Context: an optimization exercise on an open-source flow, tuned for small area. The choices shown serve that exercise and are no tape-out recipe.
At most, simulation tests tie the RTL to the original design; equivalence was not proved.
Some runs may be left out. An edit can pass the tests and still lose a function that they never use.
Function not checked in runs 2 and 3: the RTL went through the layout flow alone.
No activity file was given, so power comes from the tool's default toggle rates.

===== run.sh =====
#!/bin/bash
# synth_recipe.tcl (not shown) runs the flow's synth.tcl, then flattens the netlist and writes it again
# the make line also repeats each setting of config.mk as NAME=value (left out here)
make -C /OpenROAD-flow-scripts/flow DESIGN_CONFIG=/design/flow/config.mk WORK_HOME=/design/flow/orfs CLKGATE_MAP_FILE= SYNTH_SCRIPT=/design/flow/synth_recipe.tcl finish

===== config.mk =====
export PLATFORM = sky130hd
export DESIGN_NAME = cpu_top
export DESIGN_NICKNAME = cpu_top
export VERILOG_FILES = /design/flow/design.v
export SDC_FILE = /design/flow/constraint.sdc
export NUM_CORES = 8
export LEC_CHECK = 0
export CAP_MARGIN = 20
export CORE_MARGIN = 2
export CORE_UTILIZATION = 45
export CTS_CLUSTER_DIAMETER = 100
export CTS_CLUSTER_SIZE = 24
export PLACE_DENSITY = 0.55
export SLEW_MARGIN = 20

===== constraint.sdc =====
create_clock -name core_clock -period 20.0 [get_ports {clk}]
set_input_delay 4.0000 -clock core_clock [delete_from_list [all_inputs] [get_ports {clk}]]
set_output_delay 4.0000 -clock core_clock [all_outputs]
set_load 0.01 [all_outputs]

===== design.v =====
module isb(input clk,
    input rst,
    input pause,
    input outEnable,  
    output outReady,
    output [14:0]dataOut,  
    input inEnable,  
    input [14:0]dataIn);
reg [14:0]buffer[0:31];
reg [4:0]head;
reg [4:0]tail;
wire empty = (head == tail);
assign outReady = !empty || inEnable;
wire [31:0]headOH = 32'b1 << head;
reg [14:0]headData;
integer k;
always @(*) begin
    headData = 15'b0;
    for(k = 0; k < 32; k = k + 1) headData = headData | ({15{headOH[k]}} & buffer[k]);
end
assign dataOut = empty ? dataIn : headData;
wire pop = !empty && outEnable && !pause;
wire pushA = empty && outEnable && pause;
wire pushB = inEnable && !(empty && outEnable);
wire push = pushA || pushB;
always @(posedge clk) begin
    if(rst) begin
        head <= 0;
        tail <= 0;
    end
    else begin
        if(pop) head <= head + 5'd1;
        if(push) tail <= tail + 5'd1;
    end
end
always @(posedge clk) begin
    if(!rst && push) buffer[tail] <= dataIn;
end
endmodule
module adder(input clk,
    input rst,
    input writeEnabled,
    input [3:0]lineReg,
    input [1:0]lineOp,
    input [15:0]lineV0,
    input lineR0,
    input [2:0]lineS0,
    input [15:0]lineV1,
    input lineR1,
    input [2:0]lineS1,
    input loadOutReady,
    input [15:0]loadOut,
    input [2:0]loadOutSrc,
    output [2:0]nextRA,
    output [1:0]RAFilled,
    output floatOutReady,
    output [15:0]floatOut,
    output [2:0]floatOutSrc,
    output [3:0]floatOutReg,
    output isJeq,
    output jeqTaken,
    output [3:0]jeqOffset);
    reg busy0, busy1;
    reg [3:0]reg0, reg1;
    reg [1:0]op0, op1;
    reg [15:0]v00, v01, v10, v11;
    reg r00, r01, r10, r11;
    reg [2:0]s00, s01, s10, s11;
    assign nextRA = !busy0 ? 3'd0 :
                    !busy1 ? 3'd1 :
                    3'd4;
    assign RAFilled = {1'b0, busy0} + {1'b0, busy1};
    wire float0Ready = busy0 && r00 && r01;
    wire float1Ready = !float0Ready && busy1 && r10 && r11;
    wire [15:0]a = float0Ready ? v00 : v10;
    wire [15:0]b = float0Ready ? v01 : v11;
    wire [1:0]op = float0Ready ? op0 : op1;
    wire [3:0]rg = float0Ready ? reg0 : reg1;
    assign floatOutReady = float0Ready || float1Ready;
    assign floatOut = op[1] ? {12'b0, rg} : (a + b);
    assign floatOutSrc = float0Ready ? 3'd0 :
                         float1Ready ? 3'd1 :
                         3'd4;
    assign floatOutReg = (float0Ready && !op0[1]) ? reg0 :
                         (float1Ready && op1 == 2'b00) ? reg1 :
                         4'hF;
    assign isJeq = floatOutReady && op[1];
    assign jeqTaken = isJeq && (a == b);
    assign jeqOffset = rg;
    always @(posedge clk) begin
        if(rst) begin
            busy0 <= 0;
            busy1 <= 0;
        end
        else begin
            if(writeEnabled && !busy0) busy0 <= 1;
            else if(writeEnabled && !busy1) busy1 <= 1;
            if(float0Ready) busy0 <= 0;
            else if(float1Ready) busy1 <= 0;
        end
    end
    always @(posedge clk) begin
        if(!rst) begin
        if(writeEnabled) begin
            if(!busy0) begin
                reg0 <= lineReg; op0 <= lineOp;
                v00 <= lineV0; r00 <= lineR0; s00 <= lineS0;
                v01 <= lineV1; r01 <= lineR1; s01 <= lineS1;
            end
            else if(!busy1) begin
                reg1 <= lineReg; op1 <= lineOp;
                v10 <= lineV0; r10 <= lineR0; s10 <= lineS0;
                v11 <= lineV1; r11 <= lineR1; s11 <= lineS1;
            end
        end
        if(float0Ready) begin
            if((s10 == 3'd0) && busy1) begin
                v10 <= floatOut; r10 <= 1; s10 <= 3'd4;
            end
            if((s11 == 3'd0) && busy1) begin
                v11 <= floatOut; r11 <= 1; s11 <= 3'd4;
            end
        end
        else if(float1Ready) begin
            if((s00 == 3'd1) && busy0) begin
                v00 <= floatOut; r00 <= 1;
            end
            if((s01 == 3'd1) && busy0) begin
                v01 <= floatOut; r01 <= 1;
            end
        end
        if(loadOutReady) begin
            if(busy0 && (s00 == loadOutSrc) && !r00) begin
                v00 <= loadOut; r00 <= 1;
            end
            if(busy0 && (s01 == loadOutSrc) && !r01) begin
                v01 <= loadOut; r01 <= 1;
            end
            if(busy1 && (s10 == loadOutSrc) && !r10) begin
                v10 <= loadOut; r10 <= 1; s10 <= 3'd4;
            end
            if(busy1 && (s11 == loadOutSrc) && !r11) begin
                v11 <= loadOut; r11 <= 1; s11 <= 3'd4;
            end
        end
        end
    end
endmodule
module loader(input clk,
    input rst,
    input writeEnabled,
    input [3:0]lineReg,
    input [15:0]lineV,
    input lineR,
    input [2:0]lineS,
    input floatOutReady,
    input [15:0]floatOut,
    input [2:0]floatOutSrc,
    input memReady,
    output loadMem,
    output [15:0]memAddr,
    output [2:0]nextRA,
    output [1:0]RAFilled,
    output loadOutReady,
    output [2:0]loadOutSrc,
    output [3:0]loadOutReg);
    reg busy0, busy1;
    reg r0, r1;
    reg [3:0]reg0, reg1;
    reg [15:0]v0, v1;
    reg [2:0]s0, s1;
    reg fetching;
    wire nz0 = busy0 || r0;
    wire nz1 = busy1 || r1;
    assign nextRA = !nz0 ? 3'd2 :
                    !nz1 ? 3'd3 :
                    3'd7;
    assign RAFilled = {1'b0, busy0} + {1'b0, busy1};
    wire load0Ready = busy0 && r0;
    wire load1Ready = !load0Ready && busy1 && r1;
    assign loadMem = (load0Ready || load1Ready) && !fetching;
    assign memAddr = load0Ready ? v0 : v1;  
    assign loadOutSrc = load0Ready ? 3'd2 :
                        load1Ready ? 3'd3 :
                        3'd4;
    assign loadOutReg = load0Ready ? reg0 :
                        load1Ready ? reg1 :
                        4'hF;
    assign loadOutReady = memReady;
    wire w0 = writeEnabled && !nz0;
    wire w1 = writeEnabled && nz0;
    wire c0 = memReady && load0Ready;
    wire c1 = memReady && load1Ready;
    wire f0 = floatOutReady && (s0 == floatOutSrc) && nz0;
    wire f1 = floatOutReady && (s1 == floatOutSrc) && nz1;
    always @(posedge clk) begin
        if(rst) begin
            busy0 <= 0;
            busy1 <= 0;
            r0 <= 0;
            r1 <= 0;
            fetching <= 0;
        end
        else begin
            if(memReady) fetching <= 0;
            else if(loadMem) fetching <= 1;
            if(f0) r0 <= 1;
            else if(c0) r0 <= 0;
            else if(w0) r0 <= lineR;
            if(c0) busy0 <= 0;
            else if(w0) busy0 <= 1;
            if(f1) r1 <= 1;
            else if(c1) r1 <= 0;
            else if(w1) r1 <= lineR;
            if(c1) busy1 <= 0;
            else if(w1) busy1 <= 1;
        end
    end
    always @(posedge clk) begin
        if(!rst) begin
            if(w0) reg0 <= lineReg;
            if(w1) reg1 <= lineReg;
            if(c0) s0 <= 3'd0;
            else if(w0) s0 <= lineS;
            if(c1) s1 <= 3'd0;
            else if(w1) s1 <= lineS;
            if(f0) v0 <= floatOut;
            else if(w0) v0 <= lineV;
            if(f1) v1 <= floatOut;
            else if(w1) v1 <= lineV;
        end
    end
endmodule
module bPredictor(input clk,
    input rst,
    input [15:0]laPC,
    output bpValid,
    output [11:0]bpAddr,
    input branch,
    input [4:0]branchIdx,
    input [11:0]branchAddr,
    output firstHit
    );
    reg [31:0]valid;
    reg [11:0]target[31:0];
    wire [4:0]index = laPC[4:0];
    wire [31:0]indexOH = 32'b1 << index;
    reg [11:0]rdTarget;
    integer k;
    always @(*) begin
        rdTarget = 12'b0;
        for(k = 0; k < 32; k = k + 1) rdTarget = rdTarget | ({12{indexOH[k]}} & target[k]);
    end
    assign bpValid = |(indexOH & valid);
    assign bpAddr = rdTarget;
    assign firstHit = !valid[branchIdx] && branch;
    always @(posedge clk) begin
        if(rst) begin
            valid <= 32'b0;
        end
        else if(branch) begin
            valid[branchIdx] <= 1'b1;
        end
    end
    always @(posedge clk) begin
        if(branch) begin
            target[branchIdx] <= branchAddr;
        end
    end
endmodule
module prefetcher(input clk,
    input rst,
    input [15:0]pc,
    input memAccess,
    input [15:0]memAddress,
    output submitMemRequest,
    output [15:0]requestAddress,
    output [15:0]orlOutput,
    output [15:0]laPC,
    input bpValid,
    input [11:0]bpAddr,
    input firstHit,
    input [11:0]branchAddr
    );
    reg [31:0]rptV;
    reg [4:0]rptTimes[31:0];
    reg [15:0]rptAddr[31:0];
    reg [13:0]rptStride[31:0];
    reg [1:0]rptState[31:0];
    reg memRequest;
    reg [15:0]requestAddressR;
    reg [15:0]laPCR;
    reg orlCheck;
    assign submitMemRequest = memRequest && !orlCheck;
    assign requestAddress = requestAddressR;
    assign laPC = laPCR;
    wire [15:0]rdPC = memAccess ? pc : laPCR;
    wire [4:0]idx = rdPC[4:0];
    wire inRange = (rdPC[15:5] == 11'd0);
    wire [31:0]idxOH = 32'b1 << idx;
    wire [31:0]rsel = idxOH & rptV & {32{inRange}};
    wire eV = |rsel;
    reg [4:0]eTimes;
    reg [15:0]eAddr;
    reg [13:0]eStride;
    reg [1:0]eState;
    integer k;
    always @(*) begin
        eTimes = 0; eAddr = 0; eStride = 0; eState = 0;
        for(k = 0; k < 32; k = k + 1) begin
            eTimes = eTimes | ({5{rsel[k]}} & rptTimes[k]);
            eAddr = eAddr | ({16{rsel[k]}} & rptAddr[k]);
            eStride = eStride | ({14{rsel[k]}} & rptStride[k]);
            eState = eState | ({2{rsel[k]}} & rptState[k]);
        end
    end
    wire laPCEntryV = !memAccess && eV;
    wire [15:0]pcDelta = memAddress - eAddr;
    wire strideEq = (pcDelta[15:14] == 2'b00) && (pcDelta[13:0] == eStride);
    wire [4:0]timesDec = (eTimes != 0) ? (eTimes - 5'd1) : 5'd0;
    wire toInit = !eV || (!strideEq && eState == 2'd2);
    wire [1:0]newState = toInit ? 2'd0 :
                         (eState == 2'd0) ? 2'd1 :
                         strideEq ? ((eState == 2'd3) ? 2'd1 : 2'd2) :
                         2'd3;
    wire [15:0]laMul = {2'b0, eStride} * ({11'b0, eTimes} + 16'd1);
    wire [15:0]nextA = memAccess ? memAddress : eAddr;
    wire [15:0]nextB = memAccess ? pcDelta : laMul;
    wire [15:0]nextAddress = nextA + nextB;
    integer i;
    always @(posedge clk) begin
        if(rst) begin
            rptV <= 32'b0;
        end
        else if(memAccess) begin
            rptV[idx] <= 1'b1;
        end
    end
    always @(posedge clk) begin
        if(!rst) begin
            if(memAccess) begin
                rptAddr[idx] <= memAddress;
                rptStride[idx] <= toInit ? 14'd0 : pcDelta[13:0];
                rptState[idx] <= newState;
                rptTimes[idx] <= toInit ? 5'd0 : timesDec;
            end
            else if(laPCEntryV) begin
                rptTimes[idx] <= eTimes + 5'd1;
            end
        end
    end
    always @(posedge clk) begin
        if(rst) begin
            memRequest <= 0;
            requestAddressR <= 0;
        end
        else if(memAccess) begin
            if(eV && eState != 2'd3) begin
                memRequest <= 1;
                requestAddressR <= nextAddress;
            end
        end
        else if(laPCEntryV) begin
            memRequest <= 1;
            requestAddressR <= nextAddress;
        end
        else begin
            memRequest <= 0;
            requestAddressR <= 0;
        end
    end
    always @(posedge clk) begin
        if(rst) begin
            laPCR <= 0;
        end
        else if(firstHit) begin
            laPCR <= {4'b0, branchAddr};
        end
        else if(bpValid) begin
            laPCR <= {4'b0, bpAddr};
        end
        else begin
            laPCR <= laPCR + 16'd1;
        end
    end
    reg [15:0]orl[99:0];
    reg [6:0]orlFill;
    assign orlOutput = orl[99];  
    always @(posedge clk) begin
        if(rst) begin
            orlFill <= 0;
        end
        else if(orlFill != 7'd100) begin
            orlFill <= orlFill + 7'd1;
        end
    end
    always @(posedge clk) begin
        for(i = 1; i < 100; i = i + 1) begin
            orl[i] <= orl[i-1];
        end
        if(memAccess) begin
            orl[0] <= memAddress;
        end
        else if(memRequest) begin
            orl[0] <= requestAddressR;
        end
        else begin
            orl[0] <= 16'hFFFF;
        end
    end
    reg orlHit;
    always @(*) begin
        orlHit = 1'b0;
        for(i = 1; i < 100; i = i + 1) begin
            if(i < orlFill) begin
                if(orl[i] == nextAddress) orlHit = 1'b1;
            end
        end
        if(orlFill < 7'd100 && nextAddress == 16'hFFFF) orlHit = 1'b1;
    end
    always @(posedge clk) begin
        if(rst) begin
            orlCheck <= 0;
        end
        else if(memAccess || laPCEntryV) begin
            if(orlHit) orlCheck <= 1;
        end
        else if(memRequest) begin
            orlCheck <= 0;
        end
    end
endmodule
module cache(input clk,
    input rst,
    input iReadEnable,
    input [15:0]iAddress,
    output iMemReady,
    output [14:0]iDataOut,
    input dReadEnable,
    input [15:0]dAddress,
    output dMemReady,
    output [15:0]dDataOut,
    input [15:0]pc,
    input jmp,
    input [11:0]jmpAddr,
    output fetchEnable,
    output [15:0]fetchAddr,
    input iReady,
    input [63:0]iData,
    output dMemEnable,
    output [15:0]dMemAddress,
    input dReady,
    input [63:0]dData);
    function [14:0] cw(input [15:0] w);
        cw = {w[14:12] | {3{w[15]}}, w[11:0]};
    endfunction
    reg [9:0]iTag0[15:0];
    reg [9:0]iTag1[15:0];
    reg [59:0]iDat0[15:0];
    reg [59:0]iDat1[15:0];
    reg [15:0]iV0;
    reg [15:0]iV1;
    reg [15:0]iLRU;
    wire [15:0]iAddressReal = iAddress;
    wire [3:0]index = iAddressReal[5:2];
    wire [9:0]iTag = iAddressReal[15:6];
    wire [1:0]blockIndex = iAddressReal[1:0];
    wire value1V = iV0[index];
    wire value2V = iV1[index];
    wire icachev1Hit = value1V && (iTag0[index] == iTag);
    wire icachev2Hit = value2V && (iTag1[index] == iTag);
    wire icacheHit = icachev1Hit || icachev2Hit;
    wire [59:0]iDataC = {cw(iData[63:48]), cw(iData[47:32]), cw(iData[31:16]), cw(iData[15:0])};
    wire [15:0]iSetOH = 16'b1 << index;
    wire [3:0]iWordOH = 4'b1 << blockIndex;
    reg [14:0]iHitWord;
    integer k, w;
    always @(*) begin
        iHitWord = 15'b0;
        for(k = 0; k < 16; k = k + 1) begin
            for(w = 0; w < 4; w = w + 1) begin
                iHitWord = iHitWord
                    | ({15{iSetOH[k] && iWordOH[w] && icachev1Hit}} & iDat0[k][59-15*w -: 15])
                    | ({15{iSetOH[k] && iWordOH[w] && icachev2Hit && !icachev1Hit}} & iDat1[k][59-15*w -: 15]);
            end
        end
    end
    assign iDataOut = icacheHit ? iHitWord :
                      (blockIndex == 3) ? iDataC[14:0] :
                      (blockIndex == 2) ? iDataC[29:15] :
                      (blockIndex == 1) ? iDataC[44:30] :
                      iDataC[59:45];
    assign fetchEnable = (!icacheHit && iReadEnable);
    assign fetchAddr = iAddress;
    assign iMemReady = icacheHit || iReady;
    wire iFillW0 = !value1V || (value2V && iLRU[index]);
    always @(posedge clk) begin
        if(rst) begin
            iV0 <= 16'b0;
            iV1 <= 16'b0;
            iLRU <= 16'b0;
        end
        else if(iReady) begin
            if(iFillW0) iV0[index] <= 1'b1;
            else iV1[index] <= 1'b1;
            iLRU[index] <= !iFillW0;
        end
    end
    always @(posedge clk) begin
        if(!rst && iReady) begin
            if(iFillW0) begin
                iTag0[index] <= iTag;
                iDat0[index] <= iDataC;
            end
            else begin
                iTag1[index] <= iTag;
                iDat1[index] <= iDataC;
            end
        end
    end
    reg [9:0]dTag0[15:0];
    reg [9:0]dTag1[15:0];
    reg [63:0]dDat0[15:0];
    reg [63:0]dDat1[15:0];
    reg [15:0]dV0;
    reg [15:0]dV1;
    reg [15:0]dLRU;
    wire memRequest;
    wire [15:0]requestAddress;
    wire [15:0]orlOutput;
    reg [15:0]daddr;
    wire [15:0]dAddressRead = dReadEnable ? dAddress : orlOutput;
    wire [3:0]dIndex = dAddressRead[5:2];
    wire [9:0]dTag = dAddressRead[15:6];
    wire [1:0]dBlockIndex = dAddressRead[1:0];
    wire dvalue1V = dV0[dIndex];
    wire dvalue2V = dV1[dIndex];
    wire dcachev1Hit = dvalue1V && (dTag0[dIndex] == dTag);
    wire dcachev2Hit = dvalue2V && (dTag1[dIndex] == dTag);
    wire dcacheHit = dcachev1Hit || dcachev2Hit;
    wire [15:0]dSetOH = 16'b1 << dIndex;
    wire [3:0]dWordOH = 4'b1 << dBlockIndex;
    reg [15:0]dHitWord;
    always @(*) begin
        dHitWord = 16'b0;
        for(k = 0; k < 16; k = k + 1) begin
            for(w = 0; w < 4; w = w + 1) begin
                dHitWord = dHitWord
                    | ({16{dSetOH[k] && dWordOH[w] && dcachev1Hit}} & dDat0[k][63-16*w -: 16])
                    | ({16{dSetOH[k] && dWordOH[w] && dcachev2Hit && !dcachev1Hit}} & dDat1[k][63-16*w -: 16]);
            end
        end
    end
    wire dataComplete = (dReady && orlOutput == daddr);
    assign dMemReady = (dcacheHit && dReadEnable) || dataComplete;
    assign dDataOut = dcacheHit ? dHitWord :
                      (dBlockIndex == 3) ? dData[15:0] :
                      (dBlockIndex == 2) ? dData[31:16] :
                      (dBlockIndex == 1) ? dData[47:32] :
                      dData[63:48];
    assign dMemEnable = (!dcacheHit && dReadEnable) || memRequest;
    assign dMemAddress = dReadEnable ? dAddress : requestAddress;
    wire [3:0]dIndexW = orlOutput[5:2];
    wire dFillW0 = !dvalue1V || (dvalue2V && dLRU[dIndexW]);
    always @(posedge clk) begin
        if(rst) begin
            daddr <= 16'hFFFF;
        end
        else if(dReadEnable && !dMemReady) begin
            daddr <= dAddress;
        end
        else if(dMemReady) begin
            daddr <= 16'hFFFF;
        end
    end
    always @(posedge clk) begin
        if(rst) begin
            dV0 <= 16'b0;
            dV1 <= 16'b0;
            dLRU <= 16'b0;
        end
        else if(dReady) begin
            if(dFillW0) dV0[dIndexW] <= 1'b1;
            else dV1[dIndexW] <= 1'b1;
            dLRU[dIndexW] <= !dFillW0;
        end
    end
    always @(posedge clk) begin
        if(!rst && dReady) begin
            if(dFillW0) begin
                dTag0[dIndexW] <= dTag;
                dDat0[dIndexW] <= dData;
            end
            else begin
                dTag1[dIndexW] <= dTag;
                dDat1[dIndexW] <= dData;
            end
        end
    end
    wire bpValid;
    wire [11:0]bpAddr;
    wire firstHit;
    wire [15:0]laPC;
    bPredictor bp(clk, rst,
        laPC,
        bpValid,
        bpAddr,
        jmp,
        pc[4:0],
        jmpAddr,
        firstHit);
    prefetcher pre(clk, rst,
        pc,
        dReadEnable,
        dAddress,
        memRequest,
        requestAddress,
        orlOutput,
        laPC,
        bpValid,
        bpAddr,
        firstHit,
        jmpAddr
        );
endmodule
module cpu_top(input clk,
    input rst,
    output imem_req,
    output [15:0]imem_addr,
    input imem_ready,
    input [63:0]imem_data,
    output dmem_req,
    output [15:0]dmem_addr,
    input dmem_ready,
    input [63:0]dmem_data,
    output halted,
    output [255:0]regs_out);
    localparam [2:0] SF = 3'd4;
    reg fetching;
    reg stallFetch;  
    reg [15:0]pc;
    wire iRead = !fetching && !stallFetch;
    wire imemReady;
    wire [14:0]imemOut;  
    wire fastFetch = (imemReady && iRead);
    wire earlyJump = imemReady && (imemOut[14:12] == 3'd2) && (fetching || fastFetch);
    wire [11:0]jmpDest = imemOut[11:0];
    wire jeq = imemReady && (imemOut[14:12] == 3'd6) && (fetching || fastFetch);
    wire dData;
    wire [15:0]dmemIn;
    wire dmemReady;
    wire [15:0]dmemOut;
    wire [2:0]nextFloatRA;
    wire [1:0]floatFilled;
    wire floatOutReady;
    wire [15:0]floatOut;
    wire [2:0]floatOutSrc;
    wire [3:0]floatOutReg;
    wire isJeq;
    wire jeqTaken;
    wire [3:0]jeqOffset;
    wire [2:0]nextLoadRA;
    wire [1:0]loadFilled;
    wire loadOutReady;
    wire [15:0]loadOut = dmemOut;
    wire [2:0]loadOutSrc;
    wire [3:0]loadOutReg;
    cache i0(clk, rst,
       iRead,
       pc,
       imemReady,
       imemOut,
       dData,
       dmemIn,
       dmemReady,
       dmemOut,
       pc,
       earlyJump,
       jmpDest,
       imem_req, imem_addr, imem_ready, imem_data,
       dmem_req, dmem_addr, dmem_ready, dmem_data
    );
    always @(posedge clk) begin
        if(rst) begin
            fetching <= 0;
            stallFetch <= 0;
            pc <= 16'h0000;
        end
        else begin
        if(iRead && !fastFetch) begin
            fetching <= 1;
        end
        else if(imemReady) begin
            if(stallFetch && !isJeq) begin
                pc <= pc;
            end
            else if(jeqTaken) begin
                pc <= pc + {12'b0, jeqOffset};
            end
            else if(earlyJump) begin
                pc <= {4'b0, jmpDest};
            end
            else if(jeq) begin
                pc <= pc;
            end
            else begin
                pc <= pc + 16'd1;
            end
            fetching <= 0;
        end
        if(jeq) begin
            stallFetch <= 1;
        end
        if(isJeq) begin
            stallFetch <= 0;
        end
        end
    end
    reg stallDispatch;
    wire willStall;
    wire pause = stallDispatch || willStall;
    wire outReady;
    wire outEnable = outReady;
    wire inEnable = imemReady && !earlyJump && !stallFetch;
    wire [14:0]isbOut;
    isb ib(clk, rst,
        pause,
        outEnable,
        outReady,
        isbOut,
        inEnable,
        imemOut);
    reg [15:0]regs[0:15];
    reg [2:0]regsSource[0:15];
    reg [15:0]regsValid;
    wire [14:0]inst = isbOut;
    wire [2:0]opcode = inst[14:12];
    wire [3:0]ra = inst[11:8];
    wire [3:0]rb = inst[7:4];
    wire [3:0]rt = inst[3:0];
    wire [15:0]ii = {8'b0, inst[11:4]};
    wire opMov = (opcode == 3'd0);
    wire opAdd = (opcode == 3'd1);
    wire opHalt = (opcode == 3'd3);
    wire opLd = (opcode == 3'd4);
    wire opLdr = (opcode == 3'd5);
    wire opJeq = (opcode == 3'd6);
    wire needsFloat = opAdd || opLdr || opJeq;
    wire needsLoad = opLd || opLdr;
    wire floatWE;
    wire loadWE;
    wire overwriteAdd = (floatWE && floatOutReady && floatOutReg == rt && opAdd) ||
                        (loadWE && floatOutReady && floatOutReg == rt);
    wire overwriteLoad = (floatWE && loadOutReady && loadOutReg == rt && opAdd) ||
                         (loadWE && loadOutReady && loadOutReg == rt);
    wire stallCond = (needsFloat && (floatFilled == 2)) ||
                     (needsLoad && (loadFilled == 2)) ||
                     (opHalt && (floatFilled != 0 || loadFilled != 0));
    assign willStall = outEnable && stallCond;
    reg finish;
    assign halted = finish;
    genvar g;
    generate
        for (g = 0; g < 16; g = g + 1) begin : regs_o
            assign regs_out[16*g+15:16*g] = regs[g];
        end
    endgenerate
    wire floatWrite = floatOutReady && !isJeq &&
        (regsSource[floatOutReg] == floatOutSrc) && !regsValid[floatOutReg] && !overwriteAdd;
    wire loadWrite = loadOutReady &&
        (regsSource[loadOutReg] == loadOutSrc) && !regsValid[loadOutReg] && !overwriteLoad;
    wire dispatch = outEnable && !finish && !pause;
    integer i;
    always @(posedge clk) begin
        if(rst) begin
            for (i = 0; i < 16; i = i + 1) begin
                regs[i] <= 16'h0000;
                regsSource[i] <= SF;
            end
            regsValid <= 16'hFFFF;
            stallDispatch <= 0;
            finish <= 0;
        end
        else begin
        if(floatWrite) begin
            regs[floatOutReg] <= floatOut;
            regsValid[floatOutReg] <= 1;
        end
        if(loadWrite) begin
            regs[loadOutReg] <= loadOut;
            regsValid[loadOutReg] <= 1;
        end
        stallDispatch <= willStall;
        if(dispatch) begin
            if(opMov) begin
                regs[rt] <= ii;
                regsSource[rt] <= SF;
                regsValid[rt] <= 1;
            end
            else if(opAdd) begin
                regsValid[rt] <= 0;
                regsSource[rt] <= (nextFloatRA == 3'd0) ? 3'd0 : 3'd1;
            end
            else if(opHalt) begin
                if(floatFilled == 0 && loadFilled == 0) begin
                    finish <= 1;
                end
            end
            else if(opLd || opLdr) begin
                regsValid[rt] <= 0;
                regsSource[rt] <= (nextLoadRA == 3'd2) ? 3'd2 : 3'd3;
            end
        end
        end
    end
    wire [15:0]raOH = 16'b1 << ra;
    wire [15:0]rbOH = 16'b1 << rb;
    reg [15:0]regA, regB;
    reg [2:0]srcA, srcB;
    integer k;
    always @(*) begin
        regA = 0; regB = 0; srcA = 0; srcB = 0;
        for(k = 0; k < 16; k = k + 1) begin
            regA = regA | ({16{raOH[k]}} & regs[k]);
            regB = regB | ({16{rbOH[k]}} & regs[k]);
            srcA = srcA | ({3{raOH[k]}} & regsSource[k]);
            srcB = srcB | ({3{rbOH[k]}} & regsSource[k]);
        end
    end
    wire validA = |(raOH & regsValid);
    wire validB = |(rbOH & regsValid);
    wire fA = floatOutReady && floatOutSrc == srcA;
    wire lA = loadOutReady && loadOutSrc == srcA;
    wire fB = floatOutReady && floatOutSrc == srcB;
    wire lB = loadOutReady && loadOutSrc == srcB;
    wire [15:0]valA = validA ? regA : fA ? floatOut : loadOut;
    wire rdyA = validA || fA || lA;
    wire [15:0]valB = validB ? regB : fB ? floatOut : loadOut;
    wire rdyB = validB || fB || lB;
    assign floatWE = !pause && outEnable && needsFloat;
    adder add(clk, rst,
        floatWE,
        rt, {opJeq, opLdr},
        valA, rdyA, srcA,
        valB, rdyB, srcB,
        loadOutReady, loadOut, loadOutSrc,
        nextFloatRA, floatFilled, floatOutReady,
        floatOut, floatOutSrc, floatOutReg,
        isJeq, jeqTaken, jeqOffset);
    assign loadWE = !pause && outEnable && needsLoad;
    loader load(clk, rst,
        loadWE,
        rt, ii, opLd, opLdr ? nextFloatRA : SF,
        !isJeq && floatOutReady, floatOut, floatOutSrc,
        dmemReady, dData, dmemIn,
        nextLoadRA, loadFilled, loadOutReady,
        loadOutSrc, loadOutReg);
endmodule

==> results.json, run 1 <==
{
  "core_mm2": 0.768,
  "end_kind": "flip-flop",
  "grt_util_all_layers_pct": 37.6,
  "groute.layer.met1.usage_pct": 48.6,
  "io_pins": 423,
  "number_of_buffers_inserted_by_port_buffering": 422,
  "fin_area_mm2": 0.382,
  "fin_worst_skew_ns": 0.0999,
  "synth_area_mm2": 0.347,
  "seqCellArea_mm2": 0.249,
  "ant_nets": 0,
  "final_core_utilization_pct": 49.7,
  "routed_wl_um": 1510000,
  "post_cts.repair.setup_buffers": 0,
  "synth-warning-count": 8,
  "synth_seq_cells": 8969,
  "status": "complete, no violations",
  "floorplan.rows": 322,
  "worst_min_path_start": "i0.pre.orl[0][12]",
  "pre_cts_setup_slack_ns": 5.60,
  "placedCellCount": 34000,
  "hold_violations": 0,
  "whs_path_depth": 0,
  "synth_ff_type": "sky130_fd_sc_hd__edfxtp_1",
  "yosysTopAreaCellShare_pct": 60.3,
  "worstSetupStartpointType": "flip-flop",
  "fp.dieArea_mm2": 0.778,
  "grt_start_max_net_pins": 102,
  "setup_violation_total_in_the_final_timing_report": 0,
  "setup.worst_path.class": "flip-flop to flip-flop",
  "worst_hold_path.endpoint": "i0.pre.orl[1][12]",
  "die_width_um": 882,
  "timing.critical_path.slowest_stage_cell": "sky130_fd_sc_hd__or4_1",
  "synth-async-reset-ratio_pct": 0,
  "ys_top_cells_by_area": "sky130_fd_sc_hd__edfxtp_1 (60%), sky130_fd_sc_hd__dfxtp_1 (12%), sky130_fd_sc_hd__a22oi_1 (3.2%), sky130_fd_sc_hd__xnor2_1 (2.1%), sky130_fd_sc_hd__xor2_1 (2.0%)",
  "first_global_vias": 225000,
  "areaGrowthSynthToFinish_pct": 10.2,
  "crit_family": "simple AND/OR/NAND/NOR gates",
  "layout.filler_cells": 65200,
  "post_synth_inst_count": 23700,
  "synth-edff-count": 6967,
  "regToRegSetupSlack_ns": 5.78,
  "finalMaxSlewViolations": 0,
  "cts_tree": "done",
  "tightest_slew_ns": 1.34,
  "ctsResizeCount": 0,
  "top_usage_layer": "met2",
  "crit-reg2reg-launch": "load.fetching",
  "via_count": 242000,
  "synth_top_cell_by_area": "sky130_fd_sc_hd__edfxtp_1",
  "initial_cell_density_of_the_core_pct": 45.1,
  "worst_hold_path_type": "flip-flop to flip-flop",
  "worst-path-max-fanout": 40,
  "routed_wire_length_per_instance_um": 43.6,
  "rsz0062_at_grt": "false",
  "timing.rr.end": "i0.pre.orlCheck",
  "post_dp_cell_area_mm2": 0.370,
  "max-clock-path-buffers": 4,
  "critical_path.max_stage_delay_ns": 0.93,
  "portion_of_the_post_synthesis_area_used_by_sequential_elements_pct": 71.9,
  "drive_above_1_share_pct": 10.4,
  "post-route-drc-count": 0,
  "max-vdd-ir-drop_mv": 0.229,
  "footprint_of_the_multi_input_gates_mm2": 0.0939
}
-- run 1: flip-flops by register name, indices dropped and copies added, names as in the netlist, 32 cells and up, named ones only --
| signal | flops |
|---|---|
| i0.pre.orl | 1600 |
| i0.dDat0 | 1024 |
| i0.dDat1 | 1024 |
| i0.iDat0 | 960 |
| i0.iDat1 | 960 |
| i0.pre.rptAddr | 512 |
| ib.buffer | 480 |
| i0.pre.rptStride | 448 |
| i0.bp.target | 384 |
| regs | 256 |
| i0.dTag0 | 160 |
| i0.dTag1 | 160 |
| i0.iTag0 | 160 |
| i0.iTag1 | 160 |
| i0.pre.rptTimes | 160 |
| i0.pre.rptState | 64 |
| regsSource | 48 |
| i0.bp.valid | 32 |
| i0.pre.rptV | 32 |
-- run 1: routing by layer --
metal | share of wire (%) | up-vias
met4 | 7.9 | 78
met3 | 13 | 4335
met2 | 43 | 18900
met5 | 0.033 | -
met1 | 36 | 124000
li1 | - | 94400
-- run 1: report_power, final --
group	total (uW)	switching [uW]	internal, uW	leakage (uW)
clock network	10100	6060	4070	0.00582
logic	8550	6500	2060	0.0368
registers	21000	334	20600	0.0799
total	39700	12900	26800	0.123
-- run 1: cells by family after synthesis --
logic type,share of synthesized area (%)
DFF,71.9
and+or+nand+nor,7.98
AOI/OAI and AO/OA,12.0
buffers and inverters,2.02
xor gates and xnor gates,4.08
muxes,1.34
adders and majority gates,0.732
-- run 1: worst max path at each step --
stage                        from  cells past startpoint               to
finish              load.fetching                     45  i0.pre.orlCheck
global route        load.fetching                     44  i0.pre.orlCheck
CTS                 load.fetching                     44  i0.pre.orlCheck
detailed placement  load.fetching                     44  i0.pre.orlCheck
global placement    load.fetching                     44  i0.pre.orlCheck
floorplan              load.busy1                     50  i0.pre.orlCheck
-- run 1: area by class of cell --
type,instances,area share (%)
Inverter,235,0.233
Clock buffer,515,2.92
Tap cell,10200,3.34
Clock inverter,50,0.217
Timing Repair Buffer,1605,3.43
Multi-Input combinational cell,13000,24.6
Antenna cell,57,0.0373
Sequential cell,8969,65.2
-- run 1: metrics by stage --
stage / total power, uW / hold WS (ns)
2_1_floorplan: 25300 / 0.310
3_3_place_gp: 29400 / 0.311
3_5_place_dp: 29400 / 0.312
4_1_cts: 39200 / 0.334
5_1_grt: 40300 / 0.340
6_report: 39700 / 0.329
-- run 1: cells in the mapped netlist (all sizes together) (416+ instances only) --
library cell	instances
edfxtp	6967
dfxtp	2002
a22oi	1474
nand2	1255
clkbuf	1137
nor2	1132
xnor2	836
xor2	778
nand3	769
a22o	702
a221oi	684
nand4	547
a21oi	518
nor4	462
o21ai	416
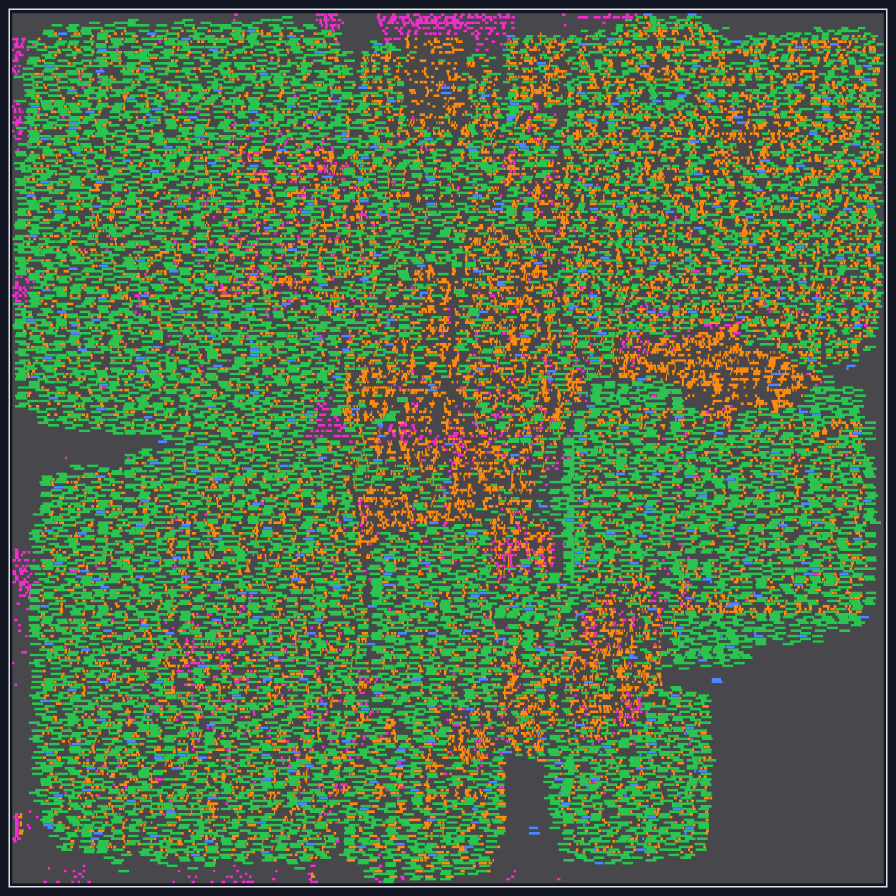
Figure 1: run 1, cell classes on the final placement.
Fill, decap, tap and diode cells in grey.
clock drivers and dummy loads: marked blue, cells 565, share of their area 3.2%. flops: marked green, cells 8969, share of their area 68%. other buffers and delay cells: marked magenta, cells 1605, share of their area 3.6%. combinational and other logic: marked orange, cells 13218, share of their area 26%.

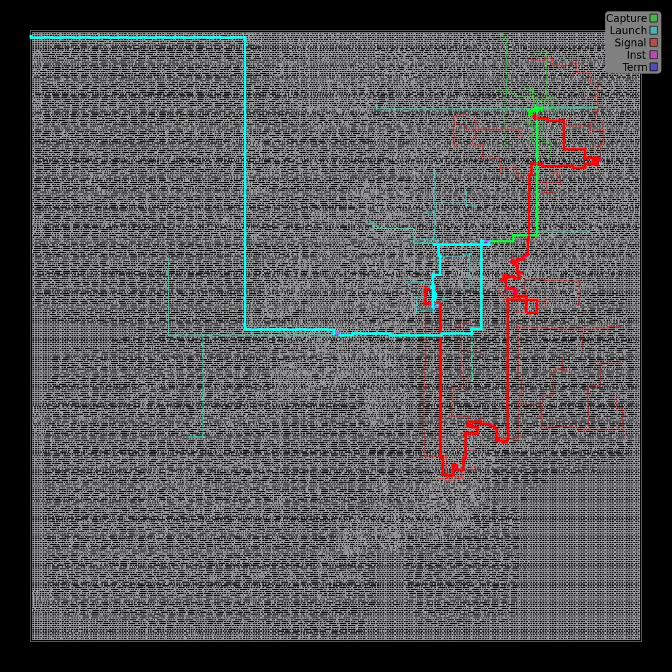
Figure 2: run 1, the worst timing path.
final setup margin: 5.78 ns
post-layout min period: 14.22 ns

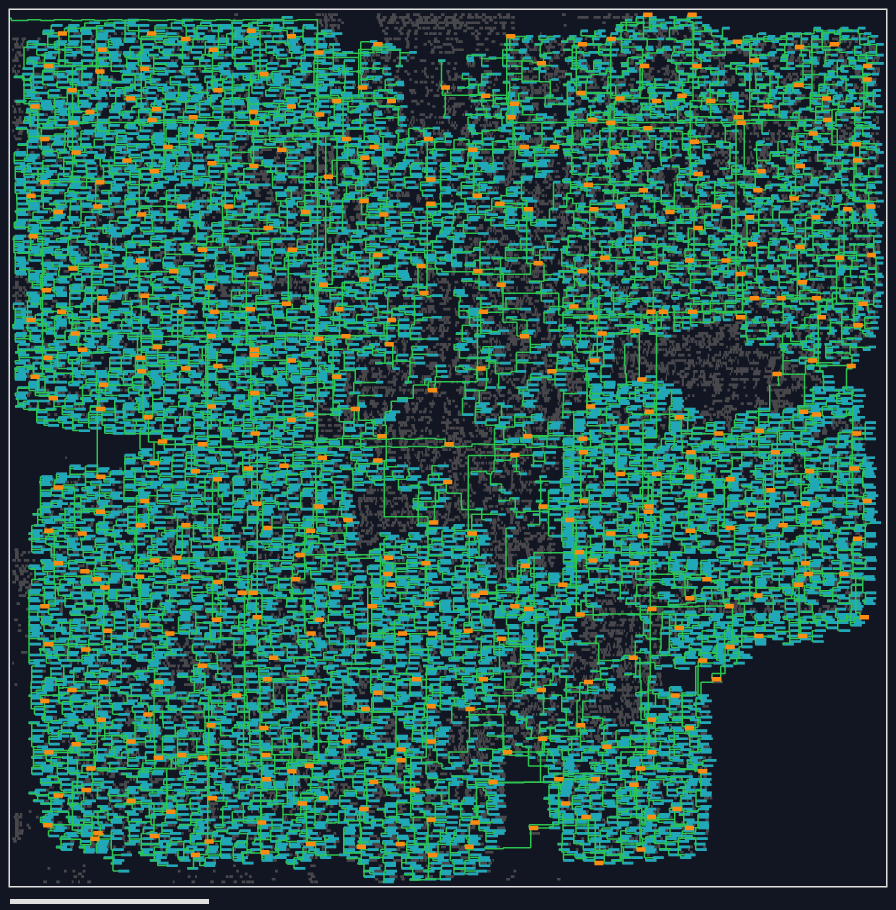
Figure 3: run 1, clock wires, drivers and flops.
Scale bar: 200 um.
clock drivers: marked orange, count 423. flip-flops: marked cyan, count 8969. clock wires: marked green, length 95.6 mm.
Position of the flops: all over the die. There are 424 routed clock nets.

Figure 4. M3 wires (run 1).
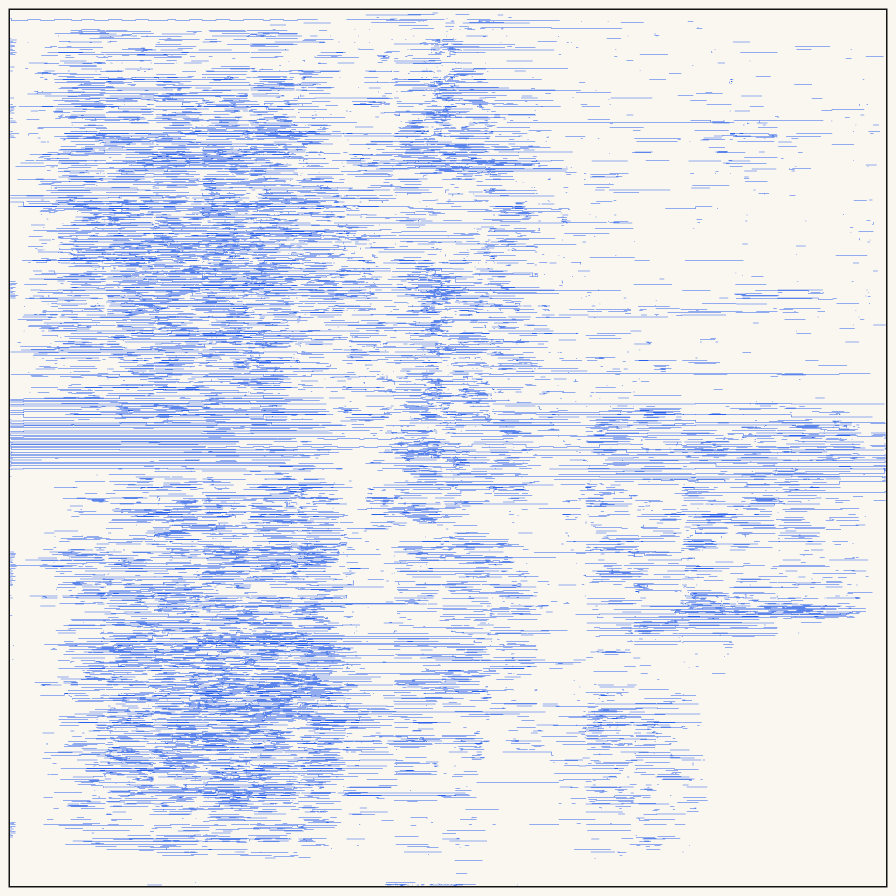

## Run 2: what changed since run 1
--- a/design.v
+++ b/design.v
@@ -10,5 +10,6 @@
 reg [4:0]head;
 reg [4:0]tail;
-wire empty = (head == tail);
+reg [4:0]count;
+wire empty = (count == 0);
 assign outReady = !empty || inEnable;
 wire [31:0]headOH = 32'b1 << head;
@@ -28,8 +29,11 @@
         head <= 0;
         tail <= 0;
+        count <= 0;
     end
     else begin
         if(pop) head <= head + 5'd1;
         if(push) tail <= tail + 5'd1;
+        if(push && !pop) count <= count + 5'd1;
+        else if(pop && !push) count <= count - 5'd1;
     end
 end
@@ -462,5 +466,6 @@
     reg [15:0]iV1;
     reg [15:0]iLRU;
-    wire [15:0]iAddressReal = iAddress;
+    reg [15:0]raddr;
+    wire [15:0]iAddressReal = iReadEnable ? iAddress : raddr;
     wire [3:0]index = iAddressReal[5:2];
     wire [9:0]iTag = iAddressReal[15:6];
@@ -494,4 +499,12 @@
     assign fetchAddr = iAddress;
     assign iMemReady = icacheHit || iReady;
+    always @(posedge clk) begin
+        if(rst) begin
+            raddr <= 16'h0000;
+        end
+        else if(iReadEnable) begin
+            raddr <= iAddress;
+        end
+    end
     wire iFillW0 = !value1V || (value2V && iLRU[index]);
     always @(posedge clk) begin
--- a/config.mk
+++ b/config.mk
@@ -8,7 +8,7 @@
 export CAP_MARGIN = 20
 export CORE_MARGIN = 2
-export CORE_UTILIZATION = 45
-export CTS_CLUSTER_DIAMETER = 100
-export CTS_CLUSTER_SIZE = 24
-export PLACE_DENSITY = 0.55
+export CORE_UTILIZATION = 50
+export CTS_BUF_LIST = sky130_fd_sc_hd__clkbuf_8
+export CTS_CLUSTER_SIZE = 20
+export PLACE_DENSITY = 0.6
 export SLEW_MARGIN = 20
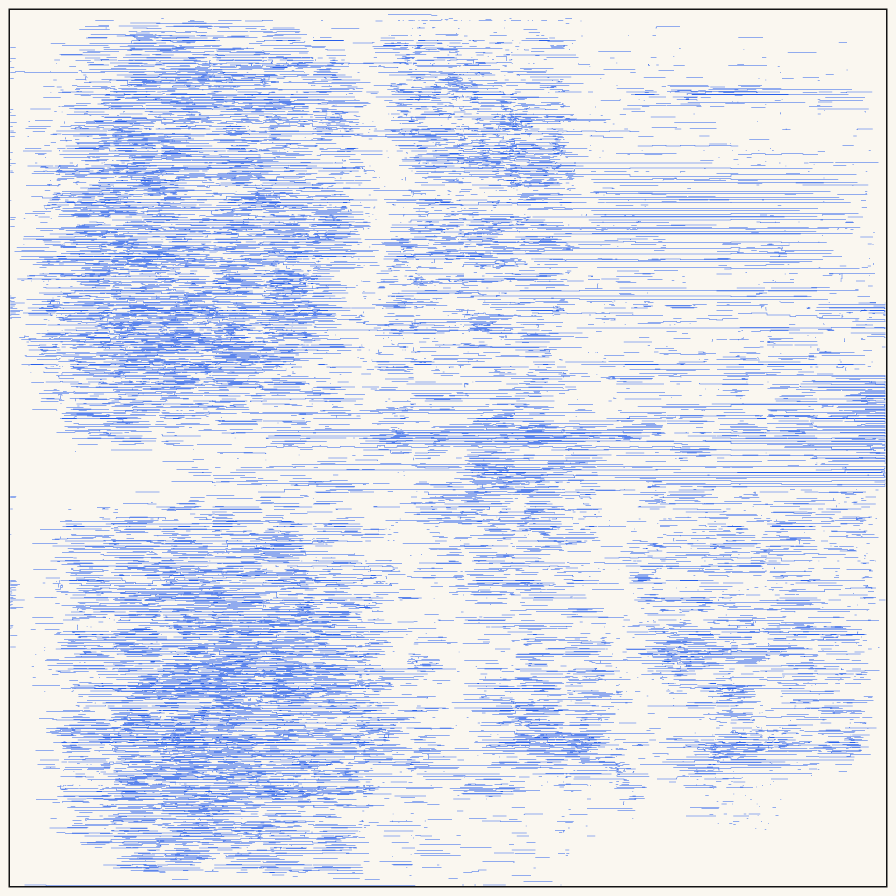
Figure 5: run 2, M3 wires.
The layer holds 14% of the routed length. The longest straight run is 410 um. 3497 nets have wire on it.

==> results.json, run 2 <==
{
  "hold_violations": 0,
  "grt_util_all_layers_pct": 41.5,
  "floorplan.rows": 306,
  "worstSetupStartpointType": "flip-flop",
  "placedCellCount": 33200,
  "ant_nets": 0,
  "synth.most_common_cell": "sky130_fd_sc_hd__edfxtp_1",
  "areaGrowthSynthToFinish_pct": 14.5,
  "synth_ff_type": "sky130_fd_sc_hd__edfxtp_1",
  "finalMaxSlewViolations": 0,
  "end_kind": "flip-flop",
  "core_mm2": 0.694,
  "number_of_buffers_inserted_by_port_buffering": 422,
  "setup_violation_total_in_the_final_timing_report": 0,
  "first_global_vias": 235000,
  "synth-warning-count": 8,
  "rsz0062_at_grt": "false",
  "max-clock-path-buffers": 5,
  "setup.worst_path.class": "flip-flop to flip-flop",
  "synth-async-reset-ratio_pct": 0,
  "largest_register_ffs": 1600,
  "post_cts.repair.setup_buffers": 0,
  "status": "complete, no violations",
  "layout_min_cycle_time_ns": 15.25,
  "routed_wl_um": 1500000,
  "cts_tree": "done",
  "crit-reg2reg-launch": "load.busy0",
  "synth_common_cells": "sky130_fd_sc_hd__edfxtp_1 (6967), sky130_fd_sc_hd__dfxtp_1 (2019), sky130_fd_sc_hd__a22oi_1 (1650), sky130_fd_sc_hd__nand2_1 (1299), sky130_fd_sc_hd__nor2_1 (1077)",
  "post-route-drc-count": 0,
  "max-vdd-ir-drop_mv": 0.171,
  "io_pins": 423,
  "drive_above_1_share_pct": 14.9,
  "fin_worst_skew_ns": 0.129,
  "synth_top_cell_by_area": "sky130_fd_sc_hd__edfxtp_1",
  "timing.critical_path.from": "load.busy0",
  "worst_hold_path_type": "flip-flop to flip-flop",
  "critical_path.max_stage_delay_ns": 0.82,
  "via_count": 250000,
  "synth_seq_cells": 8986,
  "portion_of_the_post_synthesis_area_used_by_sequential_elements_pct": 71.7
}
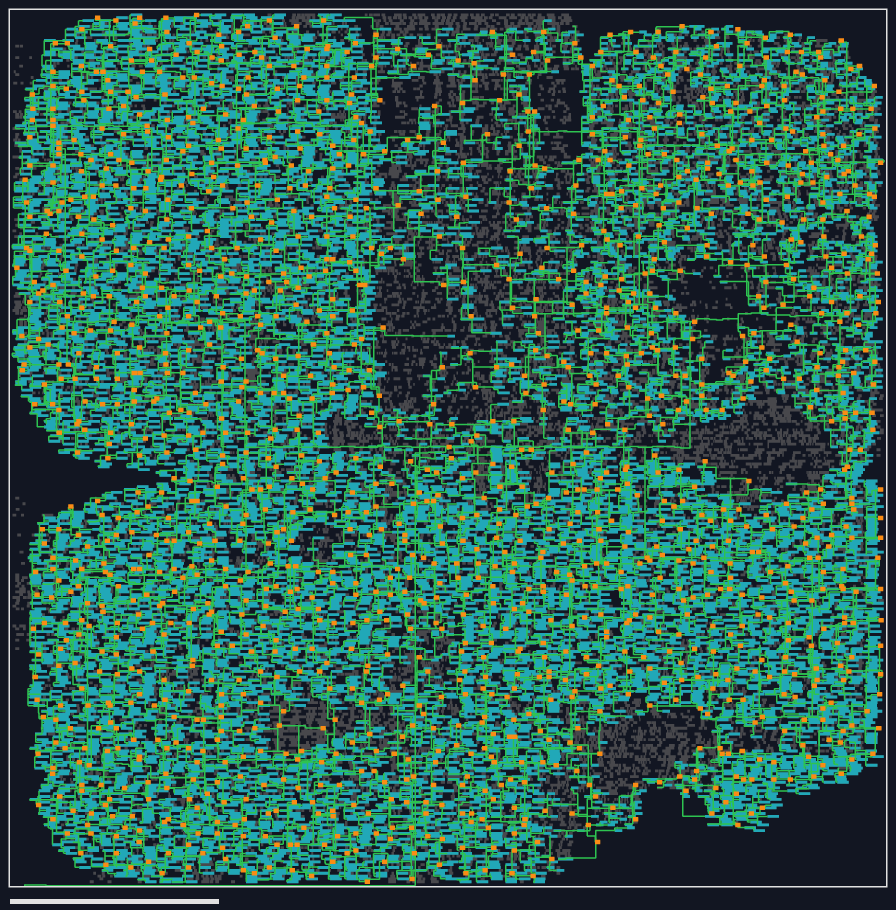
Figure 6: run 2, clock wires, drivers and flops.
Scale bar: 200 um.
clock drivers: marked orange, count 1505. flip-flops: marked cyan, count 8986. clock wires: marked green, length 111 mm.
Position of the flops: all over the die. There are 1506 routed clock nets.

[run 2: changes by cell type after synthesis, sizes merged, moves of 74 or more]
cell | before | now
nor4 | 462 | 347
mux2 | 43 | 167
a22o | 702 | 594
a22oi | 1474 | 1650
a21oi | 518 | 594
clkbuf | 1137 | 1028
o22ai | 145 | 284
o221ai | 191 | 81
xnor3 | 1 | 75
[run 2: layer usage]
metal | share of wire (%) | GRT usage [%] | up-vias | wire length [um]
met5 | 0.058 | 0.217 | - | 863
met4 | 7.9 | 26.8 | 82 | 118000
met3 | 14 | 14.3 | 5349 | 217000
met2 | 43 | 60.8 | 21800 | 641000
met1 | 35 | 52.8 | 125000 | 521000
li1 | - | - | 97500 | -
[run 2: final cells by class]
class                   instances  area [um2]
clock buffers                1637       22500
multi-input cells           13000       95300
well taps                    9240       11600
fillers                     55000      296000
flip-flops and latches       8986      250000
diodes                         63         158
clock inverters               942        4640
repair buffers               1635       13700
inverters                     258         981
[run 2: stage by stage]
| stage | power (uW) | cell area (um2) | worst slack, ns |
|---|---|---|---|
| after floorplan | 24900 | 348000 | 7.30 |
| after global placement | 28600 | 371000 | 4.78 |
| after detailed placement | 28600 | 371000 | 5.15 |
| after CTS | 43600 | 398000 | 5.10 |
| after global routing | 45000 | 398000 | 4.16 |
| final | 44100 | 399000 | 4.75 |
[run 2: kinds of logic after synthesis]
kind of cell,synth area share [%]
DFF,71.7
muxes,1.51
and+or+nand+nor,7.64
buffers and inverters,2.02
xor gates and xnor gates,4.33
AOI/OAI and AO/OA,12.0
adders and majority gates,0.745
[run 2: power by group]
| part | internal (uW) | switching [uW] | leakage [uW] |
|---|---|---|---|
| logic | 1940 | 5970 | 0.0383 |
| registers | 20600 | 304 | 0.0808 |
| clock network | 7860 | 7450 | 0.0158 |
| total | 30400 | 13700 | 0.135 |
[run 2: worst max-delay path: cells and delay by family, from the launching register on]
| family | cells | cell delay [ns] |
|---|---|---|
| AOI/OAI and AO/OA | 16 | 3.45 |
| adders and majority gates | 7 | 2.96 |
| xor gates and xnor gates | 2 | 0.92 |
| buffers and inverters | 8 | 2.65 |
| and+or+nand+nor | 13 | 4.21 |
| DFF | 1 | 0.66 |
[run 2: path summary, 6_finish.rpt]
check	end	slack (ns)	cells past startpoint
worst max-delay path	i0.pre.orlCheck	4.75	46
worst min-delay path	i0.pre.orl[59][9]	0.32	0
worst max register to register	i0.pre.orlCheck	4.75	46
worst min register to register	i0.pre.orl[59][9]	0.32	0
Figure 7. Cell classes on the final placement (run 2).
Fill, decap, tap and diode cells in grey.
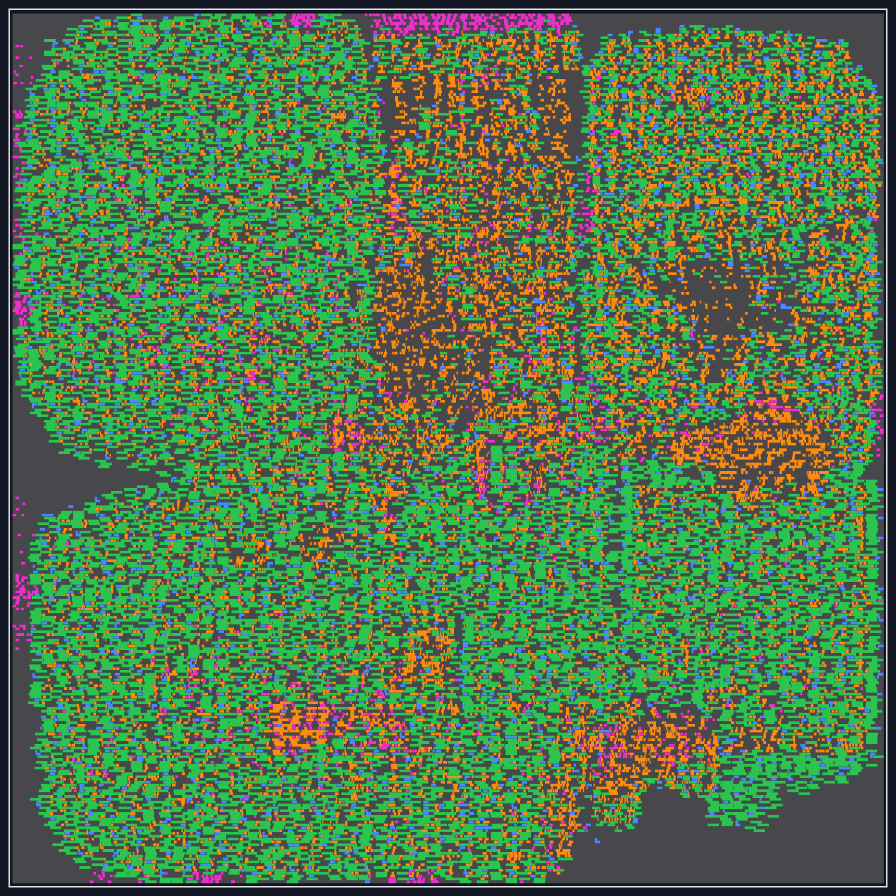

## Run 3: what changed since run 2
==> config.mk (replaced) <==
export PLATFORM = sky130hd
export DESIGN_NAME = cpu_top
export DESIGN_NICKNAME = cpu_top
export VERILOG_FILES = /design/flow/design.v
export SDC_FILE = /design/flow/constraint.sdc
export NUM_CORES = 8
export LEC_CHECK = 0
export ABC_AREA = 1
export CAP_MARGIN = 20
export CORE_MARGIN = 2
export CORE_UTILIZATION = 40
export PLACE_DENSITY = 0.5
export SLEW_MARGIN = 20
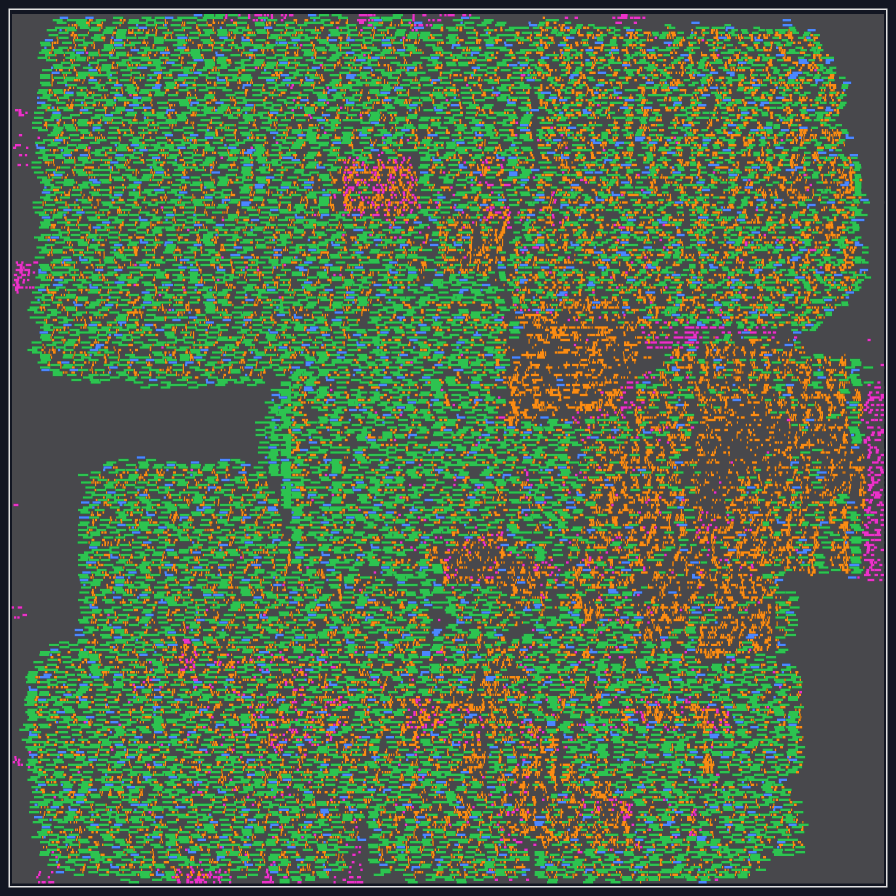
Figure 8: run 3, cell classes on the final placement.
Fill, decap, tap and diode cells in grey.
clock drivers and dummy loads: marked blue, cells 1746, share of their area 7.7%. combinational and other logic: marked orange, cells 21246, share of their area 27%. other buffers and delay cells: marked magenta, cells 1459, share of their area 2.9%. flops: marked green, cells 8986, share of their area 63%.

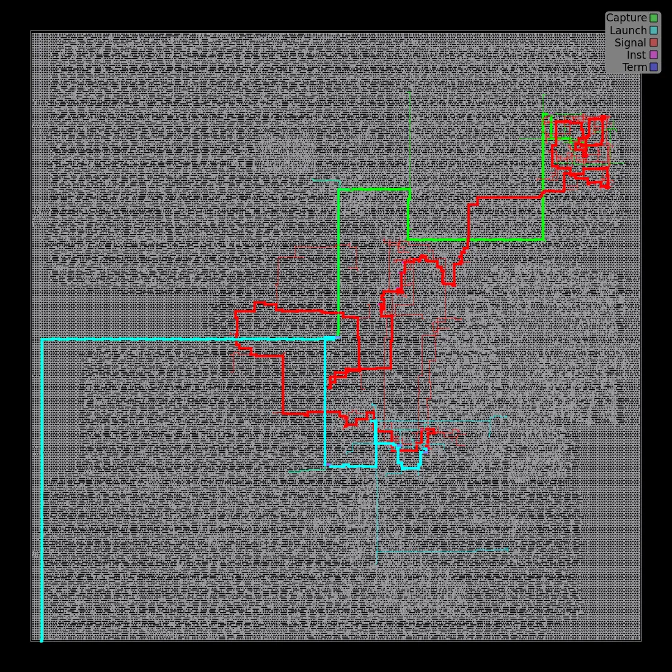
Figure 9: run 3, the worst timing path.
final setup margin: 4.24 ns
post-layout min period: 15.76 ns

==> results.json, run 3 <==
{
  "worst-path-max-fanout": 60,
  "ctsResizeCount": 0,
  "netSwitchingFraction_pct": 32.0,
  "clock_tree.root_cell": "sky130_fd_sc_hd__clkbuf_16",
  "p_clk_share_pct": 36.2,
  "biggestRegsByFlops": "i0.pre.orl (1600), i0.dDat0 (1024), i0.dDat1 (1024)",
  "worstSetupStartpointType": "flip-flop",
  "core_mm2": 0.898,
  "cts_tree": "done",
  "first_global_vias": 245000,
  "max-clock-path-buffers": 5,
  "grt_start_max_net_pins": 196,
  "dieHeight_um": 954,
  "drv.max_cap_violation_count": 0,
  "number_of_buffers_created_by_cts": 963,
  "clock_sinks": 8986,
  "p_comb_share_pct": 19.4,
  "final_cell_count_no_fill": 45400,
  "commonest_non_fill_non_tap_cell_in_the_layout": "sky130_fd_sc_hd__nand2_1",
  "synth_fp_nets": 32000,
  "grt_util_all_layers_pct": 32.7,
  "htree_num_levels": 6,
  "routed_wire_length_per_instance_um": 33.9,
  "finalMaxSlewViolations": 0,
  "hpwl_um": 960000,
  "ant_nets": 0,
  "power.sequential.fraction_pct": 44.4,
  "worst_hold_path_type": "flip-flop to flip-flop",
  "areaGrowthSynthToFinish_pct": 14.7,
  "endpoint_arrival_time_on_the_critical_path_ns": 16.84,
  "synth.most_common_cell": "sky130_fd_sc_hd__nand2_1",
  "synth-warning-count": 8,
  "rsz0062_at_grt": "false",
  "crit-reg2reg-launch": "load.busy0",
  "drive_above_1_share_pct": 10.4,
  "static-leakage-power_uw": 0.152,
  "post_cts.repair.setup_buffers": 0,
  "synth-async-reset-ratio_pct": 0,
  "crit_buf_inv": 11,
  "maxSlewHeadroom_pct": 10.9,
  "end_kind": "flip-flop",
  "synth_cell_type_count": 79,
  "grt_first_pass_wirelength_um": 2080000,
  "p_per_area_mw_per_mm2": 118,
  "fp.dieArea_mm2": 0.909,
  "post_synth_inst_count": 31700,
  "synth_xor_xnor_area_share_pct": 1.74,
  "ys_top_cells_by_area": "sky130_fd_sc_hd__edfxtp_1 (58%), sky130_fd_sc_hd__dfxtp_1 (11%), sky130_fd_sc_hd__nand2_1 (8.4%), sky130_fd_sc_hd__nor2_1 (3.0%), sky130_fd_sc_hd__nand3_1 (2.2%)",
  "synth_fa_ha_area_share_pct": 0.719,
  "cts-hold-fix-buffers": 0,
  "timing.rr.end": "i0.pre.orlCheck",
  "synth_top_cell_by_area": "sky130_fd_sc_hd__edfxtp_1",
  "yosysTopAreaCellShare_pct": 58.0,
  "tightest_slew_ns": 1.30,
  "p_int_uw": 33200,
  "nNetsFinal": 33000,
  "floorplan.rows": 348,
  "depth_of_the_most_critical_reg_to_reg_path": 62,
  "crit_family": "simple AND/OR/NAND/NOR gates",
  "setup_violation_total_in_the_final_timing_report": 0,
  "synth_ff_type": "sky130_fd_sc_hd__edfxtp_1",
  "hold_violations": 0,
  "cts.reportedPaths.clkPinSlew_ns": 0.07,
  "portion_of_the_post_synthesis_area_used_by_sequential_elements_pct": 69.2,
  "final_core_utilization_pct": 46.0,
  "drt_iter0_drc": 38300,
  "required_ns": 21.09,
  "period_share_pct": 78.8,
  "timing.critical_path.from": "load.busy0",
  "via_count": 266000,
  "fin_worst_skew_ns": 0.128,
  "path_common_cell": "sky130_fd_sc_hd__nand2_1",
  "regToRegSetupSlack_ns": 4.24,
  "grt_overflow_total": 0,
  "status": "complete, no violations",
  "io_pins": 423,
  "layout_common_cells": "sky130_fd_sc_hd__nand2_1 (8067), sky130_fd_sc_hd__edfxtp_1 (6967), sky130_fd_sc_hd__nor2_1 (2493)",
  "routed_wl_um": 1540000,
  "largest_register_ffs": 1600,
  "synth_area_mm2": 0.361,
  "number_of_buffers_inserted_by_port_buffering": 422,
  "critical_path.max_stage_delay_ns": 0.73,
  "worst_min_path_start": "i0.pre.orl[0][5]",
  "post-route-drc-count": 0,
  "clock_insertion_delay_worst_skew_ns": 1.24,
  "synth-edff-count": 6967,
  "postSynthAreaPerCell_um2": 11.4,
  "placedCellCount": 43600,
  "place.gp.congestion": 0.974,
  "synth-simple-area-share_pct": 17.4,
  "setup.worst_path.class": "flip-flop to flip-flop",
  "synth_compound_area_share_pct": 7.30,
  "die_width_um": 954,
  "whs_path_depth": 0,
  "synth_seq_cells": 8986,
  "initial_cell_density_of_the_core_pct": 40.2,
  "antenna_found_initial": 102,
  "timing.critical_path.slowest_stage_cell": "sky130_fd_sc_hd__xnor2_1",
  "switch_pwr_uw": 15600,
  "max_freq_ghz": 0.0635,
  "routed_via_density": 5.87,
  "synth.mux.area_fraction_pct": 0.0111,
  "final.setup.tns_ns": 0,
  "combinational_family_with_the_most_area_after_synthesis": "simple AND/OR/NAND/NOR gates",
  "worst_hold_path.endpoint": "i0.pre.orl[1][5]",
  "synth_common_cells": "sky130_fd_sc_hd__nand2_1 (8094), sky130_fd_sc_hd__edfxtp_1 (6967), sky130_fd_sc_hd__nor2_1 (2844), sky130_fd_sc_hd__dfxtp_1 (2019), sky130_fd_sc_hd__inv_1 (1621)",
  "largest-register": "i0.pre.orl",
  "drtPass1Iterations": 10,
  "max-vdd-ir-drop_mv": 0.137
}
==> run 3: cell count changes after synthesis, sizes merged, moves of 242 or more <==
cell and delta:
a21oi +431, a221oi -320, a22oi -1553, clkbuf -242
inv +1425, nand2 +6841, nand3 +913, nand4 +668
nor2 +1833, o21ai +304, xnor2 -408, xor2 -401
==> run 3: routing by layer <==
layer / vias up / GRT usage [%] / wire, um
li1: 114000 / - / -
met1: 134000 / 45.9 / 633000
met2: 15400 / 49.4 / 671000
met3: 2793 / 7.49 / 163000
met4: 34 / 12.7 / 70100
met5: - / 0 / 260
==> run 3: power by group through the flow <==
stage | Combinational [uW] | Clock, uW | Sequential (uW)
after floorplan | 4420 | 0 | 21900
after detailed placement | 9060 | 0 | 22000
final | 9440 | 17700 | 21600
after global routing | 9710 | 18500 | 21700
after CTS | 9080 | 17800 | 21600
after global placement | 9020 | 0 | 22000
==> run 3: worst max-delay path by stage <==
stage | end | slack, ns | cells after the start
3_3_place_gp | i0.pre.orlCheck | 4.28 | 62
5_1_grt | i0.pre.orlCheck | 3.31 | 63
4_1_cts | i0.pre.orlCheck | 4.42 | 63
3_5_place_dp | i0.pre.orlCheck | 4.39 | 63
2_1_floorplan | i0.dDat1[12][0] | 8.75 | 7
6_report | i0.pre.orlCheck | 4.24 | 62
==> run 3: cells by family (layout without fill, tap and decap cells) <==
family                     after synthesis  after routing
other                                    0             21
buffers and inverters                 3174           4926
and+or+nand+nor                      14700          14700
muxes                                    4              4
adders and majority gates              178            178
AOI/OAI and AO/OA                     3916           3916
xor gates and xnor gates               717            717
DFF                                   8986           8986
==> run 3: worst reg2reg max path, delay by kind of cell, from the launching register on <==
family / cells / cell delay, ns
compound gates: 9 / 1.35
fa+ha+maj: 6 / 2.66
simple gates: 35 / 7.36
buf+inv: 11 / 3.20
flops: 1 / 0.35
xor+xnor: 1 / 0.73
==> run 3: cell type report <==
type / instances / area [um2]
Clock buffer: 1258 / 26200
Fill cell: 82100 / 485000
Inverter: 1721 / 6480
Multi-Input combinational cell: 19500 / 100000
Tap cell: 11900 / 14900
Clock inverter: 488 / 4350
Sequential cell: 8986 / 250000
Timing Repair Buffer: 1459 / 11700
Antenna cell: 21 / 52.6
==> run 3: through the flow <==
step	total power [uW]	area (um2)	hold WS (ns)	setup WS (ns)
CTS	48500	413000	0.310	4.42
global route	49900	414000	0.327	3.31
finish	48700	414000	0.311	4.24
floorplan	26300	361000	0.310	8.75
global placement	31000	383000	0.312	4.28
detailed placement	31100	383000	0.312	4.39
Figure 10. Clock wires, drivers and flops (run 3).
Scale bar: 200 um.
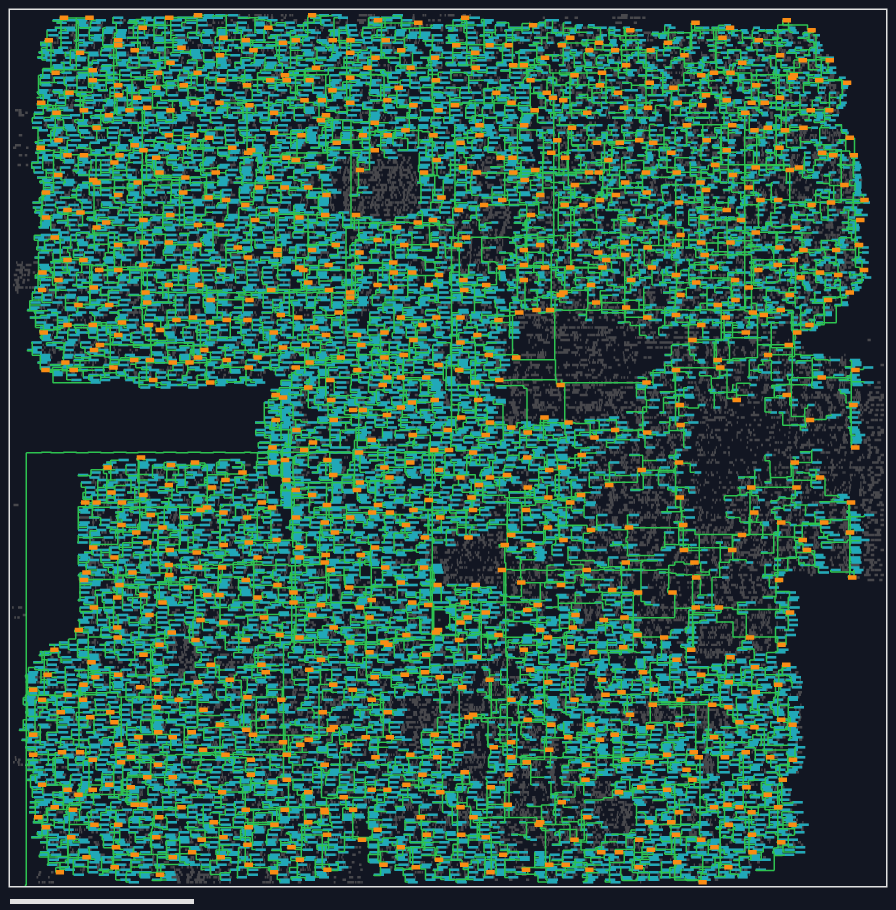

--- run 4 (changed files replaced; the others as in run 3) ---
==> design.v <==
module orlmatch #(parameter N = 99) (
    input [N*16-1:0]entries,
    input [N-1:0]valid,
    input allValid,
    input [15:0]addr,
    output hit);
    reg h;
    integer k;
    always @(*) begin
        h = 1'b0;
        for(k = 0; k < N; k = k + 1) begin
            if(valid[k] && entries[k*16 +: 16] == addr) h = 1'b1;
        end
        if(!allValid && addr == 16'hFFFF) h = 1'b1;
    end
    assign hit = h;
endmodule
module aoread #(parameter N = 2, parameter W = 1) (
    input [N-1:0]sel,
    input [N*W-1:0]data,
    output reg [W-1:0]out);
    integer k;
    always @(*) begin
        out = {W{1'b0}};
        for(k = 0; k < N; k = k + 1) begin
            out = out | ({W{sel[k]}} & data[k*W +: W]);
        end
    end
endmodule
module cpu_top(input clk,
    input rst,
    output imem_req,
    output [15:0]imem_addr,
    input imem_ready,
    input [63:0]imem_data,
    output dmem_req,
    output [15:0]dmem_addr,
    input dmem_ready,
    input [63:0]dmem_data,
    output halted,
    output [255:0]regs_out);
    localparam [2:0] SF = 3'd4;
    integer i, k, w;
    function [15:0] add16(input [15:0] a, input [15:0] b, input cin);
        integer j;
        reg c;
        begin
            c = cin;
            for(j = 0; j < 16; j = j + 1) begin
                add16[j] = a[j] ^ b[j] ^ c;
                c = (a[j] & b[j]) | (c & (a[j] ^ b[j]));
            end
        end
    endfunction
    function [15:0] inc16(input [15:0] a);
        integer j;
        reg c;
        begin
            c = 1'b1;
            for(j = 0; j < 16; j = j + 1) begin
                inc16[j] = a[j] ^ c;
                c = c & a[j];
            end
        end
    endfunction
    function [6:0] inc7(input [6:0] a);
        integer j;
        reg c;
        begin
            c = 1'b1;
            for(j = 0; j < 7; j = j + 1) begin
                inc7[j] = a[j] ^ c;
                c = c & a[j];
            end
        end
    endfunction
    function [4:0] inc5(input [4:0] a);
        integer j;
        reg c;
        begin
            c = 1'b1;
            for(j = 0; j < 5; j = j + 1) begin
                inc5[j] = a[j] ^ c;
                c = c & a[j];
            end
        end
    endfunction
    function [4:0] dec5(input [4:0] a);
        integer j;
        reg b;
        begin
            b = 1'b1;
            for(j = 0; j < 5; j = j + 1) begin
                dec5[j] = a[j] ^ b;
                b = b & !a[j];
            end
        end
    endfunction
    function [14:0] cw(input [15:0] x);
        cw = {x[14:12] | {3{x[15]}}, x[11:0]};
    endfunction
    reg fetching;
    reg stallFetch;  
    reg [15:0]pc;
    wire iRead = !fetching && !stallFetch;
    wire imemReady;
    wire [14:0]imemOut;
    wire fastFetch = (imemReady && iRead);
    wire earlyJump = imemReady && (imemOut[14:12] == 3'd2) && (fetching || fastFetch);
    wire [11:0]jmpDest = imemOut[11:0];
    wire jeq = imemReady && (imemOut[14:12] == 3'd6) && (fetching || fastFetch);
    wire floatOutReady;
    wire [15:0]floatOut;
    wire [2:0]floatOutSrc;
    wire [3:0]floatOutReg;
    wire isJeq;
    wire jeqTaken;
    wire [3:0]jeqOffset;
    always @(posedge clk) begin
        if(rst) begin
            fetching <= 0;
            stallFetch <= 0;
            pc <= 16'h0000;
        end
        else begin
        if(iRead && !fastFetch) begin
            fetching <= 1;
        end
        else if(imemReady) begin
            if(stallFetch && !isJeq) begin
                pc <= pc;
            end
            else if(jeqTaken) begin
                pc <= add16(pc, {12'b0, jeqOffset}, 1'b0);
            end
            else if(earlyJump) begin
                pc <= {4'b0, jmpDest};
            end
            else if(jeq) begin
                pc <= pc;
            end
            else begin
                pc <= inc16(pc);
            end
            fetching <= 0;
        end
        if(jeq) begin
            stallFetch <= 1;
        end
        if(isJeq) begin
            stallFetch <= 0;
        end
        end
    end
    reg [9:0]iTag0[15:0];
    reg [9:0]iTag1[15:0];
    reg [59:0]iDat0[15:0];
    reg [59:0]iDat1[15:0];
    reg [15:0]iV0;
    reg [15:0]iV1;
    reg [15:0]iLRU;
    wire [3:0]index = pc[5:2];
    wire [9:0]iTag = pc[15:6];
    wire [1:0]blockIndex = pc[1:0];
    wire [15:0]iSetOH = 16'b1 << index;
    wire [3:0]iWordOH = 4'b1 << blockIndex;
    reg [159:0]iTagData;
    always @(*) begin
        for(k = 0; k < 16; k = k + 1) begin
            iTagData[k*10 +: 10] = iTag0[k];
        end
    end
    reg [159:0]iTagData1;
    always @(*) begin
        for(k = 0; k < 16; k = k + 1) begin
            iTagData1[k*10 +: 10] = iTag1[k];
        end
    end
    wire [9:0]rdTag0, rdTag1;
    aoread #(.N(16), .W(10)) iTagRd0(.sel(iSetOH), .data(iTagData), .out(rdTag0));
    aoread #(.N(16), .W(10)) iTagRd1(.sel(iSetOH), .data(iTagData1), .out(rdTag1));
    wire value1V = |(iSetOH & iV0);
    wire value2V = |(iSetOH & iV1);
    wire icachev1Hit = value1V && (rdTag0 == iTag);
    wire icachev2Hit = value2V && (rdTag1 == iTag);
    wire icacheHit = icachev1Hit || icachev2Hit;
    reg [127:0]iWordSel;
    reg [1919:0]iWordData;
    always @(*) begin
        for(k = 0; k < 16; k = k + 1) begin
            for(w = 0; w < 4; w = w + 1) begin
                iWordSel[k*4+w] = iSetOH[k] && iWordOH[w] && icachev1Hit;
                iWordSel[64+k*4+w] = iSetOH[k] && iWordOH[w] && icachev2Hit && !icachev1Hit;
                iWordData[(k*4+w)*15 +: 15] = iDat0[k][59-15*w -: 15];
                iWordData[(64+k*4+w)*15 +: 15] = iDat1[k][59-15*w -: 15];
            end
        end
    end
    wire [14:0]iHitWord;
    aoread #(.N(128), .W(15)) iWordRd(.sel(iWordSel), .data(iWordData), .out(iHitWord));
    wire [59:0]iDataC = {cw(imem_data[63:48]), cw(imem_data[47:32]), cw(imem_data[31:16]), cw(imem_data[15:0])};
    assign imemOut = icacheHit ? iHitWord :
                     (blockIndex == 3) ? iDataC[14:0] :
                     (blockIndex == 2) ? iDataC[29:15] :
                     (blockIndex == 1) ? iDataC[44:30] :
                     iDataC[59:45];
    assign imem_req = !icacheHit && iRead;
    assign imem_addr = pc;
    assign imemReady = icacheHit || imem_ready;
    wire iFillW0 = !value1V || (value2V && |(iSetOH & iLRU));
    always @(posedge clk) begin
        if(rst) begin
            iV0 <= 16'b0;
            iV1 <= 16'b0;
            iLRU <= 16'b0;
        end
        else if(imem_ready) begin
            if(iFillW0) iV0[index] <= 1'b1;
            else iV1[index] <= 1'b1;
            iLRU[index] <= !iFillW0;
        end
    end
    always @(posedge clk) begin
        if(!rst && imem_ready) begin
            if(iFillW0) begin
                iTag0[index] <= iTag;
                iDat0[index] <= iDataC;
            end
            else begin
                iTag1[index] <= iTag;
                iDat1[index] <= iDataC;
            end
        end
    end
    reg [31:0]bpV;
    reg [11:0]bpTarget[31:0];
    reg [15:0]laPCR;
    wire [31:0]laOH = 32'b1 << laPCR[4:0];
    reg [383:0]bpData;
    always @(*) begin
        for(k = 0; k < 32; k = k + 1) begin
            bpData[k*12 +: 12] = bpTarget[k];
        end
    end
    wire [11:0]bpAddr;
    aoread #(.N(32), .W(12)) bpRd(.sel(laOH), .data(bpData), .out(bpAddr));
    wire bpValid = |(laOH & bpV);
    wire [31:0]pcOH = 32'b1 << pc[4:0];
    wire firstHit = !(|(pcOH & bpV)) && earlyJump;
    always @(posedge clk) begin
        if(rst) begin
            bpV <= 32'b0;
        end
        else if(earlyJump) begin
            bpV[pc[4:0]] <= 1'b1;
        end
    end
    always @(posedge clk) begin
        if(earlyJump) begin
            bpTarget[pc[4:0]] <= jmpDest;
        end
    end
    wire memAccess;           
    wire [15:0]memAddress;    
    wire dmemReady;
    wire [15:0]dmemOut;
    reg memRequest;
    reg orlCheck;
    reg [15:0]requestAddressR;
    wire [15:0]orlOutput;
    reg [9:0]dTag0[15:0];
    reg [9:0]dTag1[15:0];
    reg [63:0]dDat0[15:0];
    reg [63:0]dDat1[15:0];
    reg [15:0]dV0;
    reg [15:0]dV1;
    reg [15:0]dLRU;
    reg [15:0]daddr;
    wire [15:0]dAddressRead = memAccess ? memAddress : orlOutput;
    wire [3:0]dIndex = dAddressRead[5:2];
    wire [9:0]dTag = dAddressRead[15:6];
    wire [1:0]dBlockIndex = dAddressRead[1:0];
    wire [15:0]dSetOH = 16'b1 << dIndex;
    wire [3:0]dWordOH = 4'b1 << dBlockIndex;
    reg [159:0]dTagData0, dTagData1;
    always @(*) begin
        for(k = 0; k < 16; k = k + 1) begin
            dTagData0[k*10 +: 10] = dTag0[k];
            dTagData1[k*10 +: 10] = dTag1[k];
        end
    end
    wire [9:0]rdDTag0, rdDTag1;
    aoread #(.N(16), .W(10)) dTagRd0(.sel(dSetOH), .data(dTagData0), .out(rdDTag0));
    aoread #(.N(16), .W(10)) dTagRd1(.sel(dSetOH), .data(dTagData1), .out(rdDTag1));
    wire dvalue1V = |(dSetOH & dV0);
    wire dvalue2V = |(dSetOH & dV1);
    wire dcachev1Hit = dvalue1V && (rdDTag0 == dTag);
    wire dcachev2Hit = dvalue2V && (rdDTag1 == dTag);
    wire dcacheHit = dcachev1Hit || dcachev2Hit;
    reg [127:0]dWordSel;
    reg [2047:0]dWordData;
    always @(*) begin
        for(k = 0; k < 16; k = k + 1) begin
            for(w = 0; w < 4; w = w + 1) begin
                dWordSel[k*4+w] = dSetOH[k] && dWordOH[w] && dcachev1Hit;
                dWordSel[64+k*4+w] = dSetOH[k] && dWordOH[w] && dcachev2Hit && !dcachev1Hit;
                dWordData[(k*4+w)*16 +: 16] = dDat0[k][63-16*w -: 16];
                dWordData[(64+k*4+w)*16 +: 16] = dDat1[k][63-16*w -: 16];
            end
        end
    end
    wire [15:0]dHitWord;
    aoread #(.N(128), .W(16)) dWordRd(.sel(dWordSel), .data(dWordData), .out(dHitWord));
    wire dataComplete = (dmem_ready && orlOutput == daddr);
    assign dmemReady = (dcacheHit && memAccess) || dataComplete;
    assign dmemOut = dcacheHit ? dHitWord :
                     (dBlockIndex == 3) ? dmem_data[15:0] :
                     (dBlockIndex == 2) ? dmem_data[31:16] :
                     (dBlockIndex == 1) ? dmem_data[47:32] :
                     dmem_data[63:48];
    wire submitMemRequest = memRequest && !orlCheck;
    assign dmem_req = (!dcacheHit && memAccess) || submitMemRequest;
    assign dmem_addr = memAccess ? memAddress : requestAddressR;
    wire [3:0]dIndexW = orlOutput[5:2];
    wire [15:0]dSetWOH = 16'b1 << dIndexW;
    wire dFillW0 = !dvalue1V || (dvalue2V && |(dSetWOH & dLRU));
    always @(posedge clk) begin
        if(rst) begin
            daddr <= 16'hFFFF;
        end
        else if(memAccess && !dmemReady) begin
            daddr <= memAddress;
        end
        else if(dmemReady) begin
            daddr <= 16'hFFFF;
        end
    end
    always @(posedge clk) begin
        if(rst) begin
            dV0 <= 16'b0;
            dV1 <= 16'b0;
            dLRU <= 16'b0;
        end
        else if(dmem_ready) begin
            if(dFillW0) dV0[dIndexW] <= 1'b1;
            else dV1[dIndexW] <= 1'b1;
            dLRU[dIndexW] <= !dFillW0;
        end
    end
    always @(posedge clk) begin
        if(!rst && dmem_ready) begin
            if(dFillW0) begin
                dTag0[dIndexW] <= dTag;
                dDat0[dIndexW] <= dmem_data;
            end
            else begin
                dTag1[dIndexW] <= dTag;
                dDat1[dIndexW] <= dmem_data;
            end
        end
    end
    reg [31:0]rptV;
    reg [4:0]rptTimes[31:0];
    reg [15:0]rptAddr[31:0];
    reg [13:0]rptStride[31:0];
    reg [1:0]rptState[31:0];
    wire [15:0]rdPC = memAccess ? pc : laPCR;
    wire [4:0]idx = rdPC[4:0];
    wire inRange = (rdPC[15:5] == 11'd0);
    wire [31:0]idxOH = 32'b1 << idx;
    wire [31:0]rsel = idxOH & rptV & {32{inRange}};
    wire eV = |rsel;
    reg [1183:0]rptData;
    always @(*) begin
        for(k = 0; k < 32; k = k + 1) begin
            rptData[k*37 +: 37] = {rptTimes[k], rptAddr[k], rptStride[k], rptState[k]};
        end
    end
    wire [4:0]eTimes;
    wire [15:0]eAddr;
    wire [13:0]eStride;
    wire [1:0]eState;
    aoread #(.N(32), .W(37)) rptRd(.sel(rsel), .data(rptData), .out({eTimes, eAddr, eStride, eState}));
    wire laPCEntryV = !memAccess && eV;
    wire [15:0]pcDelta = add16(memAddress, ~eAddr, 1'b1);
    wire strideEq = (pcDelta[15:14] == 2'b00) && (pcDelta[13:0] == eStride);
    wire [4:0]timesDec = (eTimes != 0) ? dec5(eTimes) : 5'd0;
    wire toInit = !eV || (!strideEq && eState == 2'd2);
    wire [1:0]newState = toInit ? 2'd0 :
                         (eState == 2'd0) ? 2'd1 :
                         strideEq ? ((eState == 2'd3) ? 2'd1 : 2'd2) :
                         2'd3;
    reg [15:0]laMul;
    integer m;
    always @(*) begin
        laMul = {2'b0, eStride};
        for(m = 0; m < 5; m = m + 1) begin
            laMul = add16(laMul, eTimes[m] ? ({2'b0, eStride} << m) : 16'd0, 1'b0);
        end
    end
    wire [15:0]nextA = memAccess ? memAddress : eAddr;
    wire [15:0]nextB = memAccess ? pcDelta : laMul;
    wire [15:0]nextAddress = add16(nextA, nextB, 1'b0);
    always @(posedge clk) begin
        if(rst) begin
            rptV <= 32'b0;
        end
        else if(memAccess) begin
            rptV[idx] <= 1'b1;
        end
    end
    always @(posedge clk) begin
        if(!rst) begin
            if(memAccess) begin
                rptAddr[idx] <= memAddress;
                rptStride[idx] <= toInit ? 14'd0 : pcDelta[13:0];
                rptState[idx] <= newState;
                rptTimes[idx] <= toInit ? 5'd0 : timesDec;
            end
            else if(laPCEntryV) begin
                rptTimes[idx] <= inc5(eTimes);
            end
        end
    end
    always @(posedge clk) begin
        if(rst) begin
            memRequest <= 0;
            requestAddressR <= 0;
        end
        else if(memAccess) begin
            if(eV && eState != 2'd3) begin
                memRequest <= 1;
                requestAddressR <= nextAddress;
            end
        end
        else if(laPCEntryV) begin
            memRequest <= 1;
            requestAddressR <= nextAddress;
        end
        else begin
            memRequest <= 0;
            requestAddressR <= 0;
        end
    end
    always @(posedge clk) begin
        if(rst) begin
            laPCR <= 0;
        end
        else if(firstHit) begin
            laPCR <= {4'b0, jmpDest};
        end
        else if(bpValid) begin
            laPCR <= {4'b0, bpAddr};
        end
        else begin
            laPCR <= inc16(laPCR);
        end
    end
    reg [15:0]orl[99:0];
    reg [6:0]orlFill;
    assign orlOutput = orl[99];  
    always @(posedge clk) begin
        if(rst) begin
            orlFill <= 0;
        end
        else if(orlFill != 7'd100) begin
            orlFill <= inc7(orlFill);
        end
    end
    always @(posedge clk) begin
        for(i = 1; i < 100; i = i + 1) begin
            orl[i] <= orl[i-1];
        end
        if(memAccess) begin
            orl[0] <= memAddress;
        end
        else if(memRequest) begin
            orl[0] <= requestAddressR;
        end
        else begin
            orl[0] <= 16'hFFFF;
        end
    end
    wire [2:0]fh = orlFill[6:4];
    wire [3:0]fl = orlFill[3:0];
    reg [6:0]gtH, eqH;
    reg [15:0]gtL;
    reg [98:0]orlValid;
    reg [1583:0]orlEntries;
    integer h;
    always @(*) begin
        for(h = 0; h < 7; h = h + 1) begin
            gtH[h] = (fh > h);
            eqH[h] = (fh == h);
        end
        for(h = 0; h < 16; h = h + 1) begin
            gtL[h] = (fl > h);
        end
        for(i = 1; i < 100; i = i + 1) begin
            orlValid[i-1] = gtH[i / 16] | (eqH[i / 16] & gtL[i % 16]);
            orlEntries[(i-1)*16 +: 16] = orl[i];
        end
    end
    wire orlHit;
    orlmatch #(.N(99)) orlm(.entries(orlEntries), .valid(orlValid), .allValid(orlValid[98]),
        .addr(nextAddress), .hit(orlHit));
    always @(posedge clk) begin
        if(rst) begin
            orlCheck <= 0;
        end
        else if(memAccess || laPCEntryV) begin
            if(orlHit) orlCheck <= 1;
        end
        else if(memRequest) begin
            orlCheck <= 0;
        end
    end
    reg [14:0]buffer[0:31];
    reg [4:0]head;
    reg [4:0]tail;
    reg stallDispatch;
    wire willStall;
    wire pause = stallDispatch || willStall;
    wire isbEmpty = (head == tail);
    wire inEnable = imemReady && !earlyJump && !stallFetch;
    wire outEnable = !isbEmpty || inEnable;
    wire [31:0]headOH = 32'b1 << head;
    reg [479:0]bufData;
    always @(*) begin
        for(k = 0; k < 32; k = k + 1) begin
            bufData[k*15 +: 15] = buffer[k];
        end
    end
    wire [14:0]headData;
    aoread #(.N(32), .W(15)) bufRd(.sel(headOH), .data(bufData), .out(headData));
    wire pop = !isbEmpty && outEnable && !pause;
    wire pushA = isbEmpty && outEnable && pause;
    wire pushB = inEnable && !(isbEmpty && outEnable);
    wire push = pushA || pushB;
    always @(posedge clk) begin
        if(rst) begin
            head <= 0;
            tail <= 0;
        end
        else begin
            if(pop) head <= inc5(head);
            if(push) tail <= inc5(tail);
        end
    end
    always @(posedge clk) begin
        if(!rst && push) buffer[tail] <= imemOut;
    end
    reg [15:0]regs[0:15];
    reg [2:0]regsSource[0:15];
    reg [15:0]regsValid;
    wire [14:0]inst = isbEmpty ? imemOut : headData;
    wire [2:0]opcode = inst[14:12];
    wire [3:0]ra = inst[11:8];
    wire [3:0]rb = inst[7:4];
    wire [3:0]rt = inst[3:0];
    wire [15:0]ii = {8'b0, inst[11:4]};
    wire opMov = (opcode == 3'd0);
    wire opAdd = (opcode == 3'd1);
    wire opHalt = (opcode == 3'd3);
    wire opLd = (opcode == 3'd4);
    wire opLdr = (opcode == 3'd5);
    wire opJeq = (opcode == 3'd6);
    wire needsFloat = opAdd || opLdr || opJeq;
    wire needsLoad = opLd || opLdr;
    reg aBusy0, aBusy1;
    reg lBusy0, lBusy1;
    wire floatFull = aBusy0 && aBusy1;
    wire floatAny = aBusy0 || aBusy1;
    wire loadFull = lBusy0 && lBusy1;
    wire loadAny = lBusy0 || lBusy1;
    wire floatWE = !pause && outEnable && needsFloat;
    wire loadWE = !pause && outEnable && needsLoad;
    wire loadOutReady = dmemReady;
    wire [15:0]loadOut = dmemOut;
    wire [2:0]loadOutSrc;
    wire [3:0]loadOutReg;
    wire overwriteAdd = (floatWE && floatOutReady && floatOutReg == rt && opAdd) ||
                        (loadWE && floatOutReady && floatOutReg == rt);
    wire overwriteLoad = (floatWE && loadOutReady && loadOutReg == rt && opAdd) ||
                         (loadWE && loadOutReady && loadOutReg == rt);
    wire stallCond = (needsFloat && floatFull) ||
                     (needsLoad && loadFull) ||
                     (opHalt && (floatAny || loadAny));
    assign willStall = outEnable && stallCond;
    reg finish;
    assign halted = finish;
    genvar g;
    generate
        for (g = 0; g < 16; g = g + 1) begin : regs_o
            assign regs_out[16*g+15:16*g] = regs[g];
        end
    endgenerate
    wire [15:0]fRegOH = 16'b1 << floatOutReg;
    wire [15:0]lRegOH = 16'b1 << loadOutReg;
    reg [2:0]fRegSrc, lRegSrc;
    always @(*) begin
        fRegSrc = 0; lRegSrc = 0;
        for(k = 0; k < 16; k = k + 1) begin
            fRegSrc = fRegSrc | ({3{fRegOH[k]}} & regsSource[k]);
            lRegSrc = lRegSrc | ({3{lRegOH[k]}} & regsSource[k]);
        end
    end
    wire floatWrite = floatOutReady && !isJeq &&
        (fRegSrc == floatOutSrc) && !(|(fRegOH & regsValid)) && !overwriteAdd;
    wire loadWrite = loadOutReady &&
        (lRegSrc == loadOutSrc) && !(|(lRegOH & regsValid)) && !overwriteLoad;
    wire dispatch = outEnable && !finish && !pause;
    wire aNext0 = !aBusy0;
    wire lNext0;
    always @(posedge clk) begin
        if(rst) begin
            for (i = 0; i < 16; i = i + 1) begin
                regs[i] <= 16'h0000;
                regsSource[i] <= SF;
            end
            regsValid <= 16'hFFFF;
            stallDispatch <= 0;
            finish <= 0;
        end
        else begin
        if(floatWrite) begin
            regs[floatOutReg] <= floatOut;
            regsValid[floatOutReg] <= 1;
        end
        if(loadWrite) begin
            regs[loadOutReg] <= loadOut;
            regsValid[loadOutReg] <= 1;
        end
        stallDispatch <= willStall;
        if(dispatch) begin
            if(opMov) begin
                regs[rt] <= ii;
                regsSource[rt] <= SF;
                regsValid[rt] <= 1;
            end
            else if(opAdd) begin
                regsValid[rt] <= 0;
                regsSource[rt] <= aNext0 ? 3'd0 : 3'd1;
            end
            else if(opHalt) begin
                if(!floatAny && !loadAny) begin
                    finish <= 1;
                end
            end
            else if(opLd || opLdr) begin
                regsValid[rt] <= 0;
                regsSource[rt] <= lNext0 ? 3'd2 : 3'd3;
            end
        end
        end
    end
    wire [15:0]raOH = 16'b1 << ra;
    wire [15:0]rbOH = 16'b1 << rb;
    reg [319:0]regData;
    always @(*) begin
        for(k = 0; k < 16; k = k + 1) begin
            regData[k*20 +: 20] = {regsValid[k], regsSource[k], regs[k]};
        end
    end
    wire [15:0]regA, regB;
    wire [2:0]srcA, srcB;
    wire validA, validB;
    aoread #(.N(16), .W(20)) regRdA(.sel(raOH), .data(regData), .out({validA, srcA, regA}));
    aoread #(.N(16), .W(20)) regRdB(.sel(rbOH), .data(regData), .out({validB, srcB, regB}));
    wire fA = floatOutReady && floatOutSrc == srcA;
    wire lA = loadOutReady && loadOutSrc == srcA;
    wire fB = floatOutReady && floatOutSrc == srcB;
    wire lB = loadOutReady && loadOutSrc == srcB;
    wire [15:0]valA = validA ? regA : fA ? floatOut : loadOut;
    wire rdyA = validA || fA || lA;
    wire [15:0]valB = validB ? regB : fB ? floatOut : loadOut;
    wire rdyB = validB || fB || lB;
    reg [3:0]aReg0, aReg1;
    reg [1:0]aOp0, aOp1;
    reg [15:0]v00, v01, v10, v11;
    reg r00, r01, r10, r11;
    reg [2:0]s00, s01, s10, s11;
    wire float0Ready = aBusy0 && r00 && r01;
    wire float1Ready = !float0Ready && aBusy1 && r10 && r11;
    wire [15:0]fa = float0Ready ? v00 : v10;
    wire [15:0]fb = float0Ready ? v01 : v11;
    wire [1:0]fop = float0Ready ? aOp0 : aOp1;
    wire [3:0]frg = float0Ready ? aReg0 : aReg1;
    assign floatOutReady = float0Ready || float1Ready;
    assign floatOut = fop[1] ? {12'b0, frg} : add16(fa, fb, 1'b0);
    assign floatOutSrc = float0Ready ? 3'd0 :
                         float1Ready ? 3'd1 :
                         SF;
    assign floatOutReg = (float0Ready && !aOp0[1]) ? aReg0 :
                         (float1Ready && aOp1 == 2'b00) ? aReg1 :
                         4'hF;
    assign isJeq = floatOutReady && fop[1];
    assign jeqTaken = isJeq && (fa == fb);
    assign jeqOffset = frg;
    wire aw0 = floatWE && !aBusy0;
    wire aw1 = floatWE && aBusy0 && !aBusy1;
    always @(posedge clk) begin
        if(rst) begin
            aBusy0 <= 0;
            aBusy1 <= 0;
        end
        else begin
            if(aw0) aBusy0 <= 1;
            else if(aw1) aBusy1 <= 1;
            if(float0Ready) aBusy0 <= 0;
            else if(float1Ready) aBusy1 <= 0;
        end
    end
    always @(posedge clk) begin
        if(!rst) begin
        if(aw0) begin
            aReg0 <= rt; aOp0 <= {opJeq, opLdr};
            v00 <= valA; r00 <= rdyA; s00 <= srcA;
            v01 <= valB; r01 <= rdyB; s01 <= srcB;
        end
        if(aw1) begin
            aReg1 <= rt; aOp1 <= {opJeq, opLdr};
            v10 <= valA; r10 <= rdyA; s10 <= srcA;
            v11 <= valB; r11 <= rdyB; s11 <= srcB;
        end
        if(float0Ready) begin
            if((s10 == 3'd0) && aBusy1) begin
                v10 <= floatOut; r10 <= 1; s10 <= SF;
            end
            if((s11 == 3'd0) && aBusy1) begin
                v11 <= floatOut; r11 <= 1; s11 <= SF;
            end
        end
        else if(float1Ready) begin
            if((s00 == 3'd1) && aBusy0) begin
                v00 <= floatOut; r00 <= 1;
            end
            if((s01 == 3'd1) && aBusy0) begin
                v01 <= floatOut; r01 <= 1;
            end
        end
        if(loadOutReady) begin
            if(aBusy0 && (s00 == loadOutSrc) && !r00) begin
                v00 <= loadOut; r00 <= 1;
            end
            if(aBusy0 && (s01 == loadOutSrc) && !r01) begin
                v01 <= loadOut; r01 <= 1;
            end
            if(aBusy1 && (s10 == loadOutSrc) && !r10) begin
                v10 <= loadOut; r10 <= 1; s10 <= SF;
            end
            if(aBusy1 && (s11 == loadOutSrc) && !r11) begin
                v11 <= loadOut; r11 <= 1; s11 <= SF;
            end
        end
        end
    end
    reg lr0, lr1;
    reg [3:0]lReg0, lReg1;
    reg [15:0]lv0, lv1;
    reg [2:0]ls0, ls1;
    reg lFetching;
    wire lnz0 = lBusy0 || lr0;
    wire lnz1 = lBusy1 || lr1;
    assign lNext0 = !lnz0;
    wire load0Ready = lBusy0 && lr0;
    wire load1Ready = !load0Ready && lBusy1 && lr1;
    assign memAccess = (load0Ready || load1Ready) && !lFetching;
    assign memAddress = load0Ready ? lv0 : lv1;  
    assign loadOutSrc = load0Ready ? 3'd2 :
                        load1Ready ? 3'd3 :
                        SF;
    assign loadOutReg = load0Ready ? lReg0 :
                        load1Ready ? lReg1 :
                        4'hF;
    wire lfReady = !isJeq && floatOutReady;
    wire lw0 = loadWE && !lnz0;
    wire lw1 = loadWE && lnz0;
    wire lc0 = loadOutReady && load0Ready;
    wire lc1 = loadOutReady && load1Ready;
    wire lf0 = lfReady && (ls0 == floatOutSrc) && lnz0;
    wire lf1 = lfReady && (ls1 == floatOutSrc) && lnz1;
    wire [2:0]lineS = opLdr ? (aNext0 ? 3'd0 : (aBusy1 ? SF : 3'd1)) : SF;
    always @(posedge clk) begin
        if(rst) begin
            lBusy0 <= 0;
            lBusy1 <= 0;
            lr0 <= 0;
            lr1 <= 0;
            lFetching <= 0;
        end
        else begin
            if(loadOutReady) lFetching <= 0;
            else if(memAccess) lFetching <= 1;
            if(lf0) lr0 <= 1;
            else if(lc0) lr0 <= 0;
            else if(lw0) lr0 <= opLd;
            if(lc0) lBusy0 <= 0;
            else if(lw0) lBusy0 <= 1;
            if(lf1) lr1 <= 1;
            else if(lc1) lr1 <= 0;
            else if(lw1) lr1 <= opLd;
            if(lc1) lBusy1 <= 0;
            else if(lw1) lBusy1 <= 1;
        end
    end
    always @(posedge clk) begin
        if(!rst) begin
            if(lw0) lReg0 <= rt;
            if(lw1) lReg1 <= rt;
            if(lc0) ls0 <= 3'd0;
            else if(lw0) ls0 <= lineS;
            if(lc1) ls1 <= 3'd0;
            else if(lw1) ls1 <= lineS;
            if(lf0) lv0 <= floatOut;
            else if(lw0) lv0 <= ii;
            if(lf1) lv1 <= floatOut;
            else if(lw1) lv1 <= ii;
        end
    end
endmodule
==> config.mk <==
export PLATFORM = sky130hd
export DESIGN_NAME = cpu_top
export DESIGN_NICKNAME = cpu_top
export VERILOG_FILES = /design/flow/design.v
export SDC_FILE = /design/flow/constraint.sdc
export NUM_CORES = 8
export LEC_CHECK = 0
export CAP_MARGIN = 10
export CORE_MARGIN = 2
export CORE_UTILIZATION = 45
export CTS_CLUSTER_DIAMETER = 100
export CTS_CLUSTER_SIZE = 24
export PLACE_DENSITY = 0.55
export SLEW_MARGIN = 10
export SYNTH_HIERARCHICAL = 1
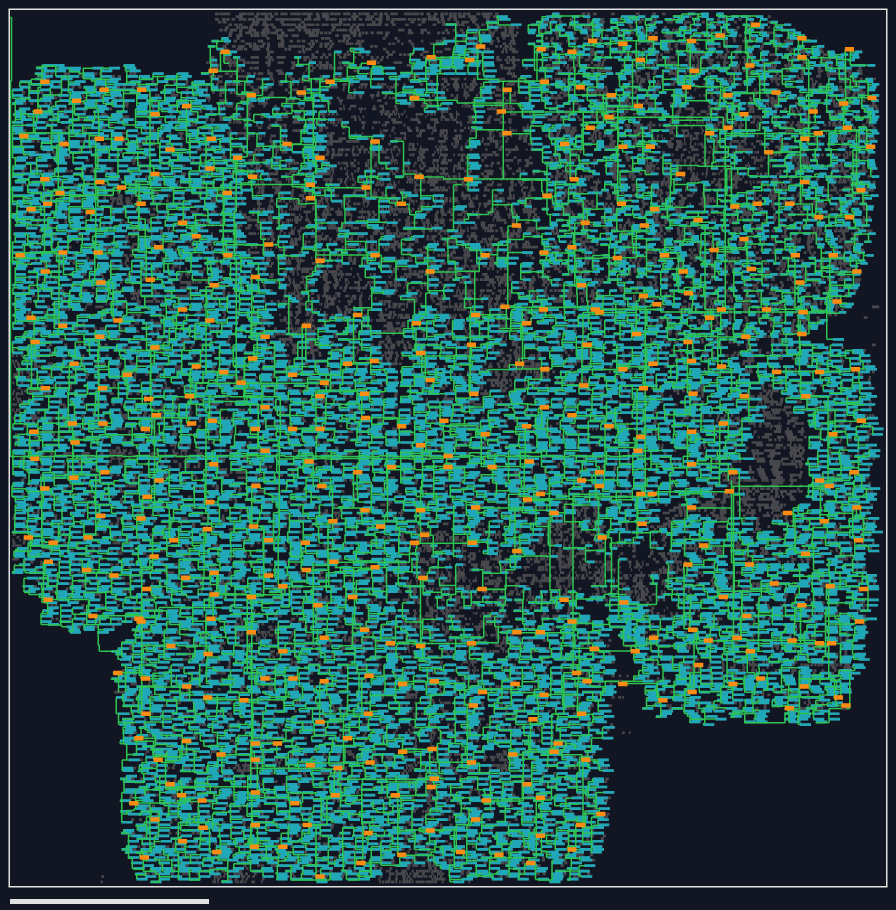
Figure 11: run 4, clock wires, drivers and flops.
Scale bar: 200 um.
clock wires: marked green, length 93.4 mm. flip-flops: marked cyan, count 8965. clock drivers: marked orange, count 424.
Position of the flops: all over the die.

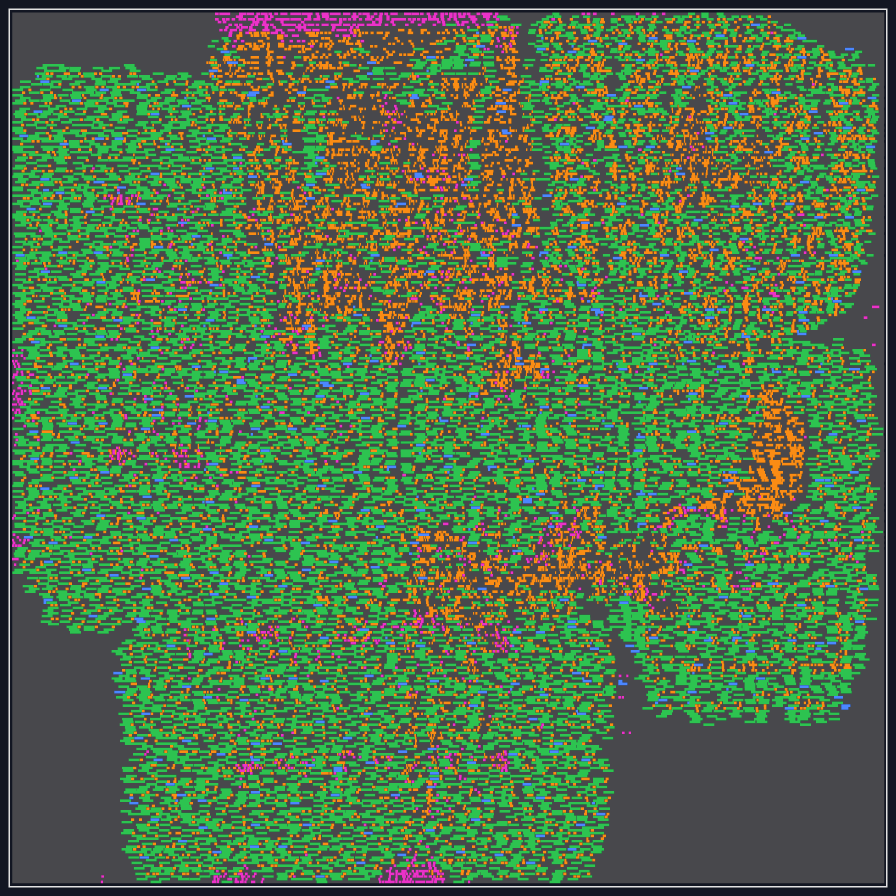
Figure 12: run 4, cell classes on the final placement.
Fill, decap, tap and diode cells in grey.
Layout Utilization: 48.8%
summed area of non-filler cells in the final layout: 0.372 mm2
Rows: 321
total core area: 0.763 mm2
proportion of cell area occupied by registers: 67.0%

==> results.json, run 4 <==
{
  "cts.reportedPaths.clkPinSlew_ns": 0.10,
  "cts_tree": "done",
  "worst_hold_path_type": "flip-flop to flip-flop",
  "p_clk_share_pct": 28.1,
  "portion_of_the_post_synthesis_area_used_by_sequential_elements_pct": 72.4,
  "largest_register_ffs": 1600,
  "hpwl_um": 802000,
  "p_int_uw": 25700,
  "switch_pwr_uw": 9780,
  "number_of_buffers_created_by_cts": 424,
  "worstSetupStartpointType": "flip-flop",
  "static-leakage-power_uw": 0.123,
  "final_cell_count_no_fill": 33000,
  "routed_wire_length_per_instance_um": 37.6,
  "first_global_vias": 205000,
  "synth_area_mm2": 0.344,
  "synth.most_common_cell": "sky130_fd_sc_hd__edfxtp_1",
  "fp.dieArea_mm2": 0.772,
  "synth_cell_type_count": 110,
  "tightest_slew_ns": 1.40,
  "power.sequential.fraction_pct": 58.2,
  "maxSlewHeadroom_pct": 6.60,
  "setup_violation_total_in_the_final_timing_report": 0,
  "grt_first_pass_wirelength_um": 1700000,
  "htree_num_levels": 5,
  "p_comb_share_pct": 13.7,
  "synth_seq_cells": 8965,
  "post_cts.repair.setup_buffers": 0,
  "routed_wl_um": 1240000,
  "rsz0062_at_grt": "false",
  "place.gp.congestion": 0.952,
  "initial_cell_density_of_the_core_pct": 45.1,
  "synth_ff_type": "sky130_fd_sc_hd__edfxtp_1",
  "period_share_pct": 87.3,
  "largest-register": "orl",
  "path_common_cell": "sky130_fd_sc_hd__fa_1",
  "pre_cts_setup_slack_ns": 2.93,
  "commonest_non_fill_non_tap_cell_in_the_layout": "sky130_fd_sc_hd__edfxtp_1",
  "max_freq_ghz": 0.0573,
  "fin_worst_skew_ns": 0.105,
  "die_width_um": 878,
  "max-vdd-ir-drop_mv": 0.122,
  "ctsResizeCount": 0,
  "drtPass1Iterations": 10,
  "p_per_area_mw_per_mm2": 95.3,
  "endpoint_arrival_time_on_the_critical_path_ns": 18.42,
  "netSwitchingFraction_pct": 27.6,
  "synth_compound_area_share_pct": 11.9,
  "ant_nets": 0,
  "grt_util_all_layers_pct": 31.1,
  "critical_path.max_stage_delay_ns": 0.89,
  "areaGrowthSynthToFinish_pct": 8.19,
  "drv.max_cap_violation_count": 0,
  "layout_common_cells": "sky130_fd_sc_hd__edfxtp_1 (6967), sky130_fd_sc_hd__dfxtp_1 (1994), sky130_fd_sc_hd__a22oi_1 (1806)",
  "end_kind": "flip-flop",
  "grt_overflow_total": 0,
  "synth_common_cells": "sky130_fd_sc_hd__edfxtp_1 (6967), sky130_fd_sc_hd__dfxtp_1 (1998), sky130_fd_sc_hd__a22oi_1 (1807), sky130_fd_sc_hd__xor2_1 (1233), sky130_fd_sc_hd__nor2_1 (1103)",
  "finalMaxSlewViolations": 0,
  "postLayoutSetupSlackWorst_ns": 2.53,
  "synth_xor_xnor_area_share_pct": 4.37,
  "combinational_family_with_the_most_area_after_synthesis": "compound AO/OA/AOI/OAI gates",
  "timing.critical_path.slowest_stage_cell": "sky130_fd_sc_hd__and3_2",
  "post_synth_inst_count": 22400,
  "clock_tree.root_cell": "sky130_fd_sc_hd__clkbuf_16",
  "synth-async-reset-ratio_pct": 0,
  "placedCellCount": 32400,
  "nNetsFinal": 23000,
  "max-clock-path-buffers": 4,
  "clock_insertion_delay_worst_skew_ns": 1.13,
  "synth_fa_ha_area_share_pct": 1.10,
  "required_ns": 20.95,
  "post-route-drc-count": 0,
  "drive_above_1_share_pct": 10.1,
  "antenna_found_initial": 103,
  "synth-edff-count": 6967,
  "synth_top_cell_by_area": "sky130_fd_sc_hd__edfxtp_1",
  "setup.worst_path.class": "flip-flop to flip-flop",
  "synth-warning-count": 16,
  "ys_top_cells_by_area": "sky130_fd_sc_hd__edfxtp_1 (61%), sky130_fd_sc_hd__dfxtp_1 (12%), sky130_fd_sc_hd__a22oi_1 (3.9%), sky130_fd_sc_hd__xor2_1 (3.1%), sky130_fd_sc_hd__a22o_1 (2.6%)",
  "io_pins": 423,
  "biggestRegsByFlops": "orl (1600), dDat0 (1024), dDat1 (1024)",
  "worst-path-max-fanout": 51,
  "layout_min_cycle_time_ns": 17.47,
  "cts-hold-fix-buffers": 0,
  "via_count": 214000,
  "clock_sinks": 8965,
  "drt_iter0_drc": 32300,
  "synth-simple-area-share_pct": 6.14,
  "yosysTopAreaCellShare_pct": 60.8,
  "dieHeight_um": 878,
  "synth_fp_nets": 22700,
  "final.setup.tns_ns": 0,
  "routed_via_density": 6.49,
  "layout.filler_cells": 64800,
  "number_of_buffers_inserted_by_port_buffering": 422,
  "hold_violations": 0,
  "hold_ws_ns": 0.334,
  "synth.mux.area_fraction_pct": 0.820,
  "status": "complete, no violations",
  "grt_start_max_net_pins": 121,
  "postSynthAreaPerCell_um2": 15.4
}
run 4: area by class of cell:
| cell class | instances | area, um2 | area share, % |
|---|---|---|---|
| Tap cell | 10200 | 12700 | 3.42 |
| Timing Repair Buffer | 1468 | 11600 | 3.12 |
| Multi-Input combinational cell | 11600 | 85600 | 23.0 |
| Clock inverter | 52 | 753 | 0.202 |
| Antenna cell | 57 | 143 | 0.0383 |
| Clock buffer | 540 | 11300 | 3.02 |
| Sequential cell | 8965 | 249000 | 67.0 |
| Inverter | 229 | 930 | 0.250 |
run 4: cells by family after synthesis:
logic type                 count (synthesis)
and+or+nand+nor                         4149
AOI/OAI and AO/OA                       5193
buffers and inverters                   1835
muxes                                    254
xor gates and xnor gates                1718
adders and majority gates                247
DFF                                     8965
run 4: worst max-delay path: cells and delay by family (launching register included):
kind                       cells  cell delay, ns
muxes                          2            0.47
adders and majority gates     19            8.86
buffers and inverters          6            1.97
xor gates and xnor gates       1            0.20
AOI/OAI and AO/OA              5            1.11
DFF                            1            0.52
and+or+nand+nor               11            3.91
run 4: worst paths after layout:
kind | to | slack [ns] | depth (start not counted) | from
min | orl[1][9] | 0.33 | 0 | orl[0][9]
max | orlCheck | 2.53 | 44 | lBusy1
max reg2reg | orlCheck | 2.53 | 44 | lBusy1
min reg2reg | orl[1][9] | 0.33 | 0 | orl[0][9]
run 4: metrics by stage:
stage,instance area (um2),total power (uW)
2_1_floorplan,344000,23400
3_3_place_gp,360000,25700
3_5_place_dp,360000,25700
4_1_cts,372000,35400
5_1_grt,372000,36200
6_report,372000,35500
run 4: routing by layer:
layer / wire [um] / track usage (%) / up-vias / part of all wire [%]
met3: 120000 / 5.96 / 2160 / 9.7
met5: 124 / 0.00615 / - / 0.010
li1: - / - / 88300 / -
met2: 557000 / 47.9 / 12500 / 45
met4: 68000 / 13.7 / 18 / 5.5
met1: 498000 / 43.2 / 111000 / 40
run 4: power by group through the flow:
| stage | registers (uW) | clock network [uW] | logic [uW] |
|---|---|---|---|
| 4_1_cts | 20600 | 10100 | 4690 |
| 5_1_grt | 20700 | 10600 | 4960 |
| 2_1_floorplan | 21000 | 0 | 2460 |
| 3_5_place_dp | 21000 | 0 | 4680 |
| 3_3_place_gp | 21000 | 0 | 4660 |
| 6_report | 20600 | 9970 | 4870 |
Figure 13. The worst timing path (run 4).
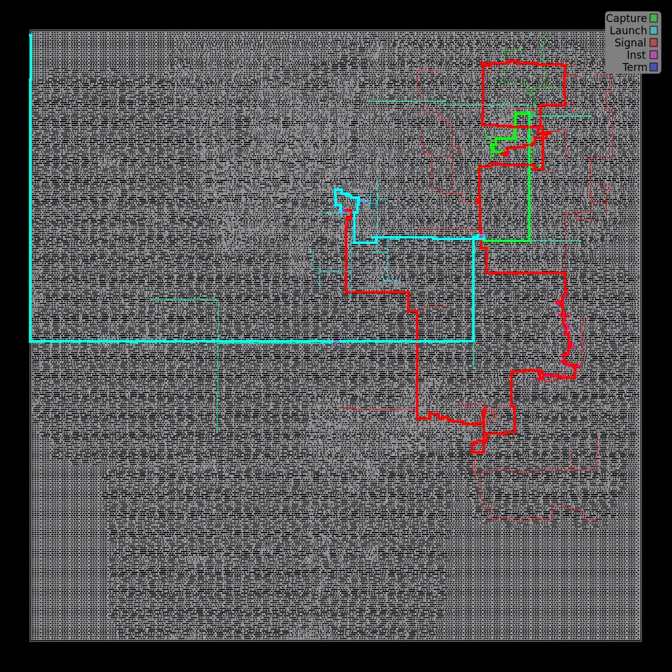

## Run 5: what changed since run 4
--- a/design.v
+++ b/design.v
@@ -157,7 +157,9 @@
     reg [59:0]iDat0[15:0];
     reg [59:0]iDat1[15:0];
-    reg [15:0]iV0;
-    reg [15:0]iV1;
-    reg [15:0]iLRU;
+    reg [15:0]iA;
+    reg [15:0]iB;
+    wire [15:0]iV0 = iA | iB;
+    wire [15:0]iV1 = iA;
+    wire [15:0]iLRU = iA & iB;
     wire [3:0]index = pc[5:2];
     wire [9:0]iTag = pc[15:6];
@@ -211,12 +213,10 @@
     always @(posedge clk) begin
         if(rst) begin
-            iV0 <= 16'b0;
-            iV1 <= 16'b0;
-            iLRU <= 16'b0;
+            iA <= 16'b0;
+            iB <= 16'b0;
         end
         else if(imem_ready) begin
-            if(iFillW0) iV0[index] <= 1'b1;
-            else iV1[index] <= 1'b1;
-            iLRU[index] <= !iFillW0;
+            iA[index] <= value1V;
+            iB[index] <= !iFillW0 || !value1V;
         end
     end
==> flow/run.sh (new file) <==
#!/bin/bash
set -euo pipefail
export BUFFER_PORTS_ARGS="-buffer_cell sky130_fd_sc_hd__buf_1"
export CTS_ARGS="-sink_clustering_enable -repair_clock_nets -sink_clustering_size 22 -sink_clustering_max_diameter 100 -dont_use_dummy_load"
bash standard.sh > standard.log 2>&1
==> standard.sh (new file) <==
#!/bin/bash
# synth_recipe.tcl (not shown) runs the flow's synth.tcl, then flattens the netlist and writes it again
# the make line also repeats each setting of config.mk as NAME=value (left out here)
make -C /OpenROAD-flow-scripts/flow DESIGN_CONFIG=/design/flow/config.mk WORK_HOME=/design/flow/orfs CLKGATE_MAP_FILE= SYNTH_SCRIPT=/design/flow/synth_recipe.tcl "${@:-finish}"
--- a/config.mk
+++ b/config.mk
@@ -10,5 +10,5 @@
 export CORE_UTILIZATION = 45
 export CTS_CLUSTER_DIAMETER = 100
-export CTS_CLUSTER_SIZE = 24
+export CTS_CLUSTER_SIZE = 22
 export PLACE_DENSITY = 0.55
 export SLEW_MARGIN = 10
removed: run.sh
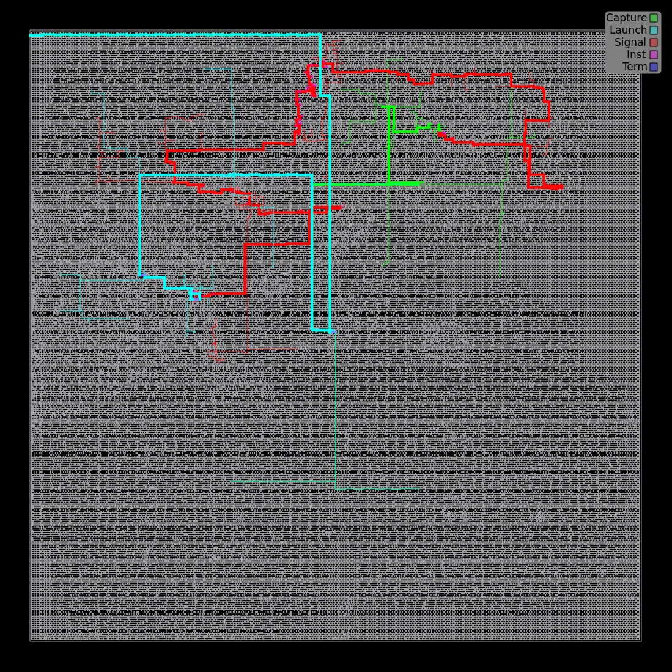
Figure 14: run 5, the worst timing path.
Setup TNS Final: 0 ns
post-layout min period: 17.46 ns
final setup margin: 2.54 ns

==> results.json, run 5 <==
{
  "via_count": 215000,
  "layout_common_cells": "sky130_fd_sc_hd__edfxtp_1 (6967), sky130_fd_sc_hd__dfxtp_1 (1980), sky130_fd_sc_hd__a22oi_1 (1730)",
  "max-vdd-ir-drop_mv": 0.211,
  "largest_register_ffs": 1600,
  "routed_wire_length_per_instance_um": 37.3,
  "hpwl_um": 789000,
  "cts.reportedPaths.clkPinSlew_ns": 0.09,
  "rsz0062_at_grt": "false",
  "fin_worst_skew_ns": 0.100,
  "clock_sinks": 8949,
  "ys_top_cells_by_area": "sky130_fd_sc_hd__edfxtp_1 (61%), sky130_fd_sc_hd__dfxtp_1 (12%), sky130_fd_sc_hd__a22oi_1 (3.8%), sky130_fd_sc_hd__xor2_1 (3.1%), sky130_fd_sc_hd__a221oi_1 (2.6%)",
  "largest-register": "orl",
  "required_ns": 20.95,
  "core_mm2": 0.763,
  "pre_cts_setup_slack_ns": 2.78,
  "synth-edff-count": 6967,
  "hold_violations": 0,
  "max-clock-path-buffers": 4,
  "synth_seq_cells": 8949,
  "ant_nets": 0,
  "synth-async-reset-ratio_pct": 0,
  "synth_area_mm2": 0.344,
  "endpoint_arrival_time_on_the_critical_path_ns": 18.41,
  "critical_path.max_stage_delay_ns": 0.70,
  "grt_overflow_total": 0,
  "end_kind": "flip-flop",
  "antenna_found_initial": 95,
  "floorplan.rows": 321,
  "nNetsFinal": 23100,
  "static-leakage-power_uw": 0.123,
  "final_core_utilization_pct": 48.4,
  "post_cts.repair.setup_buffers": 0,
  "post-route-drc-count": 0,
  "ctsResizeCount": 0,
  "commonest_non_fill_non_tap_cell_in_the_layout": "sky130_fd_sc_hd__edfxtp_1",
  "yosysTopAreaCellShare_pct": 60.8,
  "grt_first_pass_wirelength_um": 1680000,
  "finalMaxSlewViolations": 0,
  "routed_wl_um": 1230000,
  "drv.max_cap_violation_count": 0,
  "status": "complete, no violations",
  "p_per_area_mw_per_mm2": 105,
  "synth_top_cell_by_area": "sky130_fd_sc_hd__edfxtp_1",
  "synth_common_cells": "sky130_fd_sc_hd__edfxtp_1 (6967), sky130_fd_sc_hd__dfxtp_1 (1982), sky130_fd_sc_hd__a22oi_1 (1731), sky130_fd_sc_hd__xor2_1 (1223), sky130_fd_sc_hd__nor2_1 (1132)",
  "number_of_buffers_created_by_cts": 450,
  "clock_tree.root_cell": "sky130_fd_sc_hd__clkbuf_16",
  "maxSlewHeadroom_pct": 6.73,
  "setup.worst_path.class": "flip-flop to flip-flop",
  "die_width_um": 879,
  "place.gp.congestion": 0.968,
  "worst-path-max-fanout": 38,
  "synth-warning-count": 16,
  "drt_iter0_drc": 33100,
  "max_freq_ghz": 0.0573,
  "routed_via_density": 6.55,
  "io_pins": 423,
  "number_of_buffers_inserted_by_port_buffering": 422,
  "cts_tree": "done",
  "synth_fp_nets": 22800,
  "initial_cell_density_of_the_core_pct": 45.1,
  "synth_cell_type_count": 135,
  "synth.most_common_cell": "sky130_fd_sc_hd__edfxtp_1",
  "timing.critical_path.slowest_stage_cell": "sky130_fd_sc_hd__buf_4",
  "portion_of_the_post_synthesis_area_used_by_sequential_elements_pct": 72.3,
  "tightest_slew_ns": 1.39,
  "finalPower_uw": 38700,
  "postSynthAreaPerCell_um2": 15.4,
  "biggestRegsByFlops": "orl (1600), dDat0 (1024), dDat1 (1024)",
  "worstSetupStartpointType": "flip-flop",
  "drtPass1Iterations": 8,
  "setup_violation_total_in_the_final_timing_report": 0,
  "grt_start_max_net_pins": 80,
  "fp.dieArea_mm2": 0.772,
  "first_global_vias": 205000,
  "period_share_pct": 87.3,
  "synth_ff_type": "sky130_fd_sc_hd__edfxtp_1",
  "dieHeight_um": 879,
  "drive_above_1_share_pct": 10.1,
  "path_common_cell": "sky130_fd_sc_hd__fa_1",
  "worst_hold_path_type": "flip-flop to flip-flop",
  "areaGrowthSynthToFinish_pct": 7.31,
  "clock_insertion_delay_worst_skew_ns": 1.12,
  "htree_num_levels": 5,
  "post_synth_inst_count": 22400,
  "grt_util_all_layers_pct": 30.6,
  "cts-hold-fix-buffers": 0
}
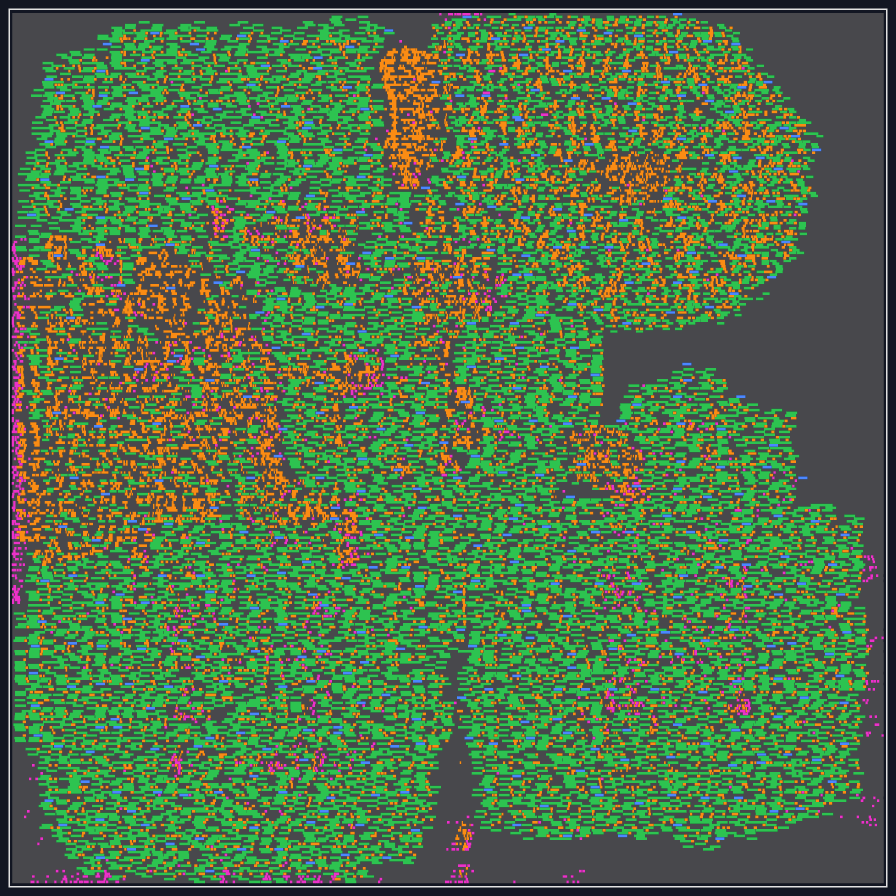
Figure 15: run 5, cell classes on the final placement.
Fill, decap, tap and diode cells in grey.
other buffers and delay cells: marked magenta, cells 1470, share of their area 2.7%. flops: marked green, cells 8949, share of their area 70%. combinational and other logic: marked orange, cells 11806, share of their area 24%. clock drivers: marked blue, cells 450, share of their area 3.2%.

run 5: worst max-delay path: cells and delay by family (launching register included):
family	cells	cell delay [ns]
fa+ha+maj	19	8.14
simple gates	11	3.15
buf+inv	7	2.55
compound gates	5	1.28
xor+xnor	3	0.98
mux	2	0.57
flops	1	0.43
run 5: cell type report:
type | instances | area, um2
Fill cell | 65100 | 394000
Sequential cell | 8949 | 249000
Multi-Input combinational cell | 11600 | 85900
Tap cell | 10200 | 12700
Clock buffer | 450 | 11300
Timing Repair Buffer | 1470 | 9650
Inverter | 245 | 992
Antenna cell | 22 | 55.1
run 5: per-layer routing:
| layer | vias up | GRT usage [%] | wire (um) |
|---|---|---|---|
| met5 | - | 0 | 134 |
| met4 | 16 | 10.7 | 52700 |
| met3 | 2041 | 6.00 | 127000 |
| met2 | 13100 | 47.4 | 550000 |
| met1 | 112000 | 43.3 | 496000 |
| li1 | 88300 | - | - |
run 5: cells by family after synthesis:
| family | after synthesis | synth area share (%) |
|---|---|---|
| flip-flops | 8949 | 72.3 |
| AO/OA/AOI/OAI | 5190 | 12.0 |
| AND/OR/NAND/NOR | 4166 | 6.23 |
| buffers and inverters | 1876 | 3.27 |
| XOR/XNOR | 1700 | 4.32 |
| multiplexers | 258 | 0.841 |
| adder cells (fa/ha/maj) | 247 | 1.10 |
run 5: stage by stage:
step	cell area, um2	std cells	hold WS, ns
after global placement	358000	32400	0.310
after CTS	369000	32800	0.268
after detailed placement	358000	32400	0.312
final	369000	32900	0.261
after floorplan	344000	22400	0.310
after global routing	369000	32900	0.271
run 5: path summary, 6_finish.rpt:
check | startpoint | end | slack (ns) | depth (start not counted)
max | lBusy1 | orlCheck | 2.54 | 47
min | orl[28][7] | orl[29][7] | 0.26 | 0
max reg2reg | lBusy1 | orlCheck | 2.54 | 47
min reg2reg | orl[28][7] | orl[29][7] | 0.26 | 0
run 5: power breakdown:
group,internal [uW],leakage (uW),switching [uW]
registers,20700,0.0797,439
logic,1950,0.0375,5850
clock network,3990,0.00555,5730
total,26700,0.123,12000
Figure 16. Clock wires, drivers and flops (run 5).
Scale bar: 200 um.
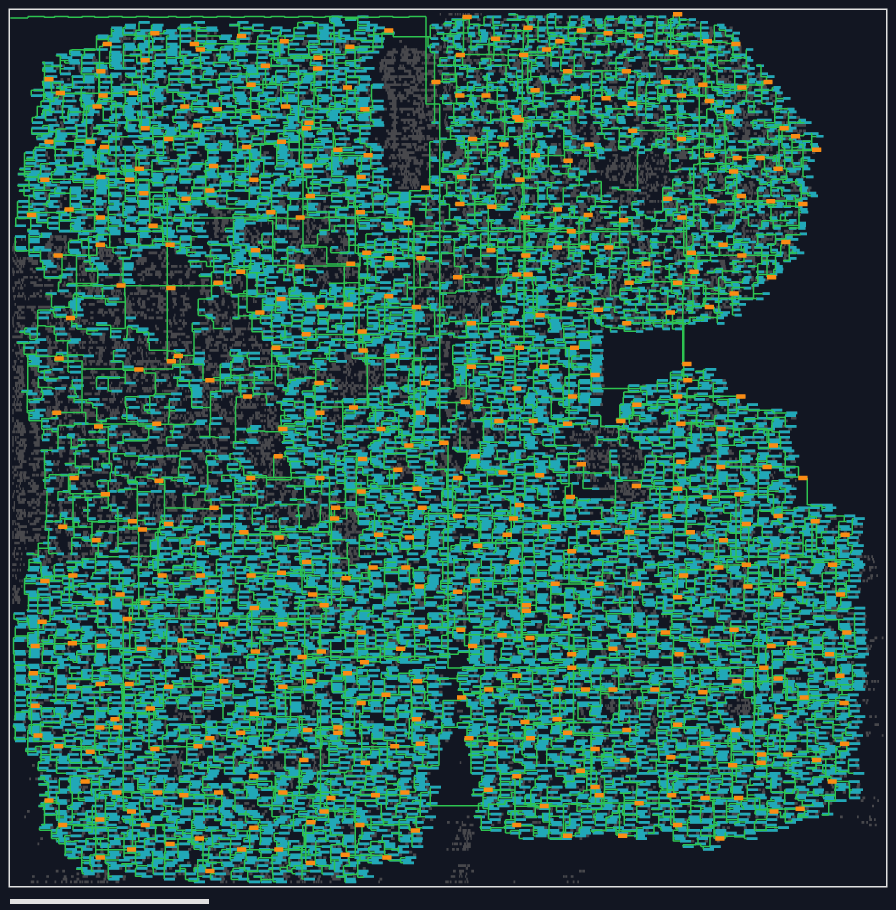

## Run 6: what changed since run 5
--- a/design.v
+++ b/design.v
@@ -1,2 +1,8 @@
+module aoi222(input a1, input b1, input a2, input b2, input a3, input b3, output y);
+    assign y = !((a1 && b1) || (a2 && b2) || (a3 && b3));
+endmodule
+module aoi22(input a1, input b1, input a2, input b2, output y);
+    assign y = !((a1 && b1) || (a2 && b2));
+endmodule
 module orlmatch #(parameter N = 99) (
     input [N*16-1:0]entries,
@@ -19,12 +25,29 @@
     input [N-1:0]sel,
     input [N*W-1:0]data,
-    output reg [W-1:0]out);
-    integer k;
-    always @(*) begin
-        out = {W{1'b0}};
-        for(k = 0; k < N; k = k + 1) begin
-            out = out | ({W{sel[k]}} & data[k*W +: W]);
+    output [W-1:0]out);
+    localparam G3 = N / 3;           
+    localparam R = N - 3 * G3;       
+    localparam G = G3 + (R > 0 ? 1 : 0);
+    wire [G*W-1:0]n;   
+    genvar g, b;
+    generate
+        for(b = 0; b < W; b = b + 1) begin : bits
+            for(g = 0; g < G3; g = g + 1) begin : grp
+                aoi222 u(.a1(sel[3*g]), .b1(data[(3*g)*W+b]),
+                         .a2(sel[3*g+1]), .b2(data[(3*g+1)*W+b]),
+                         .a3(sel[3*g+2]), .b3(data[(3*g+2)*W+b]),
+                         .y(n[b*G+g]));
+            end
+            if(R == 2) begin : rest2
+                aoi22 u(.a1(sel[3*G3]), .b1(data[(3*G3)*W+b]),
+                        .a2(sel[3*G3+1]), .b2(data[(3*G3+1)*W+b]),
+                        .y(n[b*G+G3]));
+            end
+            if(R == 1) begin : rest1
+                assign n[b*G+G3] = !(sel[3*G3] && data[(3*G3)*W+b]);
+            end
+            assign out[b] = !(&n[b*G +: G]);
         end
-    end
+    endgenerate
 endmodule
 module cpu_top(input clk,
==> flow/run.sh (replaced) <==
#!/bin/bash
set -euo pipefail
export BUFFER_PORTS_ARGS="-buffer_cell sky130_fd_sc_hd__buf_1"
export CTS_ARGS="-sink_clustering_enable -repair_clock_nets -sink_clustering_size 24 -sink_clustering_max_diameter 100 -dont_use_dummy_load"
bash standard.sh > standard.log 2>&1
--- a/config.mk
+++ b/config.mk
@@ -10,5 +10,5 @@
 export CORE_UTILIZATION = 45
 export CTS_CLUSTER_DIAMETER = 100
-export CTS_CLUSTER_SIZE = 22
+export CTS_CLUSTER_SIZE = 24
 export PLACE_DENSITY = 0.55
 export SLEW_MARGIN = 10
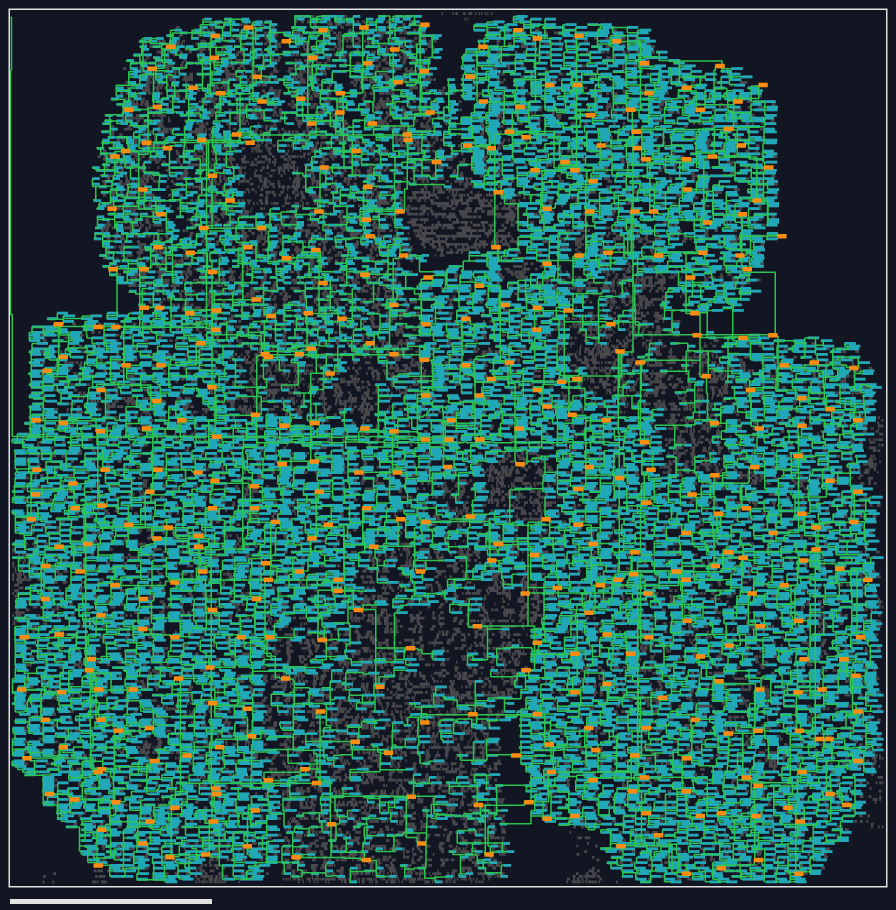
Figure 17: run 6, clock wires, drivers and flops.
Scale bar: 200 um.
flip-flops: marked cyan, count 8949. clock wires: marked green, length 91.4 mm. clock drivers: marked orange, count 421.
Position of the flops: all over the die.

==> results.json, run 6 <==
{
  "p_clk_share_pct": 25.3,
  "routed_wire_length_per_instance_um": 37.9,
  "largest_register_ffs": 1600,
  "worst-path-max-fanout": 43,
  "post_dp_cell_area_mm2": 0.353,
  "required_ns": 20.90,
  "clock_tree.root_cell": "sky130_fd_sc_hd__clkbuf_16",
  "routed_wl_um": 1200000,
  "grt_first_pass_wirelength_um": 1630000,
  "ant_nets": 0,
  "post_cts.repair.setup_buffers": 0,
  "synth_cell_type_count": 118,
  "maxSlewHeadroom_pct": 9.60,
  "layout_common_cells": "sky130_fd_sc_hd__edfxtp_1 (6967), sky130_fd_sc_hd__a222oi_1 (2348), sky130_fd_sc_hd__dfxtp_1 (1979)",
  "timing.critical_path.slowest_stage_cell": "sky130_fd_sc_hd__dfxtp_1",
  "crit_family": "adder cells",
  "fin_worst_skew_ns": 0.115,
  "period_share_pct": 88.8,
  "status": "complete, no violations",
  "drt_iter0_drc": 41100,
  "placedCellCount": 31100,
  "cts_tree": "done",
  "end_kind": "flip-flop",
  "drtPass1Iterations": 14,
  "htree_num_levels": 5,
  "ctsResizeCount": 0,
  "max_freq_ghz": 0.0563,
  "rsz0062_at_grt": "false",
  "biggestRegsByFlops": "orl (1600), dDat0 (1024), dDat1 (1024)",
  "critical_path.max_stage_delay_ns": 0.97,
  "areaGrowthSynthToFinish_pct": 8.41,
  "synth_fp_nets": 21100,
  "max-clock-path-buffers": 4,
  "grt_overflow_total": 0,
  "synth-async-reset-ratio_pct": 0,
  "static-leakage-power_uw": 0.123,
  "synth_ff_type": "sky130_fd_sc_hd__edfxtp_1"
}
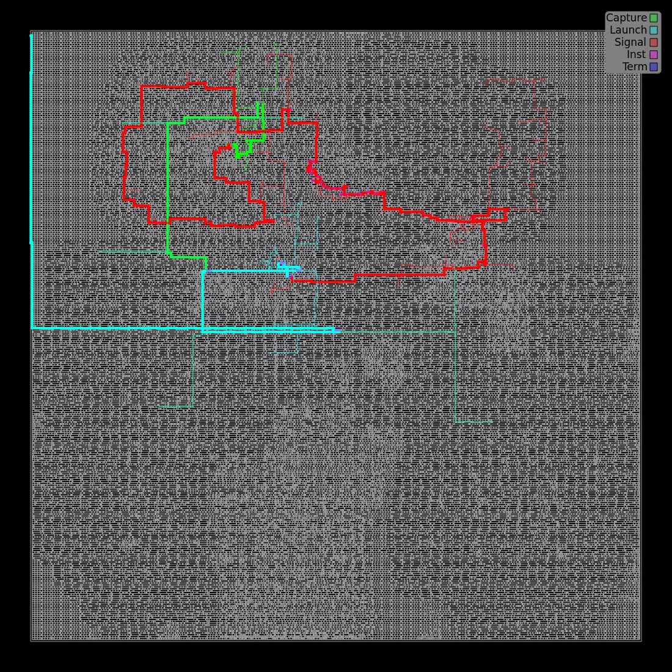
Figure 18: run 6, the worst timing path.
post-layout min period: 17.77 ns
final setup margin: 2.23 ns
Layout Utilization: 48.9%
Cell Count, Final, Fillers Out: 31600

-- run 6: cell families after synthesis --
logic type                 count (synthesis)  share of synthesized area (%)
DFF                                     8949                           74.2
and+or+nand+nor                         4414                           6.57
AOI/OAI and AO/OA                       3857                           10.3
xor gates and xnor gates                1706                           4.46
buffers and inverters                   1188                           2.10
muxes                                    391                           1.25
adders and majority gates                247                           1.13
-- run 6: routing by layer --
metal  wire (um)  vias up  global-route usage, %  share of wire (%)
met2      542000    13100                   47.9                 45
met1      460000   109000                   41.8                 38
li1            -    86200                      -                  -
met4       62300       28                   12.7                5.2
met3      133000     2216                   6.64                 11
met5         188        -                      0              0.016
-- run 6: path summary, 6_finish.rpt --
path         cells after the start         end  slack, ns  startpoint
max                             45    orlCheck       2.23   lFetching
max reg2reg                     45    orlCheck       2.23   lFetching
min reg2reg                      0  orl[72][0]       0.32  orl[71][0]
min                              0  orl[72][0]       0.32  orl[71][0]
-- run 6: Yosys stat by module, one instance, submodules excluded, excerpt --
module / copies in the design / flip-flops and latches / cells inside / area [um2]
aoi222: 2342 / 0 / 1 / 10.0
cpu_top: 1 / 8949 / 14900 / 285000
aoi22: 95 / 0 / 1 / 12.5
-- run 6: area by class of cell --
class	instances	share of cell area [%]
Inverter	252	0.280
Sequential cell	8949	68.5
Antenna cell	36	0.0248
Timing Repair Buffer	1433	2.61
Multi-Input combinational cell	10600	22.3
Clock buffer	421	2.90
Tap cell	9889	3.40
-- run 6: power by group through the flow --
stage / registers, uW / logic [uW] / clock network, uW
2_1_floorplan: 21200 / 3460 / 0
3_3_place_gp: 21300 / 6530 / 0
3_5_place_dp: 21300 / 6530 / 0
4_1_cts: 20900 / 6550 / 9480
5_1_grt: 20900 / 6910 / 10100
6_report: 20900 / 6800 / 9380

separate check: timing with driven ports:
The results above use ideal ports. As a check the final layouts listed here were re-extracted and re-timed, cells and wires unchanged.
Step 1 assumes that a clkbuf_16 drives the clock port and a buf_2 every other input.
Step 2 also shifts input and output timing later by t, the mid clock arrival at the registers, as if the neighbouring blocks saw the same clock.
Slacks: ideal / step 1 / step 2; pairs: ideal / step 1.
run	t (ns)	slack for setup (ns)	clock arrival spread, ns	cell pins on the clock port's net
run 1	1.292	5.778 / 5.778 / 5.778	0.101 / 0.100	1
run 2	1.615	4.748 / 4.748 / 4.748	0.141 / 0.141	1
run 3	1.289	4.243 / 4.243 / 4.243	0.135 / 0.135	1
run 4	1.235	2.533 / 2.533 / 2.533	0.116 / 0.116	1
run 5	1.224	2.536 / 2.536 / 2.536	0.135 / 0.135	1
run 6	1.203	2.234 / 2.234 / 2.234	0.147 / 0.147	1
After both steps every run listed still meets setup and hold.
